Background: an optimization exercise with open tools, aiming at small area, a short achievable clock period and few clock cycles per item. Do not read the settings as production practice. Where RTL was checked, it was by simulation tests only, not by an equivalence proof against the original. Some runs may be left out. An edit can pass the tests and still lose a function that they never use. Only the layout flow was run in runs 2 to 4; the RTL was not checked for function there. Power figures rest on the tool's default switching activity, not on a simulated workload.

$ cat design/flow/run.sh
#!/bin/bash
# synth_recipe.tcl (not shown) runs the flow's synth.tcl, then flattens the netlist and writes it again
# the make line also repeats each setting of config.mk as NAME=value (left out here)
make -C /OpenROAD-flow-scripts/flow DESIGN_CONFIG=/design/flow/config.mk WORK_HOME=/design/flow/orfs CLKGATE_MAP_FILE= SYNTH_SCRIPT=/design/flow/synth_recipe.tcl finish
$ cat design/flow/config.mk
export PLATFORM = sky130hd
export DESIGN_NAME = sort_paralell
export DESIGN_NICKNAME = sort_paralell
export VERILOG_FILES = /design/flow/design.v
export SDC_FILE = /design/flow/constraint.sdc
export NUM_CORES = 4
export LEC_CHECK = 0
export CAP_MARGIN = 20
export CORE_MARGIN = 2
export CORE_UTILIZATION = 40
export SLEW_MARGIN = 20
$ cat design/flow/design.v
module sort_paralell(
				input 					clk,
				input 					rst_n,
				input						en,
				input 		[15:0] 	in0, in1, in2, in3, in4, in5, in6, in7,
				output reg				complete,
				output reg 	[15:0] 	out0, out1, out2, out3, out4, out5, out6,out7
						);
reg [15:0] out_temp[7:0];				 
reg  [6:0] a;
reg  [6:0] b;
reg  [6:0] c;
reg  [6:0] d;
reg  [6:0] e;
reg  [6:0] f;
reg  [6:0] g;
reg  [6:0] h;
reg add_start;      
reg assignm_start;  
reg out_start;      
reg [3:0] mid0, mid1, mid2, mid3, mid4, mid5, mid6, mid7;  
reg [15:0] d1_0, d1_1, d1_2, d1_3, d1_4, d1_5, d1_6, d1_7;
reg [15:0] d2_0, d2_1, d2_2, d2_3, d2_4, d2_5, d2_6, d2_7;
always@(posedge clk or negedge rst_n)
begin
	if(!rst_n)
		begin
			a <= 7'b000_0000;
			b <= 7'b000_0000;
			c <= 7'b000_0000;
			d <= 7'b000_0000;
			e <= 7'b000_0000;
			f <= 7'b000_0000;
			g <= 7'b000_0000;
			h <= 7'b000_0000;
			d1_0 <= 16'd0; d1_1 <= 16'd0; d1_2 <= 16'd0; d1_3 <= 16'd0;
			d1_4 <= 16'd0; d1_5 <= 16'd0; d1_6 <= 16'd0; d1_7 <= 16'd0;
			add_start <= 0;
		end
		else
			begin
			add_start <= en;
			if(en)
			begin
				if(in0 >= in1) a[0] <= 1'b1;
				else a[0] <= 1'b0;
				if(in0 >= in2) a[1] <= 1'b1;
				else a[1] <= 1'b0;
				if(in0 >= in3) a[2] <= 1'b1;
				else a[2] <= 1'b0;
				if(in0 >= in4) a[3] <= 1'b1;
				else a[3] <= 1'b0;
				if(in0 >= in5) a[4] <= 1'b1;
				else a[4] <= 1'b0;
				if(in0 >= in6) a[5] <= 1'b1;
				else a[5] <= 1'b0;
				if(in0 >= in7) a[6] <= 1'b1;
				else a[6] <= 1'b0;
				if(in1 > in0) b[0] <= 1'b1;
				else b[0] <= 1'b0;
				if(in1 >= in2) b[1] <= 1'b1;
				else b[1] <= 1'b0;
				if(in1 >= in3) b[2] <= 1'b1;
				else b[2] <= 1'b0;
				if(in1 >= in4) b[3] <= 1'b1;
				else b[3] <= 1'b0;
				if(in1 >= in5) b[4] <= 1'b1;
				else b[4] <= 1'b0;
				if(in1 >= in6) b[5] <= 1'b1;
				else b[5] <= 1'b0;
				if(in1 >= in7) b[6] <= 1'b1;
				else b[6] <= 1'b0;
				if(in2 > in0) c[0] <= 1'b1;
				else c[0] <= 1'b0;
				if(in2 > in1) c[1] <= 1'b1;
				else c[1] <= 1'b0;
				if(in2 >= in3) c[2] <= 1'b1;
				else c[2] <= 1'b0;
				if(in2 >= in4) c[3] <= 1'b1;
				else c[3] <= 1'b0;
				if(in2 >= in5) c[4] <= 1'b1;
				else c[4] <= 1'b0;
				if(in2 >= in6) c[5] <= 1'b1;
				else c[5] <= 1'b0;
				if(in2 >= in7) c[6] <= 1'b1;
				else c[6] <= 1'b0;
				if(in3 > in0) d[0] <= 1'b1;
				else d[0] <= 1'b0;
				if(in3 > in1) d[1] <= 1'b1;
				else d[1] <= 1'b0;
				if(in3 > in2) d[2] <= 1'b1;
				else d[2] <= 1'b0;
				if(in3 >= in4) d[3] <= 1'b1;
				else d[3] <= 1'b0;
				if(in3 >= in5) d[4] <= 1'b1;
				else d[4] <= 1'b0;
				if(in3 >= in6) d[5] <= 1'b1;
				else d[5] <= 1'b0;
				if(in3 >= in7) d[6] <= 1'b1;
				else d[6] <= 1'b0;
				if(in4 > in0) e[0] <= 1'b1;
				else e[0] <= 1'b0;
				if(in4 > in1) e[1] <= 1'b1;
				else e[1] <= 1'b0;
				if(in4 > in2) e[2] <= 1'b1;
				else e[2] <= 1'b0;
				if(in4 > in3) e[3] <= 1'b1;
				else e[3] <= 1'b0;
				if(in4 >= in5) e[4] <= 1'b1;
				else e[4] <= 1'b0;
				if(in4 >= in6) e[5] <= 1'b1;
				else e[5] <= 1'b0;
				if(in4 >= in7) e[6] <= 1'b1;
				else e[6] <= 1'b0;
				if(in5 > in0) f[0] <= 1'b1;
				else f[0] <= 1'b0;
				if(in5 > in1) f[1] <= 1'b1;
				else f[1] <= 1'b0;
				if(in5 > in2) f[2] <= 1'b1;
				else f[2] <= 1'b0;
				if(in5 > in3) f[3] <= 1'b1;
				else f[3] <= 1'b0;
				if(in5 > in4) f[4] <= 1'b1;
				else f[4] <= 1'b0;
				if(in5 >= in6) f[5] <= 1'b1;
				else f[5] <= 1'b0;
				if(in5 >= in7) f[6] <= 1'b1;
				else f[6] <= 1'b0;
				if(in6 > in0) g[0] <= 1'b1;
				else g[0] <= 1'b0;
				if(in6 > in1) g[1] <= 1'b1;
				else g[1] <= 1'b0;
				if(in6 > in2) g[2] <= 1'b1;
				else g[2] <= 1'b0;
				if(in6 > in3) g[3] <= 1'b1;
				else g[3] <= 1'b0;
				if(in6 > in4) g[4] <= 1'b1;
				else g[4] <= 1'b0;
				if(in6 > in5) g[5] <= 1'b1;
				else g[5] <= 1'b0;
				if(in6 >= in7) g[6] <= 1'b1;
				else g[6] <= 1'b0;
				if(in7 > in0) h[0] <= 1'b1;
				else h[0] <= 1'b0;
				if(in7 > in1) h[1] <= 1'b1;
				else h[1] <= 1'b0;
				if(in7 > in2) h[2] <= 1'b1;
				else h[2] <= 1'b0;
				if(in7 > in3) h[3] <= 1'b1;
				else h[3] <= 1'b0;
				if(in7 > in4) h[4] <= 1'b1;
				else h[4] <= 1'b0;
				if(in7 > in5) h[5] <= 1'b1;
				else h[5] <= 1'b0;
				if(in7 > in6) h[6] <= 1'b1;
				else h[6] <= 1'b0;
				d1_0 <= in0; d1_1 <= in1; d1_2 <= in2; d1_3 <= in3;
				d1_4 <= in4; d1_5 <= in5; d1_6 <= in6; d1_7 <= in7;
			end
			end
end
always@(posedge clk or negedge rst_n)
begin
	if(!rst_n)
		begin
			mid0 <= 4'b0000;
			mid1 <= 4'b0000;
			mid2 <= 4'b0000;
			mid3 <= 4'b0000;
			mid4 <= 4'b0000;
			mid5 <= 4'b0000;
			mid6 <= 4'b0000;
			mid7 <= 4'b0000;
			d2_0 <= 16'd0; d2_1 <= 16'd0; d2_2 <= 16'd0; d2_3 <= 16'd0;
			d2_4 <= 16'd0; d2_5 <= 16'd0; d2_6 <= 16'd0; d2_7 <= 16'd0;
			assignm_start <= 0;
		end
	else
		begin
		assignm_start <= add_start;
		if(add_start == 1)
		begin
			mid0 <= a[0] + a[1] + a[2] + a[3] + a[4] + a[5] + a[6];
			mid1 <= b[0] + b[1] + b[2] + b[3] + b[4] + b[5] + b[6];
			mid2 <= c[0] + c[1] + c[2] + c[3] + c[4] + c[5] + c[6];
			mid3 <= d[0] + d[1] + d[2] + d[3] + d[4] + d[5] + d[6];
			mid4 <= e[0] + e[1] + e[2] + e[3] + e[4] + e[5] + e[6];
			mid5 <= f[0] + f[1] + f[2] + f[3] + f[4] + f[5] + f[6];
			mid6 <= g[0] + g[1] + g[2] + g[3] + g[4] + g[5] + g[6];
			mid7 <= h[0] + h[1] + h[2] + h[3] + h[4] + h[5] + h[6];
			d2_0 <= d1_0; d2_1 <= d1_1; d2_2 <= d1_2; d2_3 <= d1_3;
			d2_4 <= d1_4; d2_5 <= d1_5; d2_6 <= d1_6; d2_7 <= d1_7;
		end
		end
end
always@(posedge clk or negedge rst_n)
begin
	if(!rst_n)
		begin
			out_temp[0]  <= 16'b00000000_00000000;
			out_temp[1]  <= 16'b00000000_00000000;
			out_temp[2]  <= 16'b00000000_00000000;
			out_temp[3]  <= 16'b00000000_00000000;
			out_temp[4]  <= 16'b00000000_00000000;
			out_temp[5]  <= 16'b00000000_00000000;
			out_temp[6]  <= 16'b00000000_00000000;
			out_temp[7]  <= 16'b00000000_00000000;
			out_start <= 0;
		end
	else
		begin
		out_start <= assignm_start;
		if(assignm_start == 1)
		begin
			out_temp[mid0[2:0]] <= d2_0;
			out_temp[mid1[2:0]] <= d2_1;
			out_temp[mid2[2:0]] <= d2_2;
			out_temp[mid3[2:0]] <= d2_3;
			out_temp[mid4[2:0]] <= d2_4;
			out_temp[mid5[2:0]] <= d2_5;
			out_temp[mid6[2:0]] <= d2_6;
			out_temp[mid7[2:0]] <= d2_7;
		end
		end
end
always@(posedge clk or negedge rst_n)
begin
	if(!rst_n)
		begin
			out0 <= 16'b00000000_00000000;
			out1 <= 16'b00000000_00000000;
			out2 <= 16'b00000000_00000000;
			out3 <= 16'b00000000_00000000;
			out4 <= 16'b00000000_00000000;
			out5 <= 16'b00000000_00000000;
			out6 <= 16'b00000000_00000000;
			out7 <= 16'b00000000_00000000;
			complete <= 0;
		end
	else
		begin
		complete <= out_start;
		if(out_start == 1)
		begin
			out0 <= out_temp[0];
			out1 <= out_temp[1];
			out2 <= out_temp[2];
			out3 <= out_temp[3];
			out4 <= out_temp[4];
			out5 <= out_temp[5];
			out6 <= out_temp[6];
			out7 <= out_temp[7];
		end
		end
end
endmodule
$ cat design/flow/constraint.sdc
create_clock -name core_clock -period 5.0 [get_ports {clk}]
set_input_delay 1.0000 -clock core_clock [delete_from_list [all_inputs] [get_ports {clk}]]
set_output_delay 1.0000 -clock core_clock [all_outputs]
set_load 0.01 [all_outputs]
run_1/layers.png
Scale bar: 100 um.
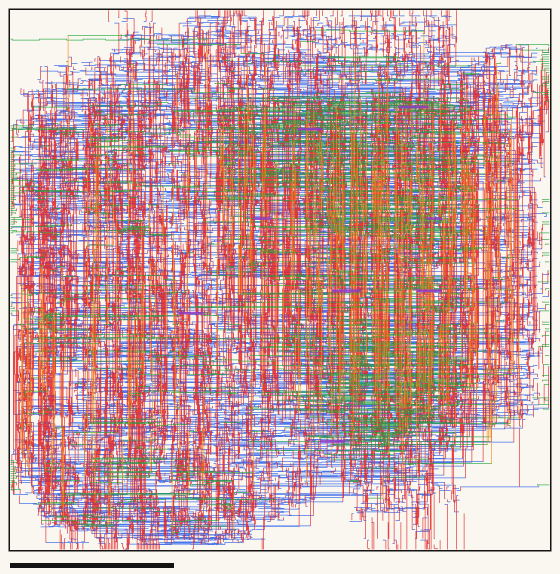
| layer | color | wire length |
|---|---|---|
| M2 | red | 91.4 mm |
| M4 | orange | 17100 um |
| M5 | purple | 104 um |
| M1 | blue | 86.4 mm |
| M3 | green | 23.9 mm |

run_1/placed.png
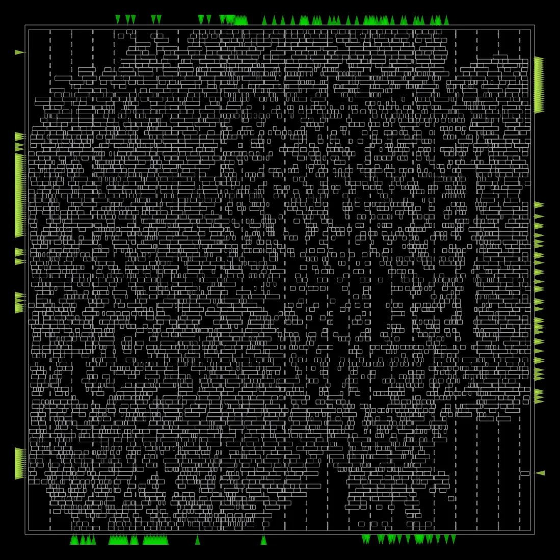
layout sequential cell count: 596
Tapcells: 1391
Layout Utilization: 46.2%
Fillers: 10099
Rows: 119

==> notes.md, run 1 <==
HPWL Detailed approximately 160000 um; power in combinational cells ~15000 uW; Tot Pwr 28600 uW; remaining antenna violation count 0; commonest non-fill, non-tap cell in the layout dfrtp_1; post-synthesis mux area share approximately a tenth; status no timing/DRC/antenna violations; Worst path top cell family by delay compound AO/OA/AOI/OAI gates; CTS Hold Bufs 0; CP max-delay cell or3_1; CP Capture Type register; wire length on met3 23900 um; maximum root-to-sink buffer count 3; global-route wire length before repair ~300000 um; Largest Pwr Group combinational cells; Sequential Power between 8000 and 9000 uW; initial core utilization between 40% and 50%; switching power around 14000 uW; Seq area share a little under a third; Clk Latency, worst-skew pair 670 ps; # nets final approximately 5000; Post CTS Setup Buffer Count 0; R2R setup slack between 1500 and 2000 ps; via density per instance 6.76; CP Data Arrival Time roughly 4000 ps; Lkg Pwr roughly 0.020 uW; # placed instances ~6000; Sequential Power Share between 30% and 40%; clock buf count 94; uppermost routed layer met5; CTS tree built; DR WL/cell approximately 37 um; #MultiIn Comb around 3200; ys flop type dfrtp_1; max reg flops 128; XOR/XNOR Fraction of Synth Area 0%; switching share of power 48.0%; crit path cell chain buf_4 -> or3_1 -> o21a_1 -> o211ai_1 -> o2111ai_1 -> a31oi_1; startpoint types register; Pre-antenna DRT Iters 7; Comb power frac between 50% and 60%; CTS Buf Count 69; antenna cells 13; r2r worst-path depth 6; sequential area share after synthesis roughly a third; EDFF count, synth 0; DRT met1 WL around 86000 um; post-route cell area 0.0485 mm^2; Final min period between 3000 and 4000 ps; Post-Synth Simple-Gate Area between 10% and 20%; clock-cell share of area around 5.1%; fin cells approximately 6000; VDD IR max approximately 0.00043 V; drt total wl 219000 um; gr ovfl total 0; largest register by flop count out_temp; sequential cell area between 0.01 and 0.015 mm^2; gr usage total roughly two fifths; GRT met3 Usage a little over an eighth; largest net degree at the start of global routing between 100 and 150; Syn-to-layout area delta 14.5%; Int Power between 10000 and 15000 uW; post_cts resized 0; Worst path depth 6; GR peak layer met2; die area between 0.1 and 0.15 mm^2; clock group power roughly 5500 uW; clock skew 37.3 ps; post-synth top area share 35.2%; Synth area leaders dfrtp_1 (35%), ha_1 (13%), mux2_2 (9.6%); layout cells sized above 1 approximately 14%; synth warn 2; global placement routability congestion between 1 and 1.5; Mapped Cells around 4500; Hold Crit Class in2async; PortBufs roughly 260; count of final setup violators 0; Clock Tree Root clkbuf_16; placed cell areas 0.0460 mm^2; Critical Path Source mid6[1]; Clock power frac about a fifth; largest area contributor in the netlist dfrtp_1; Mapped Avg Cell Area 9.49 um^2; io pins 260; RR Endpoint out_temp[0][14]; CTS H-tree depth 3; Adder-Cell Fraction of Synth Area ~15%; DRC viols 0; most frequent cells in the layout dfrtp_1 (592), ha_1 (448), mux2_2 (360); Biggest Area Class multi-input combinational cells; Fin. Hold Viols 0; vias in the first global route 37471; met2 wire length a little over 90000 um; FF+latch count, synth roughly 600; main combinational cell family by area after synthesis compound AO/OA/AOI/OAI gates; GR met1 Demand/Resource 50.5%; pwr dens roughly 600 mW/mm^2; Critical Path RT ~5500 ps; Netlist cell types 65; max-cap violations 0; Core ar. approximately 0.11 mm^2; CP Class reg2reg; fmax a little under 300 MHz; top-count cell post-synth dfrtp_1; worst slew pin tran 1240 ps; syn_nets about 5000; Die Height between 300 and 400 um; Critical Path Sink out_temp[0][14]; number of non-clock inverters between 200 and 250; initial antenna violation count 22; drt first-iter violations about 5800; M2 GR Usage between 50% and 60%
Testbench counts for the RTL of run 1, summed over its fixed seeds: cycles 2,072, items 2,048.
run_1/m4.png
Scale bar: 100 um.
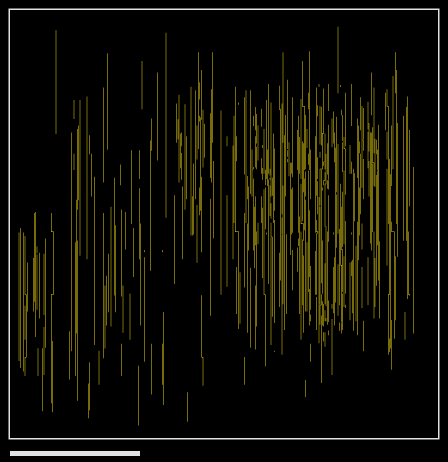
longest straight run: 168 um
main direction: vertical

==> run 2: changes to the inputs <==
==> design/flow/design.v (replaced) <==
module sort_paralell(
				input 					clk,
				input 					rst_n,
				input						en,
				input 		[15:0] 	in0, in1, in2, in3, in4, in5, in6, in7,
				output reg				complete,
				output reg 	[15:0] 	out0, out1, out2, out3, out4, out5, out6,out7
						);
wire [15:0] in_w [0:7];
assign in_w[0] = in0; assign in_w[1] = in1; assign in_w[2] = in2; assign in_w[3] = in3;
assign in_w[4] = in4; assign in_w[5] = in5; assign in_w[6] = in6; assign in_w[7] = in7;
reg        v1;               
reg [15:0] d1 [0:7];         
reg        ge [0:7][0:7];    
integer i, j, p;
always @(posedge clk or negedge rst_n)
	if (!rst_n) v1 <= 1'b0;
	else        v1 <= en;
always @(posedge clk) begin
	for (i = 0; i < 8; i = i + 1) begin
		d1[i] <= in_w[i];
		for (j = i + 1; j < 8; j = j + 1)
			ge[i][j] <= (in_w[i] >= in_w[j]);
	end
end
reg [2:0] rank [0:7];
always @* begin
	for (i = 0; i < 8; i = i + 1) begin
		rank[i] = 3'd0;
		for (j = 0; j < 8; j = j + 1)
			if (j < i)      rank[i] = rank[i] + {2'b00, ~ge[j][i]};
			else if (j > i) rank[i] = rank[i] + {2'b00,  ge[i][j]};
	end
end
reg [15:0] placed [0:7];
always @* begin
	for (p = 0; p < 8; p = p + 1) begin
		placed[p] = 16'd0;
		for (i = 0; i < 8; i = i + 1)
			placed[p] = placed[p] | ({16{rank[i] == p}} & d1[i]);
	end
end
always @(posedge clk or negedge rst_n)
	if (!rst_n) complete <= 1'b0;
	else        complete <= v1;
always @(posedge clk) begin
	out0 <= placed[0]; out1 <= placed[1]; out2 <= placed[2]; out3 <= placed[3];
	out4 <= placed[4]; out5 <= placed[5]; out6 <= placed[6]; out7 <= placed[7];
end
endmodule
run_2/route_heat.png
The die is cut into 24 by 24 equal tiles; white is low, dark blue is high, scaled to the fullest tile. Values are wire area over tile area, all layers added.
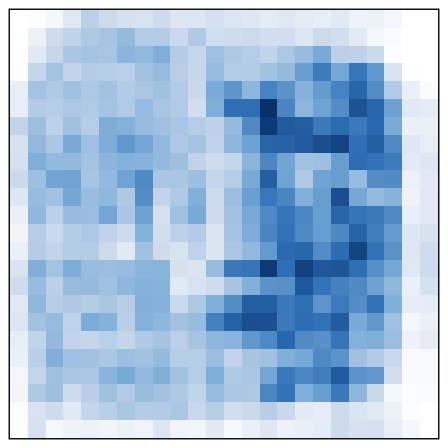
mean over tiles: 0.33
densest ninth of the die: right middle
fullest tile: 0.87
tiles over half the peak: 26%
DR vias: 23434
drt total wl: 111000 um

run_2/m4.png
Scale bar: 50 um.
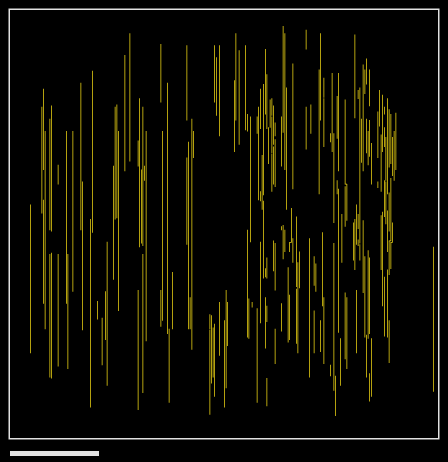
longest straight run: 141 um
nets with wire on the layer: 139
main direction: vertical
share of all routed wire: 7.0%
wire length on this layer: 7750 um

run_2/layers.png
Scale bar: 50 um.
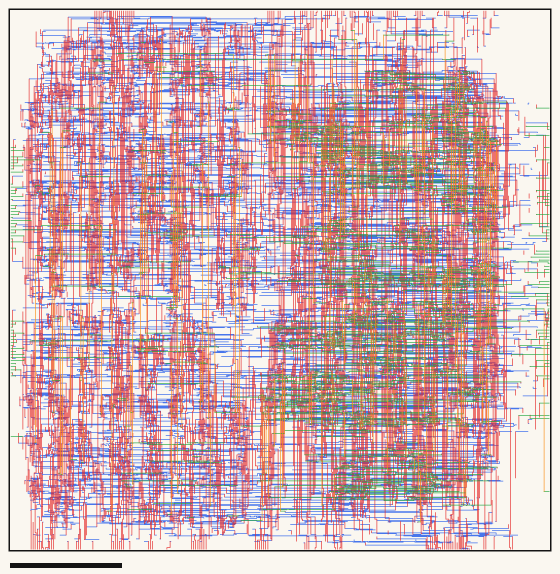
| layer | color | wire length |
|---|---|---|
| M1 | blue | 45.0 mm |
| M4 | orange | 7750 um |
| M3 | green | 10900 um |
| M2 | red | 47.7 mm |

==> run 2 against run 1 <==
Against the previous run:
- wire length is 49% lower
- clock-buffer cell count is 60 lower
- setup slack worse by 620 ps
- combinational power is about 30% lower
- clock skew is 22 ps lower
- register-to-register slack worse by 620 ps
- critical path type unchanged
- critical endpoint is now out3[15]
- largest power group unchanged
- highest routed layer is now met4
==> notes.md, run 2 <==
status no timing/DRC/antenna violations; Clk Latency, worst-skew pair 610 ps (-60 ps); worst setup margin approximately 920 ps; CTS H-tree depth 1 (-2); Core ar. 0.0561 mm^2 (-47%); Hold Crit Class reg2reg; # placed instances 3408 (-42%); layout cells sized above 1 5.35% (-8.6 points); clock-cell share of area 4.14% (-0.91 points); count of final setup violators 0 (unchanged); non-clk buf share ~11%; # nets final 3296 (-36%); largest area contributor in the netlist dfxtp_1; max reg flops 128 (unchanged); CP peak stage delay 920 ps; clock skew 15.1 ps (-22.2 ps); XOR/XNOR Fraction of Synth Area 0% (unchanged); multi-input logic area around 0.015 mm^2; Worst path depth 11 (+5); M2 GR Usage 57.1% (-0.35 points); Biggest Area Class multi-input combinational cells; fmax 245 MHz (-15%); Pre-antenna DRT Iters 11 (+4); post-synthesis cell area around 0.023 mm^2; Slew Limit Fails 0; hold depth 0; DRC viols 0 (unchanged); gr ovfl total 0 (unchanged); Mapped Avg Cell Area 8.84 um^2 (-6.8%); post-synth top area share 25.2% (-10 points); Sequential Power Share 21.6% (-8.5 points); startpoint types register; gr usage total 37.3% (-2.3 points); Post-Synth Simple-Gate Area 13.0% (+0.95 points); Worst path top cell family by delay adder cells; chip width between 200 and 250 um; Fin. Hold Viols 0 (unchanged); uppermost routed layer met4; synth warn 5 (+3); vias in the first global route 22820 (-39%); power in combinational cells 10100 uW (-30%); global-route wire length before repair 158000 um (-47%); r2r worst-path depth 11 (+5); post_cts resized 0 (unchanged); commonest non-fill, non-tap cell in the layout ha_1; #MultiIn Comb 1878 (-42%); Tot Pwr 16200 uW (-44%); Rows 87 (-27%); main combinational cell family by area after synthesis adder cells; Critical Path Source ge[55]; ys flop type dfxtp_1; CP Data Arrival Time 4620 ps (+660 ps); FF+latch count, synth 286 (-52%); remaining antenna violation count 0 (unchanged); WHS Endpoint complete; antenna cells 2 (-11); fraction of area in multi-input gates 57.3%; RSZ-0062 raised after global routing no; maximum root-to-sink buffer count 3 (unchanged); RR Endpoint out3[15]; Critical Path RT 5550 ps (+50 ps); via density per instance 6.76 (about the same); worst path buffer plus inverter count 3; initial core utilization 40.2% (-0.098 points); Sequential Power 3500 uW (-59%); Comb power frac 62.5% (+12 points); CTS Buf Count 31 (-55%); GRT met3 Usage 8.30% (-4.8 points); DRT met1 WL 45000 um (-48%); Final min period 4080 ps (+623 ps); post-synthesis compound-gate area fraction a little over a quarter; R2R setup slack 920 ps (-620 ps); Fillers 5288 (-48%); sequential area share after synthesis 25.4% (-9.8 points); number of non-clock inverters 179 (-28%); Die Height 241 um (-27%); switching power 7920 uW (-42%); Layout Utilization 47.8% (+1.6 points); drt first-iter violations 3592 (-38%); DR WL/cell 32.1 um (-12%); wire length on met3 10900 um (-55%); GR met1 Demand/Resource 48.0% (-2.5 points); CP Capture Type register; worst slew pin tran 1340 ps (+98.6 ps); Lkg Pwr 0.0120 uW (-40%); sequential cell area 0.00574 mm^2 (-62%); met2 wire length 47700 um (-48%); PortBufs 259 (unchanged); Synth area leaders dfxtp_1 (25%), ha_1 (25%), a22oi_1 (7.3%); switching share of power 49.0% (+0.97 points); pwr dens 604 mW/mm^2 (+2.4%); CTS Hold Bufs 0 (unchanged); cell repeated most along the worst path fa_1; Netlist cell types 51 (-22%); global placement routability congestion 1.04 (-6.2%); Tapcells 756 (-46%); VDD IR max 0.000466 V (+8.2%); largest register by flop count d1; clock group power 2560 uW (-53%); Clock Tree Root clkbuf_16; Int Power 8240 uW (-45%); GR peak layer met2; fin cells 3468 (-42%); CP Class reg2reg; Clock power frac 15.9% (-3.2 points); commonest cells in the netlist ha_1 (448), dfxtp_1 (284), a22oi_1 (220); top-count cell post-synth ha_1; non-clock buffer count between 300 and 400; initial antenna violation count 2 (-91%); Post CTS Setup Buffer Count 0 (unchanged); period utilization 81.6%; CTS sink cnt between 200 and 300; Fin Setup TNS 0 ps; Min Hold Slack between 300 and 400 ps; Mapped Cells 2549 (-43%); die area 0.0583 mm^2 (-46%); syn_nets 3160 (-38%); most frequent cells in the layout ha_1 (448), dfxtp_1 (284), clkdlybuf4s50_1 (259); Async SR Flop Fraction 0.699%; EDFF count, synth 0 (unchanged); HPWL Detailed 82900 um (-47%); CP max-delay cell nor2_2; Seq area share 21.4% (-9.3 points); max-cap violations 0 (unchanged); crit path cell chain inv_1 -> fa_1 -> inv_1 -> fa_1 -> fa_1 -> inv_1 -> fa_1 -> nand2b_1 -> nor2_2 -> a221oi_1 -> nand3_1; Largest Pwr Group combinational cells; layout sequential cell count 286 (-52%); CTS tree built; io pins 260 (unchanged); Critical Path Sink out3[15]; largest net degree at the start of global routing 28 (-81%); Syn-to-layout area delta 18.8%; post-route cell area 0.0268 mm^2 (-45%); placed cell areas 0.0257 mm^2 (-44%); Adder-Cell Fraction of Synth Area 27.7% (+13 points); clock buf count 34 (-64%); post-synthesis mux area share 0% (-10 points); Slew headroom a little over a tenth
==> run 3: changes to the inputs <==
==> design/flow/design.v (replaced) <==
module sort_paralell(
				input 					clk,
				input 					rst_n,
				input						en,
				input 		[15:0] 	in0, in1, in2, in3, in4, in5, in6, in7,
				output reg				complete,
				output reg 	[15:0] 	out0, out1, out2, out3, out4, out5, out6,out7
						);
function automatic ge16(input [15:0] a, input [15:0] b);
	reg [15:0] g, l;
	reg [7:0]  g1, l1;
	reg [3:0]  g2, l2;
	reg [1:0]  g3, l3;
	integer k;
	begin
		g = a & ~b;
		l = ~a & b;
		for (k = 0; k < 8; k = k + 1) begin
			g1[k] = g[2*k+1] | (~l[2*k+1] & g[2*k]);
			l1[k] = l[2*k+1] | (~g[2*k+1] & l[2*k]);
		end
		for (k = 0; k < 4; k = k + 1) begin
			g2[k] = g1[2*k+1] | (~l1[2*k+1] & g1[2*k]);
			l2[k] = l1[2*k+1] | (~g1[2*k+1] & l1[2*k]);
		end
		for (k = 0; k < 2; k = k + 1) begin
			g3[k] = g2[2*k+1] | (~l2[2*k+1] & g2[2*k]);
			l3[k] = l2[2*k+1] | (~g2[2*k+1] & l2[2*k]);
		end
		ge16 = g3[1] | (~l3[1] & ~l3[0]);
	end
endfunction
function automatic [7:0] onehot7(input [6:0] c);
	reg [3:0] x;
	reg [4:0] y;
	integer m, n;
	begin
		x[0] = ~c[0] & ~c[1] & ~c[2];
		x[1] = (c[0] & ~c[1] & ~c[2]) | (~c[0] & c[1] & ~c[2]) | (~c[0] & ~c[1] & c[2]);
		x[2] = (c[0] & c[1] & ~c[2]) | (c[0] & ~c[1] & c[2]) | (~c[0] & c[1] & c[2]);
		x[3] = c[0] & c[1] & c[2];
		y[0] = ~c[3] & ~c[4] & ~c[5] & ~c[6];
		y[1] = (c[3] & ~c[4] & ~c[5] & ~c[6]) | (~c[3] & c[4] & ~c[5] & ~c[6]) |
		       (~c[3] & ~c[4] & c[5] & ~c[6]) | (~c[3] & ~c[4] & ~c[5] & c[6]);
		y[2] = (c[3] & c[4] & ~c[5] & ~c[6]) | (c[3] & ~c[4] & c[5] & ~c[6]) |
		       (c[3] & ~c[4] & ~c[5] & c[6]) | (~c[3] & c[4] & c[5] & ~c[6]) |
		       (~c[3] & c[4] & ~c[5] & c[6]) | (~c[3] & ~c[4] & c[5] & c[6]);
		y[3] = (~c[3] & c[4] & c[5] & c[6]) | (c[3] & ~c[4] & c[5] & c[6]) |
		       (c[3] & c[4] & ~c[5] & c[6]) | (c[3] & c[4] & c[5] & ~c[6]);
		y[4] = c[3] & c[4] & c[5] & c[6];
		onehot7 = 8'd0;
		for (m = 0; m < 4; m = m + 1)
			for (n = 0; n < 5; n = n + 1)
				onehot7[m+n] = onehot7[m+n] | (x[m] & y[n]);
	end
endfunction
wire [15:0] in_w [0:7];
assign in_w[0] = in0; assign in_w[1] = in1; assign in_w[2] = in2; assign in_w[3] = in3;
assign in_w[4] = in4; assign in_w[5] = in5; assign in_w[6] = in6; assign in_w[7] = in7;
integer i, j, p;
reg ge [0:7][0:7];
always @* begin
	for (i = 0; i < 8; i = i + 1)
		for (j = 0; j < 8; j = j + 1)
			ge[i][j] = (j > i) ? ge16(in_w[i], in_w[j]) : 1'b0;
end
reg [6:0] above [0:7];
reg [7:0] sel [0:7];         
always @* begin
	for (i = 0; i < 8; i = i + 1) begin
		p = 0;
		for (j = 0; j < 8; j = j + 1)
			if (j != i) begin
				above[i][p] = (j < i) ? ~ge[j][i] : ge[i][j];
				p = p + 1;
			end
		sel[i] = onehot7(above[i]);
	end
end
reg [15:0] placed [0:7];
always @* begin
	for (p = 0; p < 8; p = p + 1) begin
		placed[p] = 16'd0;
		for (i = 0; i < 8; i = i + 1)
			placed[p] = placed[p] | ({16{sel[i][p]}} & in_w[i]);
	end
end
always @(posedge clk or negedge rst_n)
	if (!rst_n) complete <= 1'b0;
	else        complete <= en;
always @(posedge clk) begin
	out0 <= placed[0]; out1 <= placed[1]; out2 <= placed[2]; out3 <= placed[3];
	out4 <= placed[4]; out5 <= placed[5]; out6 <= placed[6]; out7 <= placed[7];
end
endmodule
--- a/design/flow/config.mk
+++ b/design/flow/config.mk
@@ -8,4 +8,5 @@
 export CAP_MARGIN = 20
 export CORE_MARGIN = 2
 export CORE_UTILIZATION = 40
+export SETUP_SLACK_MARGIN = 2.8
 export SLEW_MARGIN = 20
==> run 3 against run 2 <==
Against the previous run:
- the flow now stops in global routing (5_1_grt)
- synthesized area fell by 3.5%
- synthesized cell count rose by 26%
==> notes.md, run 3 <==
post-synthesis cell area 0.0218 mm^2 (-3.5%); Synth area leaders dfxtp_1 (12%), a21oi_1 (5.5%), o21ai_0 (5.4%); worst_ep grt out2[10]$_DFF_P_/D; Clock Tree Root clkbuf_16; gr ovfl total 8; GR peak layer met2; sequential area share after synthesis 11.9% (-14 points); Post-Synth Simple-Gate Area 22.9% (+9.9 points); ys flop type dfxtp_1; syn_nets 3341 (+5.7%); post_cts resized 660 (+660); io pins 260 (unchanged); maximum root-to-sink buffer count 2 (-1); largest area contributor in the netlist dfxtp_1; gr usage total slightly below 80%; Mapped Cells 3210 (+26%); GR met1 Demand/Resource 79.3%; global placement routability congestion 1.34 (+29%); synth warn 5 (unchanged); main combinational cell family by area after synthesis compound AO/OA/AOI/OAI gates; top-count cell post-synth nand2_1; CTS sink cnt 129 (-55%); FF+latch count, synth 129 (-55%); initial core utilization 40.4% (+0.22 points); Rows 85 (-2.3%); largest net degree at the start of global routing 23; GRT met3 Usage 67.6%; CTS Hold Bufs 0 (unchanged); HPWL Detailed 137000 um (+65%); Die Height 237 um (-1.7%); chip width 237 um (-1.7%); CTS Buf Count 17 (-45%); Post CTS Setup Buffer Count 156 (+156); Fail Step global routing (5_1_grt); Netlist cell types 105 (+110%); M2 GR Usage 89.9%; Mapped Avg Cell Area 6.78 um^2 (-23%); placed cell areas 0.0347 mm^2 (+35%); CTS H-tree depth 4 (+3); Place WS -924 ps; XOR/XNOR Fraction of Synth Area 1.01% (+1.0 points); PortBufs 259 (unchanged); # placed instances 4996 (+47%); Worst EP kind register data pin; Async SR Flop Fraction 0.775% (+0.076 points); post-synth top area share 11.8% (-13 points); post-synthesis compound-gate area fraction 48.7% (+22 points); post-synthesis mux area share 0.529% (+0.53 points); Log Error [ERROR GRT-0232] Routing congestion too high. Check the congestion heatmap in the GUI.; Adder-Cell Fraction of Synth Area 4.87% (-23 points); status did not finish; commonest cells in the netlist nand2_1 (282), a21oi_1 (239), o21ai_0 (236); EDFF count, synth 0 (unchanged)
==> run 4: changes to the inputs <==
--- a/design/flow/design.v
+++ b/design/flow/design.v
@@ -57,12 +57,19 @@
 wire [15:0] in_w [0:7];
 assign in_w[0] = in0; assign in_w[1] = in1; assign in_w[2] = in2; assign in_w[3] = in3;
 assign in_w[4] = in4; assign in_w[5] = in5; assign in_w[6] = in6; assign in_w[7] = in7;
+reg        v1;               
+reg [15:0] d1 [0:7];         
+reg        ge [0:7][0:7];    
 integer i, j, p;
-reg ge [0:7][0:7];
-always @* begin
-	for (i = 0; i < 8; i = i + 1)
-		for (j = 0; j < 8; j = j + 1)
-			ge[i][j] = (j > i) ? ge16(in_w[i], in_w[j]) : 1'b0;
+always @(posedge clk or negedge rst_n)
+	if (!rst_n) v1 <= 1'b0;
+	else        v1 <= en;
+always @(posedge clk) begin
+	for (i = 0; i < 8; i = i + 1) begin
+		d1[i] <= in_w[i];
+		for (j = i + 1; j < 8; j = j + 1)
+			ge[i][j] <= ge16(in_w[i], in_w[j]);
+	end
 end
 reg [6:0] above [0:7];
 reg [7:0] sel [0:7];         
@@ -82,12 +89,12 @@
 	for (p = 0; p < 8; p = p + 1) begin
 		placed[p] = 16'd0;
 		for (i = 0; i < 8; i = i + 1)
-			placed[p] = placed[p] | ({16{sel[i][p]}} & in_w[i]);
+			placed[p] = placed[p] | ({16{sel[i][p]}} & d1[i]);
 	end
 end
 always @(posedge clk or negedge rst_n)
 	if (!rst_n) complete <= 1'b0;
-	else        complete <= en;
+	else        complete <= v1;
 always @(posedge clk) begin
 	out0 <= placed[0]; out1 <= placed[1]; out2 <= placed[2]; out3 <= placed[3];
 	out4 <= placed[4]; out5 <= placed[5]; out6 <= placed[6]; out7 <= placed[7];
run_4/layers.png
Scale bar: 50 um.
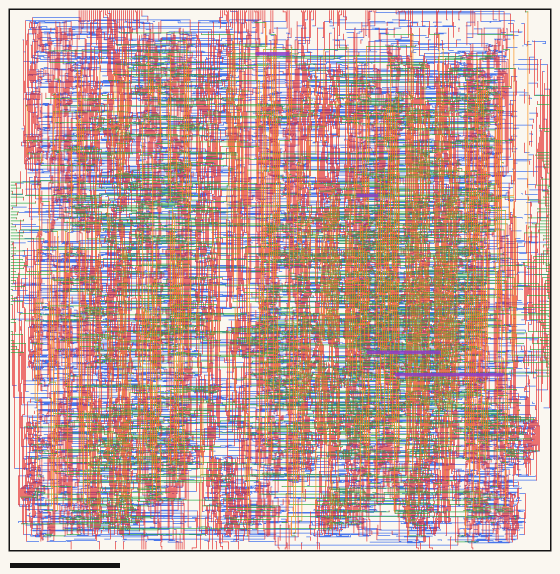
| layer | color | wire length |
|---|---|---|
| M4 | orange | 17400 um |
| M3 | green | 23.7 mm |
| M5 | purple | 102 um |
| M2 | red | 64.7 mm |
| M1 | blue | 54.1 mm |
drt total wl: 160000 um
gr usage total: 49.7%
DR vias: 33430
DR WL/cell: 36.2 um

run_4/route_heat.png
The die is cut into 25 by 25 equal tiles; white is low, dark blue is high, scaled to the fullest tile. Values are wire area over tile area, all layers added.
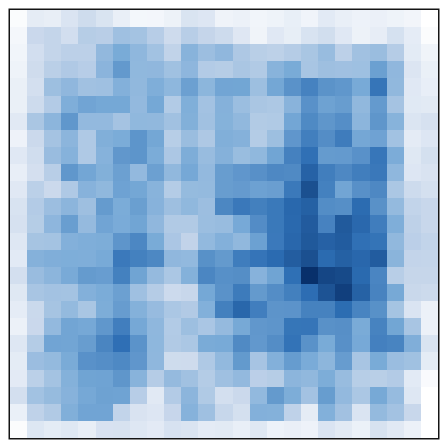
mean over tiles: 0.50
nearly empty tiles: 0.60%
densest ninth of the die: right middle

run_4/port_trees.png
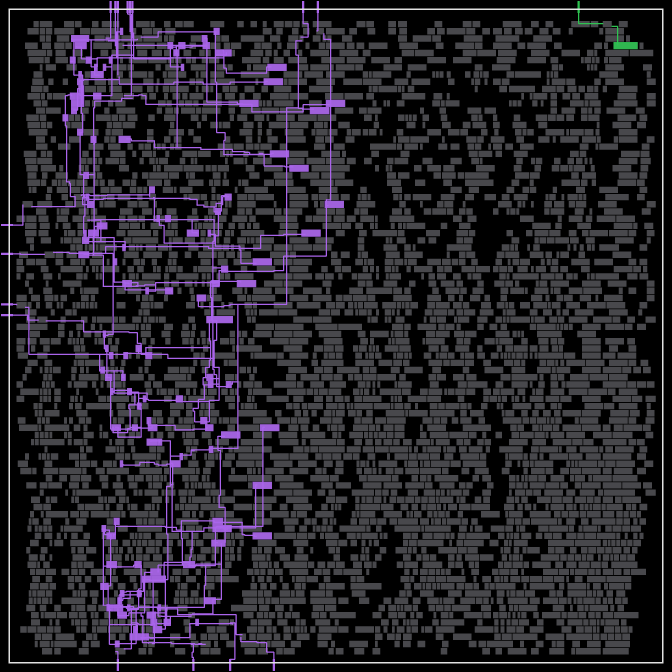
| port | color | bits | direction | end cells | buffers | wire |
|---|---|---|---|---|---|---|
| `in3` | purple | 16 | input | 135 | 24 | 3710 um |
| `en` | green | 1 | input | 1 | 1 | 23.6 um |

==> run 4 against run 3 <==
Against the previous run:
- the run now finishes clean
- synthesized cell count down 1.2%
- synthesized area up 7.7%
==> notes.md, run 4 <==
synth warn 6 (+1); gr ovfl total 0; # placed instances 3902 (-22%); drt first-iter violations around 6200; startpoint types register; Hold Startpoint v1; largest net degree at the start of global routing 30; Synth area leaders dfxtp_1 (24%), a22oi_1 (5.8%), maj3_1 (5.2%); Netlist cell types 84 (-20%); CTS Hold Bufs 0 (unchanged); post_cts resized 1349 (+100%); Core ar. between 0.05 and 0.06 mm^2; sequential area share after synthesis 24.5% (+13 points); CTS sink cnt 286 (+120%); largest area contributor in the netlist dfxtp_1; Mapped Cells 3172 (-1.2%); CTS Buf Count 34 (+17); Clock Tree Root clkbuf_16; commonest cells in the netlist clkbuf_1 (291), dfxtp_1 (284), nand2_1 (252); initial core utilization 40.5% (+0.10 points); EDFF count, synth 0 (unchanged); global-route wire length before repair around 220000 um; status no timing/DRC/antenna violations; chip width 246 um (+3.7%); post-synthesis mux area share 0.523% (-0.0057 points); Post-Synth Simple-Gate Area 19.2% (-3.7 points); HPWL Detailed 97300 um (-29%); GRT met3 Usage between 15 and 20%; Seq area share around 16%; Fillers ~4900; Lkg Pwr 0.0143 uW; largest register by flop count d1; CTS tree built; ys flop type dfxtp_1; io pins 260 (unchanged); switching share of power 44.0%; Rows 88 (+3.5%); CP Capture Type register; via density per instance 7.57; Mapped Avg Cell Area 7.39 um^2 (+9.0%); Worst path depth 9; syn_nets 3303 (-1.1%); Critical Path RT between 5000 and 6000 ps; XOR/XNOR Fraction of Synth Area 1.71% (+0.70 points); Post CTS Setup Buffer Count 311 (+99%); clock slew at reported path FFs 60 ps; GR peak layer met2; Async SR Flop Fraction 0.699% (-0.076 points); Place WS 889 ps (+1810 ps); FF+latch count, synth 286 (+120%); Die Height 246 um (+3.7%); PortBufs 259 (unchanged); Critical Path Source ge[19]; Tapcells 765; maximum root-to-sink buffer count 3 (+1); met2 wire length 64700 um; post-synth top area share 24.3% (+12 points); M2 GR Usage 71.9%; post-synthesis compound-gate area fraction 39.5% (-9.2 points); Adder-Cell Fraction of Synth Area 5.17% (+0.30 points); placed cell areas 0.0271 mm^2 (-22%); RR Endpoint out3[13]; GR met1 Demand/Resource 57.9%; post-synthesis cell area 0.0234 mm^2 (+7.7%); top-count cell post-synth clkbuf_1; fin cells 4417; CTS H-tree depth 2 (-2); Largest Pwr Group combinational cells; global placement routability congestion 1.07 (-20%); main combinational cell family by area after synthesis compound AO/OA/AOI/OAI gates; WHS Endpoint complete
==> run 5: changes to the inputs <==
--- a/design/flow/design.v
+++ b/design/flow/design.v
@@ -7,27 +7,27 @@
 				output reg 	[15:0] 	out0, out1, out2, out3, out4, out5, out6,out7
 						);
 function automatic ge16(input [15:0] a, input [15:0] b);
-	reg [15:0] g, l;
-	reg [7:0]  g1, l1;
-	reg [3:0]  g2, l2;
-	reg [1:0]  g3, l3;
+	reg [15:0] g, q;
+	reg [7:0]  g1, q1;
+	reg [3:0]  g2, q2;
+	reg [1:0]  g3, q3;
 	integer k;
 	begin
 		g = a & ~b;
-		l = ~a & b;
+		q = a | ~b;
 		for (k = 0; k < 8; k = k + 1) begin
-			g1[k] = g[2*k+1] | (~l[2*k+1] & g[2*k]);
-			l1[k] = l[2*k+1] | (~g[2*k+1] & l[2*k]);
+			g1[k] = g[2*k+1] | (q[2*k+1] & g[2*k]);
+			q1[k] = g[2*k+1] | (q[2*k+1] & q[2*k]);
 		end
 		for (k = 0; k < 4; k = k + 1) begin
-			g2[k] = g1[2*k+1] | (~l1[2*k+1] & g1[2*k]);
-			l2[k] = l1[2*k+1] | (~g1[2*k+1] & l1[2*k]);
+			g2[k] = g1[2*k+1] | (q1[2*k+1] & g1[2*k]);
+			q2[k] = g1[2*k+1] | (q1[2*k+1] & q1[2*k]);
 		end
 		for (k = 0; k < 2; k = k + 1) begin
-			g3[k] = g2[2*k+1] | (~l2[2*k+1] & g2[2*k]);
-			l3[k] = l2[2*k+1] | (~g2[2*k+1] & l2[2*k]);
+			g3[k] = g2[2*k+1] | (q2[2*k+1] & g2[2*k]);
+			q3[k] = g2[2*k+1] | (q2[2*k+1] & q2[2*k]);
 		end
-		ge16 = g3[1] | (~l3[1] & ~l3[0]);
+		ge16 = g3[1] | (q3[1] & q3[0]);
 	end
 endfunction
 function automatic [7:0] onehot7(input [6:0] c);
@@ -57,18 +57,18 @@
 wire [15:0] in_w [0:7];
 assign in_w[0] = in0; assign in_w[1] = in1; assign in_w[2] = in2; assign in_w[3] = in3;
 assign in_w[4] = in4; assign in_w[5] = in5; assign in_w[6] = in6; assign in_w[7] = in7;
+integer i, j, p;
 reg        v1;               
-reg [15:0] d1 [0:7];         
+reg [15:0] d [0:7];          
 reg        ge [0:7][0:7];    
-integer i, j, p;
 always @(posedge clk or negedge rst_n)
 	if (!rst_n) v1 <= 1'b0;
 	else        v1 <= en;
 always @(posedge clk) begin
 	for (i = 0; i < 8; i = i + 1) begin
-		d1[i] <= in_w[i];
-		for (j = i + 1; j < 8; j = j + 1)
-			ge[i][j] <= ge16(in_w[i], in_w[j]);
+		d[i] <= in_w[i];
+		for (j = 0; j < 8; j = j + 1)
+			ge[i][j] <= (j > i) ? ge16(in_w[i], in_w[j]) : 1'b0;
 	end
 end
 reg [6:0] above [0:7];
@@ -89,7 +89,7 @@
 	for (p = 0; p < 8; p = p + 1) begin
 		placed[p] = 16'd0;
 		for (i = 0; i < 8; i = i + 1)
-			placed[p] = placed[p] | ({16{sel[i][p]}} & d1[i]);
+			placed[p] = placed[p] | ({16{sel[i][p]}} & d[i]);
 	end
 end
 always @(posedge clk or negedge rst_n)
--- a/design/flow/config.mk
+++ b/design/flow/config.mk
@@ -8,5 +8,5 @@
 export CAP_MARGIN = 20
 export CORE_MARGIN = 2
 export CORE_UTILIZATION = 40
-export SETUP_SLACK_MARGIN = 2.8
+export SETUP_SLACK_MARGIN = 2.5
 export SLEW_MARGIN = 20
run_5/layers.png
Scale bar: 50 um.
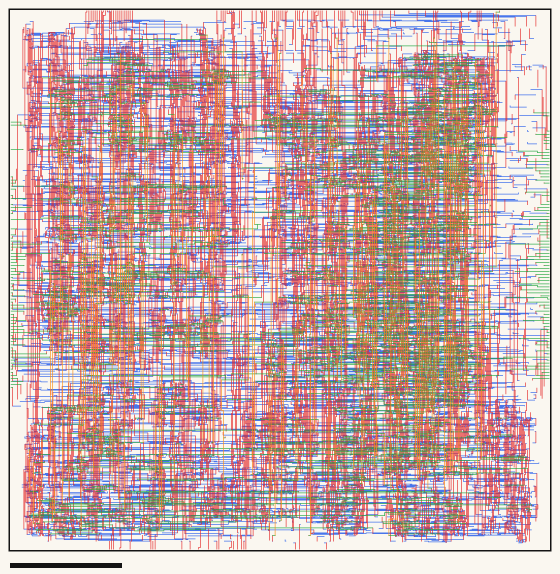
| layer | color | wire length |
|---|---|---|
| M1 | blue | 50.4 mm |
| M2 | red | 53.8 mm |
| M3 | green | 18900 um |
| M4 | orange | 11500 um |

run_5/port_trees.png
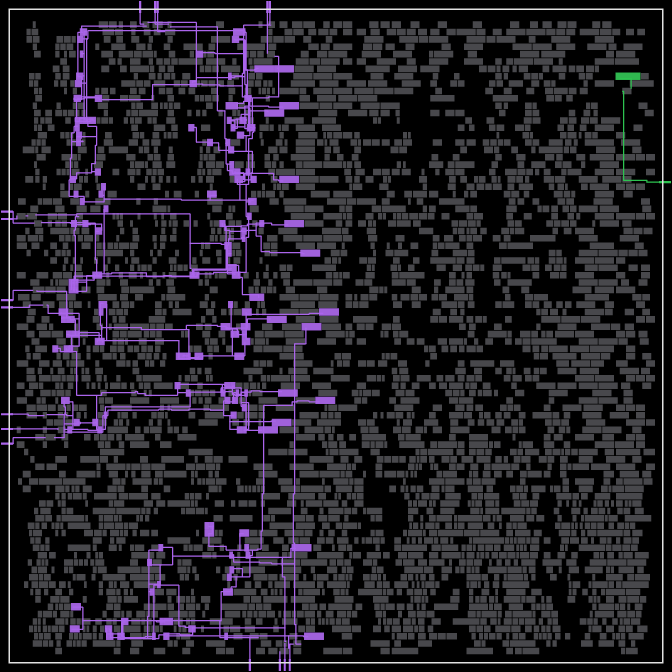
| port | color | bits | direction | end cells | buffers | wire |
|---|---|---|---|---|---|---|
| `en` | green | 1 | input | 1 | 1 | 55.9 um |
| `in3` | purple | 16 | input | 145 | 19 | 3230 um |

run_5/placed.png
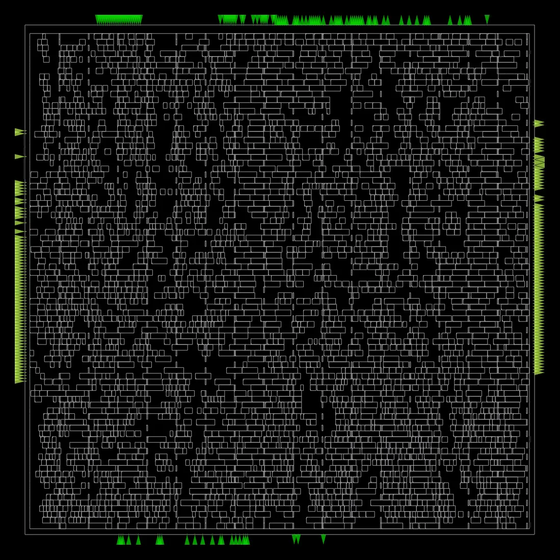
fin cells: 3955
Core ar.: 0.0552 mm^2
Layout Utilization: 54.7%

==> run 5 against run 4 <==
Against the previous run:
- still clean on timing, DRC and antenna
- cell count down 10%
- clock skew up 6.0 ps
- setup slack improved by 230 ps
- register-to-register slack better by 230 ps
==> notes.md, run 5 <==
status no timing/DRC/antenna violations; met2 wire length 53800 um (-17%); FF+latch count, synth 286 (unchanged); Fillers 5047 (+2.7%); DRC viols 0; Fin Setup TNS 0 ps; clock group power between 2000 and 2500 uW; period utilization between 50% and 60%; clock slew at reported path FFs 70 ps (about the same); Fin. Hold Viols 0; Hold Startpoint v1; CP peak stage delay around 400 ps; Lkg Pwr 0.0113 uW (-21%); top-count cell post-synth dfxtp_1; synth warn 6 (unchanged); hold depth 0; # nets final 3312; CP Data Arrival Time between 3000 and 4000 ps; antenna cells 3; drt total wl 135000 um (-16%); r2r worst-path depth 11; CP max-delay cell dfxtp_4; sequential area share after synthesis 25.6% (+1.1 points); drt first-iter violations 6049 (-2.8%); cell repeated most along the worst path buf_4; largest area contributor in the netlist dfxtp_1; Place WS 702 ps (-188 ps); EDFF count, synth 0 (unchanged); XOR/XNOR Fraction of Synth Area 1.43% (-0.28 points); ys flop type dfxtp_1; fraction of area in multi-input gates a little over half; clock buf count 39; layout sequential cell count 286; Worst Path Max Fanout 8; Largest Pwr Group combinational cells; Critical Path Source ge[23]; Critical Path Sink out3[14]; initial core utilization 40.6% (+0.054 points); GRT met3 Usage 10.9% (-8.7 points); wire length on met3 around 19000 um; CP Class reg2reg; Tot Pwr 11700 uW; Biggest Area Class multi-input combinational cells; uppermost routed layer met4; CTS tree built; CTS Buf Count 30 (-12%); CTS Hold Bufs 0 (unchanged); Worst path top cell family by delay compound AO/OA/AOI/OAI gates; post-synth top area share 25.4% (+1.1 points); power in combinational cells between 6000 and 7000 uW; GR met1 Demand/Resource 56.0% (-1.9 points); layout cells sized above 1 between 20% and 30%; CTS sink cnt 286 (unchanged); placed cell areas 0.0249 mm^2 (-8.2%); clock-cell share of area 3.37%; Clock power frac a little under 20%; Rows 86 (-2.3%); remaining antenna violation count 0; M2 GR Usage 61.9% (-10 points); switching share of power 42.9% (-1.1 points); post-route cell area 0.0302 mm^2; Syn-to-layout area delta 34.7%; number of non-clock inverters around 120; worst path buffer plus inverter count 4; R2R setup slack approximately 2200 ps; Sequential Power about 3200 uW; gr usage total 42.4% (-7.3 points); RR Endpoint out3[14]; Sequential Power Share approximately 27%; Adder-Cell Fraction of Synth Area 3.07% (-2.1 points); commonest cells in the netlist dfxtp_1 (284), a22oi_1 (277), o21ai_0 (259); Min Hold Slack 351 ps; io pins 260 (unchanged); DR WL/cell 34.0 um (-6.1%); Mapped Cells 2978 (-6.1%); crit path cell chain buf_8 -> xor2_4 -> a222oi_1 -> buf_4 -> nor2_2 -> a211o_4 -> buf_12 -> mux2_4 -> buf_4 -> a22oi_2 -> nand4_1; worst slew pin tran approximately 1200 ps; maximum root-to-sink buffer count 3 (unchanged); Netlist cell types 93 (+11%); max reg flops roughly 130; switching power just over 5000 uW; gr ovfl total 0 (unchanged); WHS Endpoint complete; Int Power roughly 6700 uW; Mapped Avg Cell Area 7.52 um^2 (+1.9%); CTS H-tree depth 1 (-1); sequential cell area around 0.0058 mm^2; Tapcells 748 (-2.2%); Clock Tree Root clkbuf_16; pwr dens 389 mW/mm^2; Slew Limit Fails 0; syn_nets 3109 (-5.9%); Die Height 241 um (-2.2%); initial antenna violation count 3; post_cts resized 461 (-66%); GR peak layer met2; CP Capture Type register; worst setup margin 2240 ps; PortBufs 259 (unchanged); largest net degree at the start of global routing 36 (+20%); Comb power frac a little over half; global-route wire length before repair 183000 um (-17%); clock skew roughly 28 ps; Pre-antenna DRT Iters 13; main combinational cell family by area after synthesis compound AO/OA/AOI/OAI gates; reg2reg start ge[23]; Critical Path RT 5410 ps (+110 ps); Async SR Flop Fraction 0.699% (unchanged); fmax 363 MHz; #MultiIn Comb 2181; VDD IR max between 0.0002 and 0.00025 V; post-synthesis mux area share 0.832% (+0.31 points); Final min period 2760 ps; most frequent cells in the layout a22oi_1 (268), dfxtp_1 (258), o21ai_0 (233); via density per instance 7.50 (-0.91%); Regs by FF count d x128, ge x28; Worst path depth 11 (+2); post-synthesis cell area 0.0224 mm^2 (-4.4%); Seq area share 19.3% (+3.4 points); HPWL Detailed 90300 um (-7.3%); Clk Latency, worst-skew pair 600 ps; Post CTS Setup Buffer Count 121 (-61%); DRT met1 WL around 50000 um; count of final setup violators 0; post-synthesis compound-gate area fraction 43.4% (+3.8 points); Hold Crit Class reg2reg; die area ~0.058 mm^2; global placement routability congestion 1.07 (+0.29%); commonest non-fill, non-tap cell in the layout a22oi_1; Slew headroom between 20% and 30%; # placed instances 3652 (-6.4%); largest register by flop count d; multi-input logic area approximately 0.016 mm^2; RSZ-0062 raised after global routing yes; Synth area leaders dfxtp_1 (25%), a22oi_1 (9.3%), o21ai_0 (5.8%); startpoint types register; Post-Synth Simple-Gate Area 16.1% (-3.1 points); DR vias 29661 (-11%); vias in the first global route ~27000; non-clk buf share a little under a fifth; non-clock buffer count around 560; chip width 241 um (-2.2%); max-cap violations 0
Testbench counts for the RTL of run 5, summed over its fixed seeds: cycles 2,056, items 2,048.
==> run 6: changes to the inputs <==
==> design/flow/flow/run.sh (new file) <==
#!/bin/bash
# Layout flow: the standard ORFS flow (standard.sh), with
#  - port buffers of type buf_2 instead of the delay cell buffer_ports picks by default,
#  - timing repair aiming at a setup slack margin of 2.5 ns through CTS and 2.5 ns after global routing.
# Each make run's full output goes to a log of its own in the work folder.
set -euo pipefail
cd "$(dirname "$0")/.."
export BUFFER_PORTS_ARGS="-buffer_cell sky130_fd_sc_hd__buf_2"
SETUP_SLACK_MARGIN=2.5 bash standard.sh cts > make_to_cts.log 2>&1
SETUP_SLACK_MARGIN=2.5 bash standard.sh finish > make_finish.log 2>&1
test -f out/final.def
==> design/flow/standard.sh (new file) <==
#!/bin/bash
# synth_recipe.tcl (not shown) runs the flow's synth.tcl, then flattens the netlist and writes it again
# the make line also repeats each setting of config.mk as NAME=value (left out here)
make -C /OpenROAD-flow-scripts/flow DESIGN_CONFIG=/design/flow/config.mk WORK_HOME=/design/flow/orfs CLKGATE_MAP_FILE= SYNTH_SCRIPT=/design/flow/synth_recipe.tcl "${@:-finish}"
--- a/design/flow/config.mk
+++ b/design/flow/config.mk
@@ -8,5 +8,4 @@
 export CAP_MARGIN = 20
 export CORE_MARGIN = 2
 export CORE_UTILIZATION = 40
-export SETUP_SLACK_MARGIN = 2.5
 export SLEW_MARGIN = 20
removed: design/flow/run.sh
run_6/port_trees.png
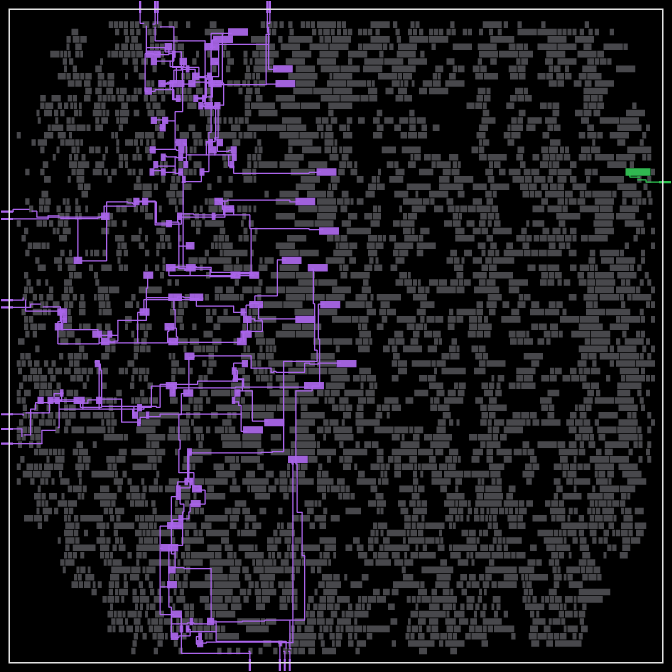
| port | color | bits | direction | end cells | buffers | wire |
|---|---|---|---|---|---|---|
| `en` | green | 1 | input | 1 | 1 | 14.9 um |
| `in3` | purple | 16 | input | 145 | 16 | 3070 um |

run_6/placed.png
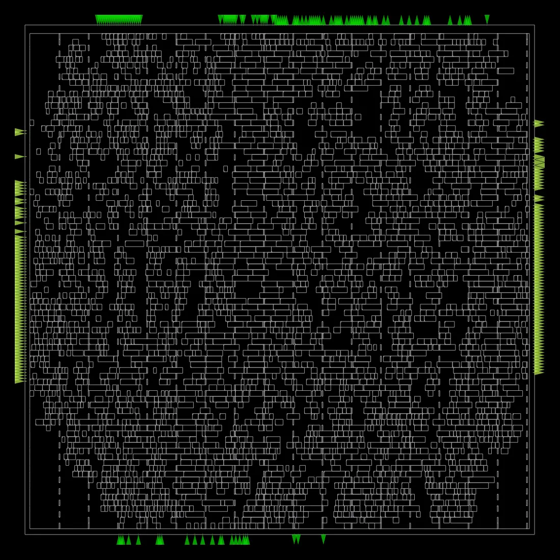
Fillers: 5446
Seq area share: 21.5%
Layout Utilization: 49.2%

run_6/route_heat.png
The die is cut into 24 by 24 equal tiles; white is low, dark blue is high, scaled to the fullest tile. Values are wire area over tile area, all layers added.
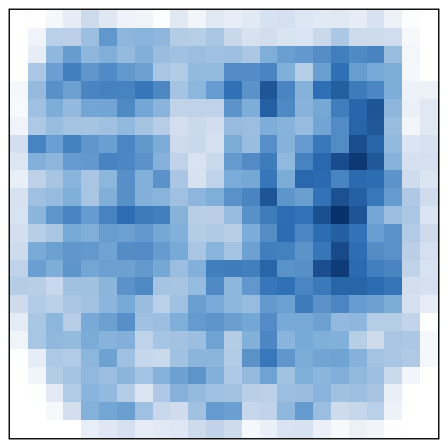
nearly empty tiles: 5.2%
mean over tiles: 0.42
tiles over half the peak: 36%
fullest tile: 1.0
densest ninth of the die: right middle
gr usage total: 41.9%
drt total wl: 132000 um
DR vias: 28989
DR WL/cell: 34.6 um

==> run 6 against run 5 <==
Against the previous run:
- still clean
- utilization decreased by 5.5 points
- highest routed layer is now met5
- critical path depth decreased by 1
- largest power group unchanged
- critical path type unchanged
- clock power is 8% higher
==> notes.md, run 6 <==
clock buf count 37 (-5.1%); most frequent cells in the layout a22oi_1 (258), dfxtp_1 (258), buf_2 (249); initial core utilization 40.6% (unchanged); clock skew 27.9 ps (+0.373 ps); post-synth top area share 25.4% (unchanged); antenna cells 3 (unchanged); # nets final 3166 (-4.4%); Sequential Power Share 29.6% (+2.5 points); Mapped Avg Cell Area 7.52 um^2 (unchanged); DRT met1 WL 49300 um (-2.3%); via density per instance 7.61 (+1.4%); startpoint types register; status no timing/DRC/antenna violations; Tot Pwr 11100 uW (-5.8%); multi-input logic area 0.0157 mm^2 (-2.5%); uppermost routed layer met5; Comb power frac 47.9% (-5.3 points); post-route cell area 0.0272 mm^2 (-10%); Async SR Flop Fraction 0.699% (unchanged); Mapped Cells 2978 (unchanged); main combinational cell family by area after synthesis compound AO/OA/AOI/OAI gates; initial antenna violation count 6 (+3); non-clock buffer count 419 (-26%); Fin. Hold Viols 0 (unchanged); sequential area share after synthesis 25.6% (unchanged); Post-Synth Simple-Gate Area 16.1% (unchanged); CP max-delay cell mux2_4; Worst path depth 10 (-1); Clock power frac 22.5% (+2.8 points); syn_nets 3109 (unchanged); CP Capture Type register; worst path buffer plus inverter count 4 (unchanged); HPWL Detailed 88700 um (-1.7%); Core ar. 0.0552 mm^2 (unchanged); pwr dens 407 mW/mm^2 (+4.7%); CTS Hold Bufs 0 (unchanged); top-count cell post-synth dfxtp_1; GR peak layer met2; Slew Limit Fails 0 (unchanged); post-synthesis compound-gate area fraction 43.4% (unchanged); fraction of area in multi-input gates 57.7% (+4.5 points); reg2reg start ge[23]; fmax 370 MHz (+2.1%); layout cells sized above 1 23.5% (+0.90 points); DRC viols 0 (unchanged); post-synthesis mux area share 0.832% (unchanged); CTS Buf Count 31 (+3.3%); max reg flops 128 (unchanged); Worst Path Max Fanout 8 (unchanged); post_cts resized 147 (-68%); Netlist cell types 93 (unchanged); Worst path top cell family by delay compound AO/OA/AOI/OAI gates; Post CTS Setup Buffer Count 65 (-46%); Fin Setup TNS 0 ps (unchanged); largest area contributor in the netlist dfxtp_1; CTS sink cnt 286 (unchanged); io pins 260 (unchanged); maximum root-to-sink buffer count 3 (unchanged); Synth area leaders dfxtp_1 (25%), a22oi_1 (9.3%), o21ai_0 (5.8%); Critical Path RT 5450 ps (+40 ps); RSZ-0062 raised after global routing yes; FF+latch count, synth 286 (unchanged); CP Class reg2reg; worst slew pin tran 952 ps (-238 ps); vias in the first global route 26176 (-1.3%); GRT met3 Usage 10.3% (-0.64 points); number of non-clock inverters 116 (-2.5%); global-route wire length before repair 181000 um (-0.77%); Pre-antenna DRT Iters 12 (-1); VDD IR max 0.000327 V (+36%); largest net degree at the start of global routing 32 (-11%); remaining antenna violation count 0 (unchanged); post-synthesis cell area 0.0224 mm^2 (unchanged); switching share of power 44.2% (+1.3 points); wire length on met3 18400 um (-2.6%); global placement routability congestion 1.01 (-5.5%); clock group power 2490 uW (+8%); Clk Latency, worst-skew pair 610 ps (about the same); Die Height 241 um (unchanged); Clock Tree Root clkbuf_16; Biggest Area Class multi-input combinational cells; placed cell areas 0.0234 mm^2 (-6.0%); power in combinational cells 5300 uW (-15%); Tapcells 748 (unchanged); Critical Path Sink out3[7]; chip width 241 um (unchanged); period utilization 54.0% (-1.1 points); XOR/XNOR Fraction of Synth Area 1.43% (unchanged); met2 wire length 52000 um (-3.2%); Slew headroom 35.9% (+15 points); M2 GR Usage 59.9% (-2.0 points); r2r worst-path depth 10 (-1); Adder-Cell Fraction of Synth Area 3.07% (unchanged); CTS tree built; Rows 86 (unchanged); worst setup margin 2300 ps (+55.6 ps); drt first-iter violations 6233 (+3.0%); count of final setup violators 0 (unchanged); clock slew at reported path FFs 70 ps (about the same); switching power 4890 uW (-3.1%); R2R setup slack 2300 ps (+60 ps); synth warn 6 (unchanged); CP Data Arrival Time 3150 ps (about the same); GR met1 Demand/Resource 55.9% (about the same); PortBufs 259 (unchanged); max-cap violations 0 (unchanged); layout sequential cell count 286 (unchanged); Hold Crit Class in2async
==> run 7: changes to the inputs <==
==> design/flow/flow/run.sh (replaced) <==
#!/bin/bash
# Layout flow: the standard ORFS flow (standard.sh), with
#  - port buffers of type buf_2 instead of the delay cell buffer_ports picks by default,
#  - timing repair aiming at a setup slack margin of 2.7 ns through CTS and 2.0 ns after global routing.
# Each make run's full output goes to a log of its own in the work folder.
set -euo pipefail
cd "$(dirname "$0")/.."
export BUFFER_PORTS_ARGS="-buffer_cell sky130_fd_sc_hd__buf_2"
SETUP_SLACK_MARGIN=2.7 bash standard.sh cts > make_to_cts.log 2>&1
SETUP_SLACK_MARGIN=2.0 bash standard.sh finish > make_finish.log 2>&1
test -f out/final.def
run_7/port_trees.png
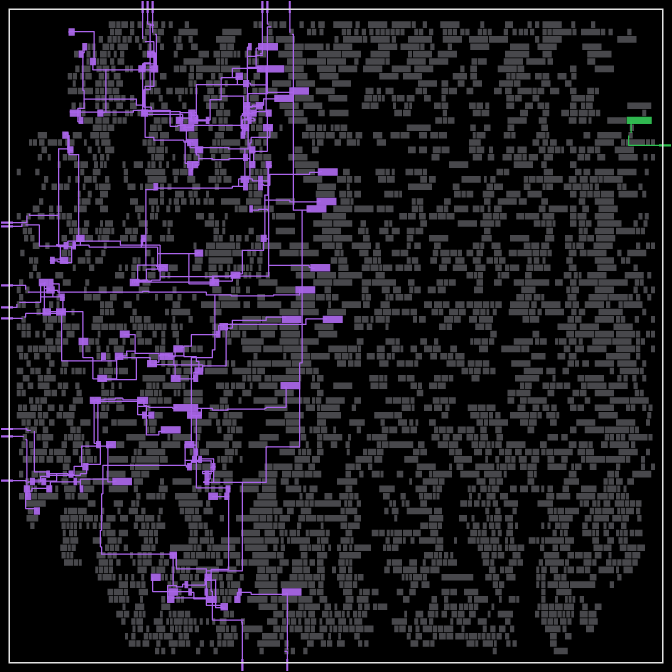
| port | color | bits | direction | end cells | buffers | wire |
|---|---|---|---|---|---|---|
| `en` | green | 1 | input | 1 | 1 | 19.5 um |
| `in3` | purple | 16 | input | 145 | 16 | 3330 um |
PortBufs: 259
io pins: 260

run_7/route_heat.png
The die is cut into 24 by 24 equal tiles; white is low, dark blue is high, scaled to the fullest tile. Values are wire area over tile area, all layers added.
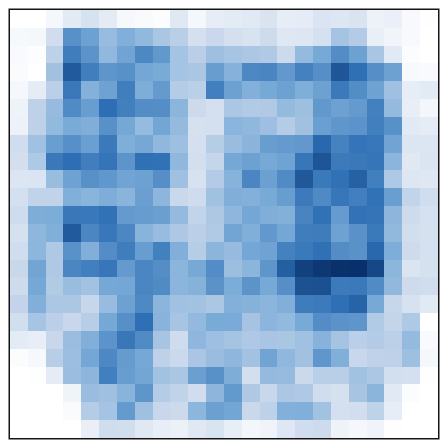
mean over tiles: 0.41
fullest tile: 1.0
nearly empty tiles: 5.0%
tiles over half the peak: 36%
gr usage total: 42.9%
drt total wl: 130000 um
DR vias: 28737

run_7/placed.png
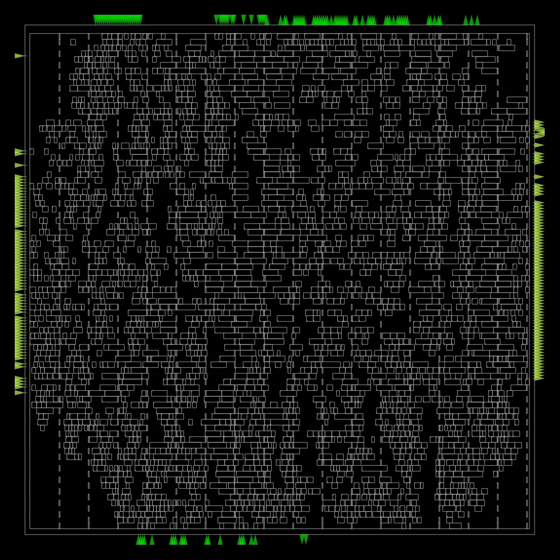
Tapcells: 748
layout sequential cell count: 286
fin cells: 3770
Layout Utilization: 47.3%
Fillers: 5389

==> run 7 against run 6 <==
Against the previous run:
- still clean
- utilization fell by 1.9 points
- clock skew fell by 14 ps
- die area did not move
- synthesized area did not move
- via count fell by 0.87%
- clock power fell by 4%
- fmax fell by 0.42%
- register-to-register slack barely moved
- first-iteration DRC count rose by 1.3%
- cell area fell by 3.9%
- sequential power fell by 1%
- critical path type unchanged
- largest power group unchanged
- highest routed layer unchanged
==> notes.md, run 7 <==
placed cell areas 0.0234 mm^2 (about the same); non-clock buffer count 382 (-8.8%); Sequential Power Share 30.9% (+1.3 points); CTS Hold Bufs 0 (unchanged); Async SR Flop Fraction 0.699% (unchanged); Netlist cell types 93 (unchanged); CP Capture Type register; Comb power frac 46.3% (-1.6 points); multi-input logic area 0.0152 mm^2 (-2.8%); layout cells sized above 1 21.2% (-2.3 points); Hold Crit Class in2async; worst setup margin 2290 ps (-11.3 ps); Mapped Cells 2978 (unchanged); Synth area leaders dfxtp_1 (25%), a22oi_1 (9.3%), o21ai_0 (5.8%); chip width 241 um (unchanged); Critical Path Sink out3[8]; status no timing/DRC/antenna violations; Post CTS Setup Buffer Count 78 (+20%); reg2reg start ge[13]; Seq area share 22.3% (+0.78 points); number of non-clock inverters 117 (+0.86%); remaining antenna violation count 0 (unchanged); largest net degree at the start of global routing 32 (unchanged); switching share of power 44.7% (+0.53 points); largest register by flop count d; Adder-Cell Fraction of Synth Area 3.07% (unchanged); FF+latch count, synth 286 (unchanged); GR peak layer met2; synth warn 6 (unchanged); Rows 86 (unchanged); CTS sink cnt 286 (unchanged); post-route cell area 0.0261 mm^2 (-3.9%); CP Data Arrival Time 3150 ps (about the same); Biggest Area Class multi-input combinational cells; GRT met3 Usage 10.5% (+0.26 points); Fin. Hold Viols 0 (unchanged); gr ovfl total 0; power in combinational cells 4850 uW (-8.5%); switching power 4680 uW (-4.3%); Mapped Avg Cell Area 7.52 um^2 (unchanged); CTS Buf Count 31 (unchanged); Worst Path Max Fanout 17 (+9); HPWL Detailed 90800 um (+2.4%); top-count cell post-synth dfxtp_1; Tot Pwr 10500 uW (-5.4%); max-cap violations 0 (unchanged); post-synth top area share 25.4% (unchanged); Clock Tree Root clkbuf_16; clock skew 13.8 ps (-14.1 ps); count of final setup violators 0 (unchanged); syn_nets 3109 (unchanged); Worst path depth 8 (-2); Worst path top cell family by delay compound AO/OA/AOI/OAI gates; CP Class reg2reg; post-synthesis compound-gate area fraction 43.4% (unchanged); drt first-iter violations 6312 (+1.3%); Syn-to-layout area delta 16.5%; DRC viols 0 (unchanged); sequential cell area slightly below 0.006 mm^2; Critical Path RT 5440 ps (about the same); fmax 369 MHz (-0.42%); Slew Limit Fails 0 (unchanged); startpoint types register; main combinational cell family by area after synthesis compound AO/OA/AOI/OAI gates; Pre-antenna DRT Iters 11 (-1); CP max-delay cell a222oi_1; Die Height 241 um (unchanged); VDD IR max 0.000265 V (-19%); R2R setup slack 2290 ps (about the same); Post-Synth Simple-Gate Area 16.1% (unchanged); period utilization 54.2% (+0.23 points); DR WL/cell 34.4 um (-0.60%); via density per instance 7.62 (+0.21%); r2r worst-path depth 8 (-2); initial core utilization 40.6% (unchanged); # nets final 3125 (-1.3%); clock group power 2380 uW (-4%); largest area contributor in the netlist dfxtp_1; global-route wire length before repair 185000 um (+2.1%); global placement routability congestion 1.07 (+5.6%); worst slew pin tran 1210 ps (+255 ps); wire length on met3 17600 um (-4.2%); pwr dens 401 mW/mm^2 (-1.6%); commonest non-fill, non-tap cell in the layout a22oi_1; most frequent cells in the layout a22oi_1 (273), dfxtp_1 (262), o21ai_0 (240); clock slew at reported path FFs 70 ps (about the same); uppermost routed layer met5; maximum root-to-sink buffer count 3 (unchanged); initial antenna violation count 7 (+1); M2 GR Usage 62.9% (+3.0 points); Fin Setup TNS 0 ps (unchanged); clock buf count 36 (-2.7%); sequential area share after synthesis 25.6% (unchanged); post-synthesis cell area 0.0224 mm^2 (unchanged); Core ar. 0.0552 mm^2 (unchanged); antenna cells 5 (+2); DRT met1 WL 48300 um (-2.1%); Clock power frac 22.8% (+0.3 points); Clk Latency, worst-skew pair 590 ps (-20 ps); post_cts resized 238 (+62%); # placed instances approximately 3600; vias in the first global route 26717 (+2.1%); post-synthesis mux area share 0.832% (unchanged); RSZ-0062 raised after global routing no; CTS tree built; XOR/XNOR Fraction of Synth Area 1.43% (unchanged); Slew headroom 19.3% (-17 points); GR met1 Demand/Resource 56.3% (+0.40 points); met2 wire length 52600 um (+1.2%); worst path buffer plus inverter count 2 (-2); max reg flops 128 (unchanged); fraction of area in multi-input gates 58.4% (+0.66 points)
==> run 8: changes to the inputs <==
--- a/design/flow/config.mk
+++ b/design/flow/config.mk
@@ -8,4 +8,5 @@
 export CAP_MARGIN = 20
 export CORE_MARGIN = 2
 export CORE_UTILIZATION = 40
+export PLACE_DENSITY = 0.9
 export SLEW_MARGIN = 20
run_8/m4.png
Scale bar: 50 um.
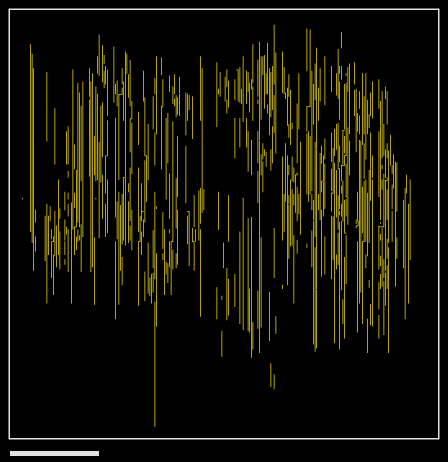
share of all routed wire: 8.8%
main direction: vertical
nets with wire on the layer: 283
longest straight run: 119 um
drt total wl: 121000 um
DR vias: 29326

run_8/route_heat.png
The die is cut into 24 by 24 equal tiles; white is low, dark blue is high, scaled to the fullest tile. Values are wire area over tile area, all layers added.
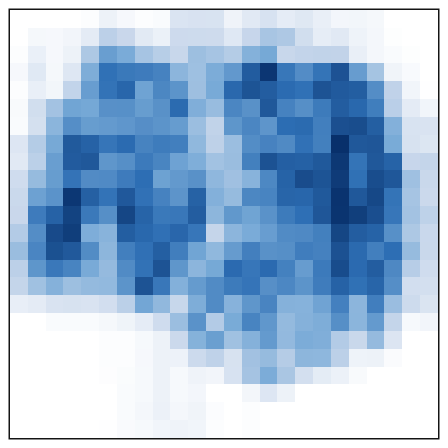
nearly empty tiles: 18%
fullest tile: 1.0
mean over tiles: 0.40
tiles over half the peak: 41%
densest ninth of the die: right middle
emptiest ninth of the die: bottom left
gr usage total: 39.4%
DR WL/cell: 32.1 um

run_8/placed.png
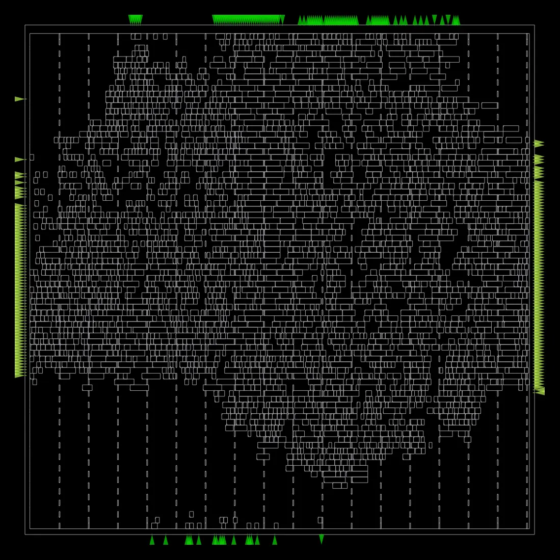
Layout Utilization: 47.0%
fin cells: 3752
Rows: 86
Seq area share: 22.4%
Fillers: 5278

==> run 8 against run 7 <==
Against the previous run:
- critical path depth grew 1
- critical endpoint is now out3[2]
- still clean on timing, DRC and antenna
- clock power shrank 9.2%
- largest power group unchanged
- cell area shrank 0.50%
- synthesized cell count is the same
- clock skew grew 36 ps
==> notes.md, run 8 <==
status no timing/DRC/antenna violations; post-synth top area share 25.4% (unchanged); syn_nets 3109 (unchanged); period utilization 52.0% (-2.2 points); largest net degree at the start of global routing 36 (+13%); uppermost routed layer met5; Adder-Cell Fraction of Synth Area 3.07% (unchanged); synth warn 6 (unchanged); met2 wire length 46200 um (-12%); worst setup margin 2400 ps (+112 ps); post-route cell area 0.0260 mm^2 (-0.50%); fraction of area in multi-input gates 59.0% (+0.63 points); gr ovfl total 0 (unchanged); CP max-delay cell a222oi_1; Fin. Hold Viols 0 (unchanged); post-synthesis mux area share 0.832% (unchanged); worst path buffer plus inverter count 2 (unchanged); Pre-antenna DRT Iters 22 (+11); fmax 385 MHz (+4.3%); Worst path top cell family by delay compound AO/OA/AOI/OAI gates; Slew headroom 31.4% (+12 points); post-synthesis compound-gate area fraction 43.4% (unchanged); EDFF count, synth 0; GR met1 Demand/Resource 49.0% (-7.3 points); largest area contributor in the netlist dfxtp_1; Sequential Power Share 31.8% (+0.9 points); XOR/XNOR Fraction of Synth Area 1.43% (unchanged); Post-Synth Simple-Gate Area 16.1% (unchanged); layout cells sized above 1 20.0% (-1.2 points); Hold Crit Class in2async; Post CTS Setup Buffer Count 69 (-12%); number of non-clock inverters 116 (-0.85%); Tot Pwr 10200 uW (-2.1%); worst slew pin tran 1020 ps (-189 ps); Netlist cell types 93 (unchanged); initial antenna violation count 13 (+6); max-cap violations 0 (unchanged); maximum root-to-sink buffer count 3 (unchanged); # placed instances 3619 (-0.19%); initial core utilization 40.6% (unchanged); Worst path depth 9 (+1); pwr dens 394 mW/mm^2 (-1.6%); Mapped Cells 2978 (unchanged); CP Class reg2reg; DRC viols 0 (unchanged); top-count cell post-synth dfxtp_1; commonest non-fill, non-tap cell in the layout a22oi_1; Clock Tree Root clkbuf_16; non-clock buffer count 367 (-3.9%); PortBufs 259 (unchanged); io pins 260 (unchanged); CP Capture Type register; clock slew at reported path FFs 80 ps (about the same); switching share of power 44.8% (about the same); Slew Limit Fails 0 (unchanged); Die Height 241 um (unchanged); remaining antenna violation count 0 (unchanged); layout sequential cell count 286 (unchanged); placed cell areas 0.0233 mm^2 (-0.24%); RSZ-0062 raised after global routing no; sequential area share after synthesis 25.6% (unchanged); GRT met3 Usage 18.2% (+7.7 points); Tapcells 748 (unchanged); clock buf count 33 (-8.3%); Biggest Area Class multi-input combinational cells; Core ar. 0.0552 mm^2 (unchanged); M2 GR Usage 55.1% (-7.8 points); Syn-to-layout area delta 15.9%; clock group power 2160 uW (-9.2%); largest register by flop count d; count of final setup violators 0 (unchanged); FF+latch count, synth 286 (unchanged); via density per instance 7.82 (+2.5%); GR peak layer met2; CTS Buf Count 28 (-9.7%); antenna cells 7 (+2); clock skew 49.5 ps (+35.6 ps); sequential cell area 0.00581 mm^2 (+0.11%); Worst Path Max Fanout 28 (+11); CTS sink cnt 286 (unchanged); post-synthesis cell area 0.0224 mm^2 (unchanged); # nets final 3108 (-0.54%); post_cts resized 227 (-4.6%); non-clk buf share 9.64%; Fin Setup TNS 0 ps (unchanged); Comb power frac 47.0% (+0.7 points); max reg flops 128 (unchanged); Synth area leaders dfxtp_1 (25%), a22oi_1 (9.3%), o21ai_0 (5.8%); drt first-iter violations 7722 (+22%); global-route wire length before repair 173000 um (-6.5%); CTS Hold Bufs 0 (unchanged); global placement routability congestion 1.15 (+7.3%); vias in the first global route 26340 (-1.4%); Clock power frac 21.1% (-1.7 points); Critical Path RT 5490 ps (+50 ps); Critical Path Sink out3[2]; Clk Latency, worst-skew pair 610 ps (+20 ps); most frequent cells in the layout a22oi_1 (274), dfxtp_1 (263), o21ai_0 (246); switching power 4580 uW (-2.0%); main combinational cell family by area after synthesis compound AO/OA/AOI/OAI gates; CTS tree built; startpoint types register; power in combinational cells 4820 uW (about the same); R2R setup slack 2400 ps (+110 ps); DRT met1 WL 40800 um (-15%)
==> run 9: changes to the inputs <==
--- a/design/flow/config.mk
+++ b/design/flow/config.mk
@@ -8,5 +8,6 @@
 export CAP_MARGIN = 20
 export CORE_MARGIN = 2
 export CORE_UTILIZATION = 40
+export CTS_BUF_LIST = sky130_fd_sc_hd__clkbuf_8
 export PLACE_DENSITY = 0.9
 export SLEW_MARGIN = 20
run_9/placed.png
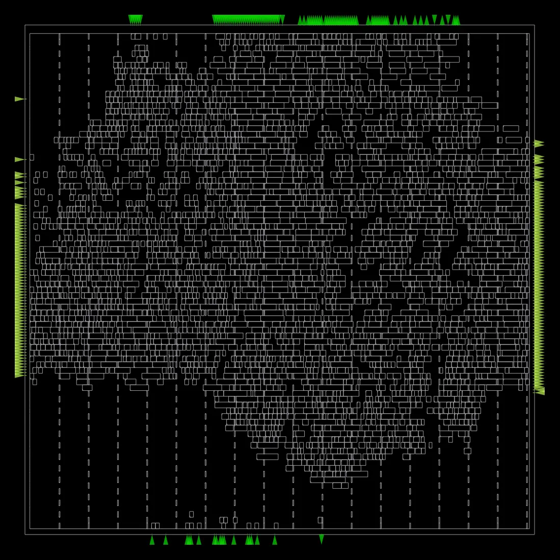
fin cells: 3795
Seq area share: 22.2%
Fillers: 5224
Layout Utilization: 47.6%

run_9/layers.png
Scale bar: 50 um.
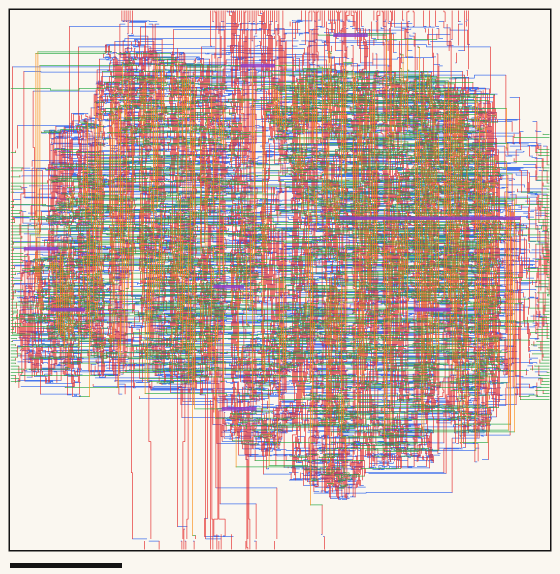
| layer | color | wire length |
|---|---|---|
| M4 | orange | 11400 um |
| M2 | red | 46.8 mm |
| M3 | green | 23.6 mm |
| M5 | purple | 175 um |
| M1 | blue | 41.3 mm |

run_9/route_heat.png
The die is cut into 24 by 24 equal tiles; white is low, dark blue is high, scaled to the fullest tile. Values are wire area over tile area, all layers added.
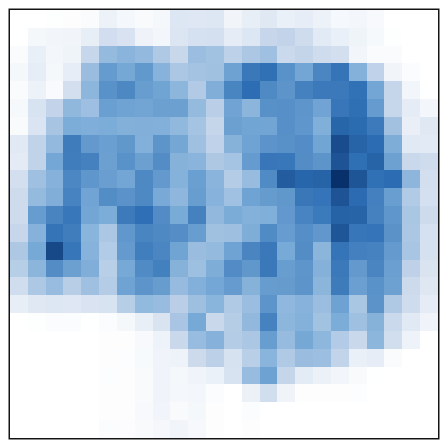
emptiest ninth of the die: bottom left
fullest tile: 1.3
tiles over half the peak: 32%
mean over tiles: 0.42
drt total wl: 123000 um
DR WL/cell: 32.5 um
gr usage total: 40.3%
DR vias: 29695

==> run 9 against run 8 <==
Against the previous run:
- flip-flop and latch count is the same
- clock-buffer cell count grew 20
- sequential share of layout area shrank 0.22 points
- die area is the same
- setup slack lost 140 ps
- synthesized area is the same
- clock power grew 13%
- first-iteration DRC count grew 2.9%
- register-to-register slack lost 140 ps
- cell area grew 1.1%
- wire length grew 2.3%
- critical path depth grew 1
- largest power group unchanged
==> notes.md, run 9 <==
maximum root-to-sink buffer count 3 (unchanged); global placement routability congestion 1.15 (unchanged); Biggest Area Class multi-input combinational cells; Core ar. 0.0552 mm^2 (unchanged); non-clock buffer count 373 (+1.6%); Clock power frac 23.0% (+1.9 points); Syn-to-layout area delta 17.2%; Worst path top cell family by delay compound AO/OA/AOI/OAI gates; clock group power 2450 uW (+13%); drt first-iter violations 7945 (+2.9%); CP Capture Type register; Tot Pwr 10600 uW (+3.8%); io pins 260 (unchanged); Critical Path RT 5530 ps (+40 ps); Clock Tree Root clkbuf_8; GR peak layer met2; post-synth top area share 25.4% (unchanged); sequential cell area 0.00582 mm^2 (+0.13%); top-count cell post-synth dfxtp_1; PortBufs 259 (unchanged); Post-Synth Simple-Gate Area 16.1% (unchanged); initial antenna violation count 20 (+7); CTS Hold Bufs 0 (unchanged); post-synthesis cell area 0.0224 mm^2 (unchanged); EDFF count, synth 0 (unchanged); most frequent cells in the layout a22oi_1 (275), dfxtp_1 (261), buf_2 (247); number of non-clock inverters 116 (unchanged); largest net degree at the start of global routing 36 (unchanged); antenna cells 11 (+4); layout cells sized above 1 21.0% (+0.99 points); vias in the first global route 26830 (+1.9%); main combinational cell family by area after synthesis compound AO/OA/AOI/OAI gates; DRT met1 WL 41300 um (+1.0%); post-route cell area 0.0263 mm^2 (+1.1%); # nets final 3135 (+0.87%); syn_nets 3109 (unchanged); Die Height 241 um (unchanged); GRT met3 Usage 20.6% (+2.5 points); Critical Path Sink out4[13]; CTS tree built; remaining antenna violation count 0 (unchanged); Pre-antenna DRT Iters 25 (+14%); FF+latch count, synth 286 (unchanged); clock skew 88.9 ps (+39.4 ps); RSZ-0062 raised after global routing no; sequential area share after synthesis 25.6% (unchanged); switching share of power 44.3% (-0.45 points); max reg flops 128 (unchanged); clock slew at reported path FFs 60 ps (-20 ps); Slew headroom 23.2% (-8.2 points); Fin Setup TNS 0 ps (unchanged); worst path buffer plus inverter count 4 (+2); pwr dens 405 mW/mm^2 (+2.7%); worst slew pin tran 1140 ps (+122 ps); Fin. Hold Viols 0 (unchanged); Clk Latency, worst-skew pair 660 ps (+50 ps); CP Class reg2reg; layout sequential cell count 286 (unchanged); Comb power frac 46.2% (-0.8 points); commonest non-fill, non-tap cell in the layout a22oi_1; CTS Buf Count 48 (+71%); CTS sink cnt 286 (unchanged); R2R setup slack 2260 ps (-140 ps); Worst path depth 10 (+1); post-synthesis mux area share 0.832% (unchanged); clock buf count 53 (+61%); worst setup margin 2260 ps (-138 ps); switching power 4710 uW (+2.8%); synth warn 6 (unchanged); Synth area leaders dfxtp_1 (25%), a22oi_1 (9.3%), o21ai_0 (5.8%); CP max-delay cell a2111oi_0; Hold Crit Class in2async; non-clk buf share 9.71% (+0.074 points); Adder-Cell Fraction of Synth Area 3.07% (unchanged); status no timing/DRC/antenna violations; Mapped Cells 2978 (unchanged); gr ovfl total 0 (unchanged); largest area contributor in the netlist dfxtp_1; startpoint types register

separate check: timing with driven ports:
The flow's constraints put no driver on any port. The routed layouts listed below were extracted and timed again, unchanged, in two steps. Step 1 (the two cells are an assumption about what drives the block):
set clk [get_ports {clk}]
set_driving_cell -lib_cell sky130_fd_sc_hd__clkbuf_16 $clk
set_driving_cell -lib_cell sky130_fd_sc_hd__buf_2 [delete_from_list [all_inputs] $clk]
Step 2 also shifts input and output timing later by t, the mid clock arrival at the registers, as if the neighbouring blocks saw the same clock. a / b / c = no drivers / after step 1 / after step 2; a / b = the first two.
| run | t (ns) | setup slack, ns | slew at the worst register clock pin (ns) |
|---|---|---|---|
| run 1 | 0.724 | 1.545 / 1.545 / 1.199 | 0.07 / 0.07 |
| run 2 | 0.661 | 0.922 / 0.922 / 0.922 | 0.08 / 0.08 |
| run 4 | 0.655 | 2.017 / 2.017 / 2.017 | 0.07 / 0.07 |
| run 5 | 0.649 | 2.244 / 2.244 / 1.840 | 0.09 / 0.09 |
| run 6 | 0.650 | 2.300 / 2.300 / 1.855 | 0.08 / 0.08 |
| run 7 | 0.651 | 2.288 / 2.288 / 1.858 | 0.07 / 0.07 |
| run 8 | 0.643 | 2.400 / 2.400 / 1.859 | 0.08 / 0.08 |
| run 9 | 0.663 | 2.263 / 2.263 / 1.745 | 0.08 / 0.08 |
After both steps every run listed still meets setup and hold. For run 8, which loses most, drivers alone change the setup slack by 0.000 ns; drivers and shift together by -0.541 ns.
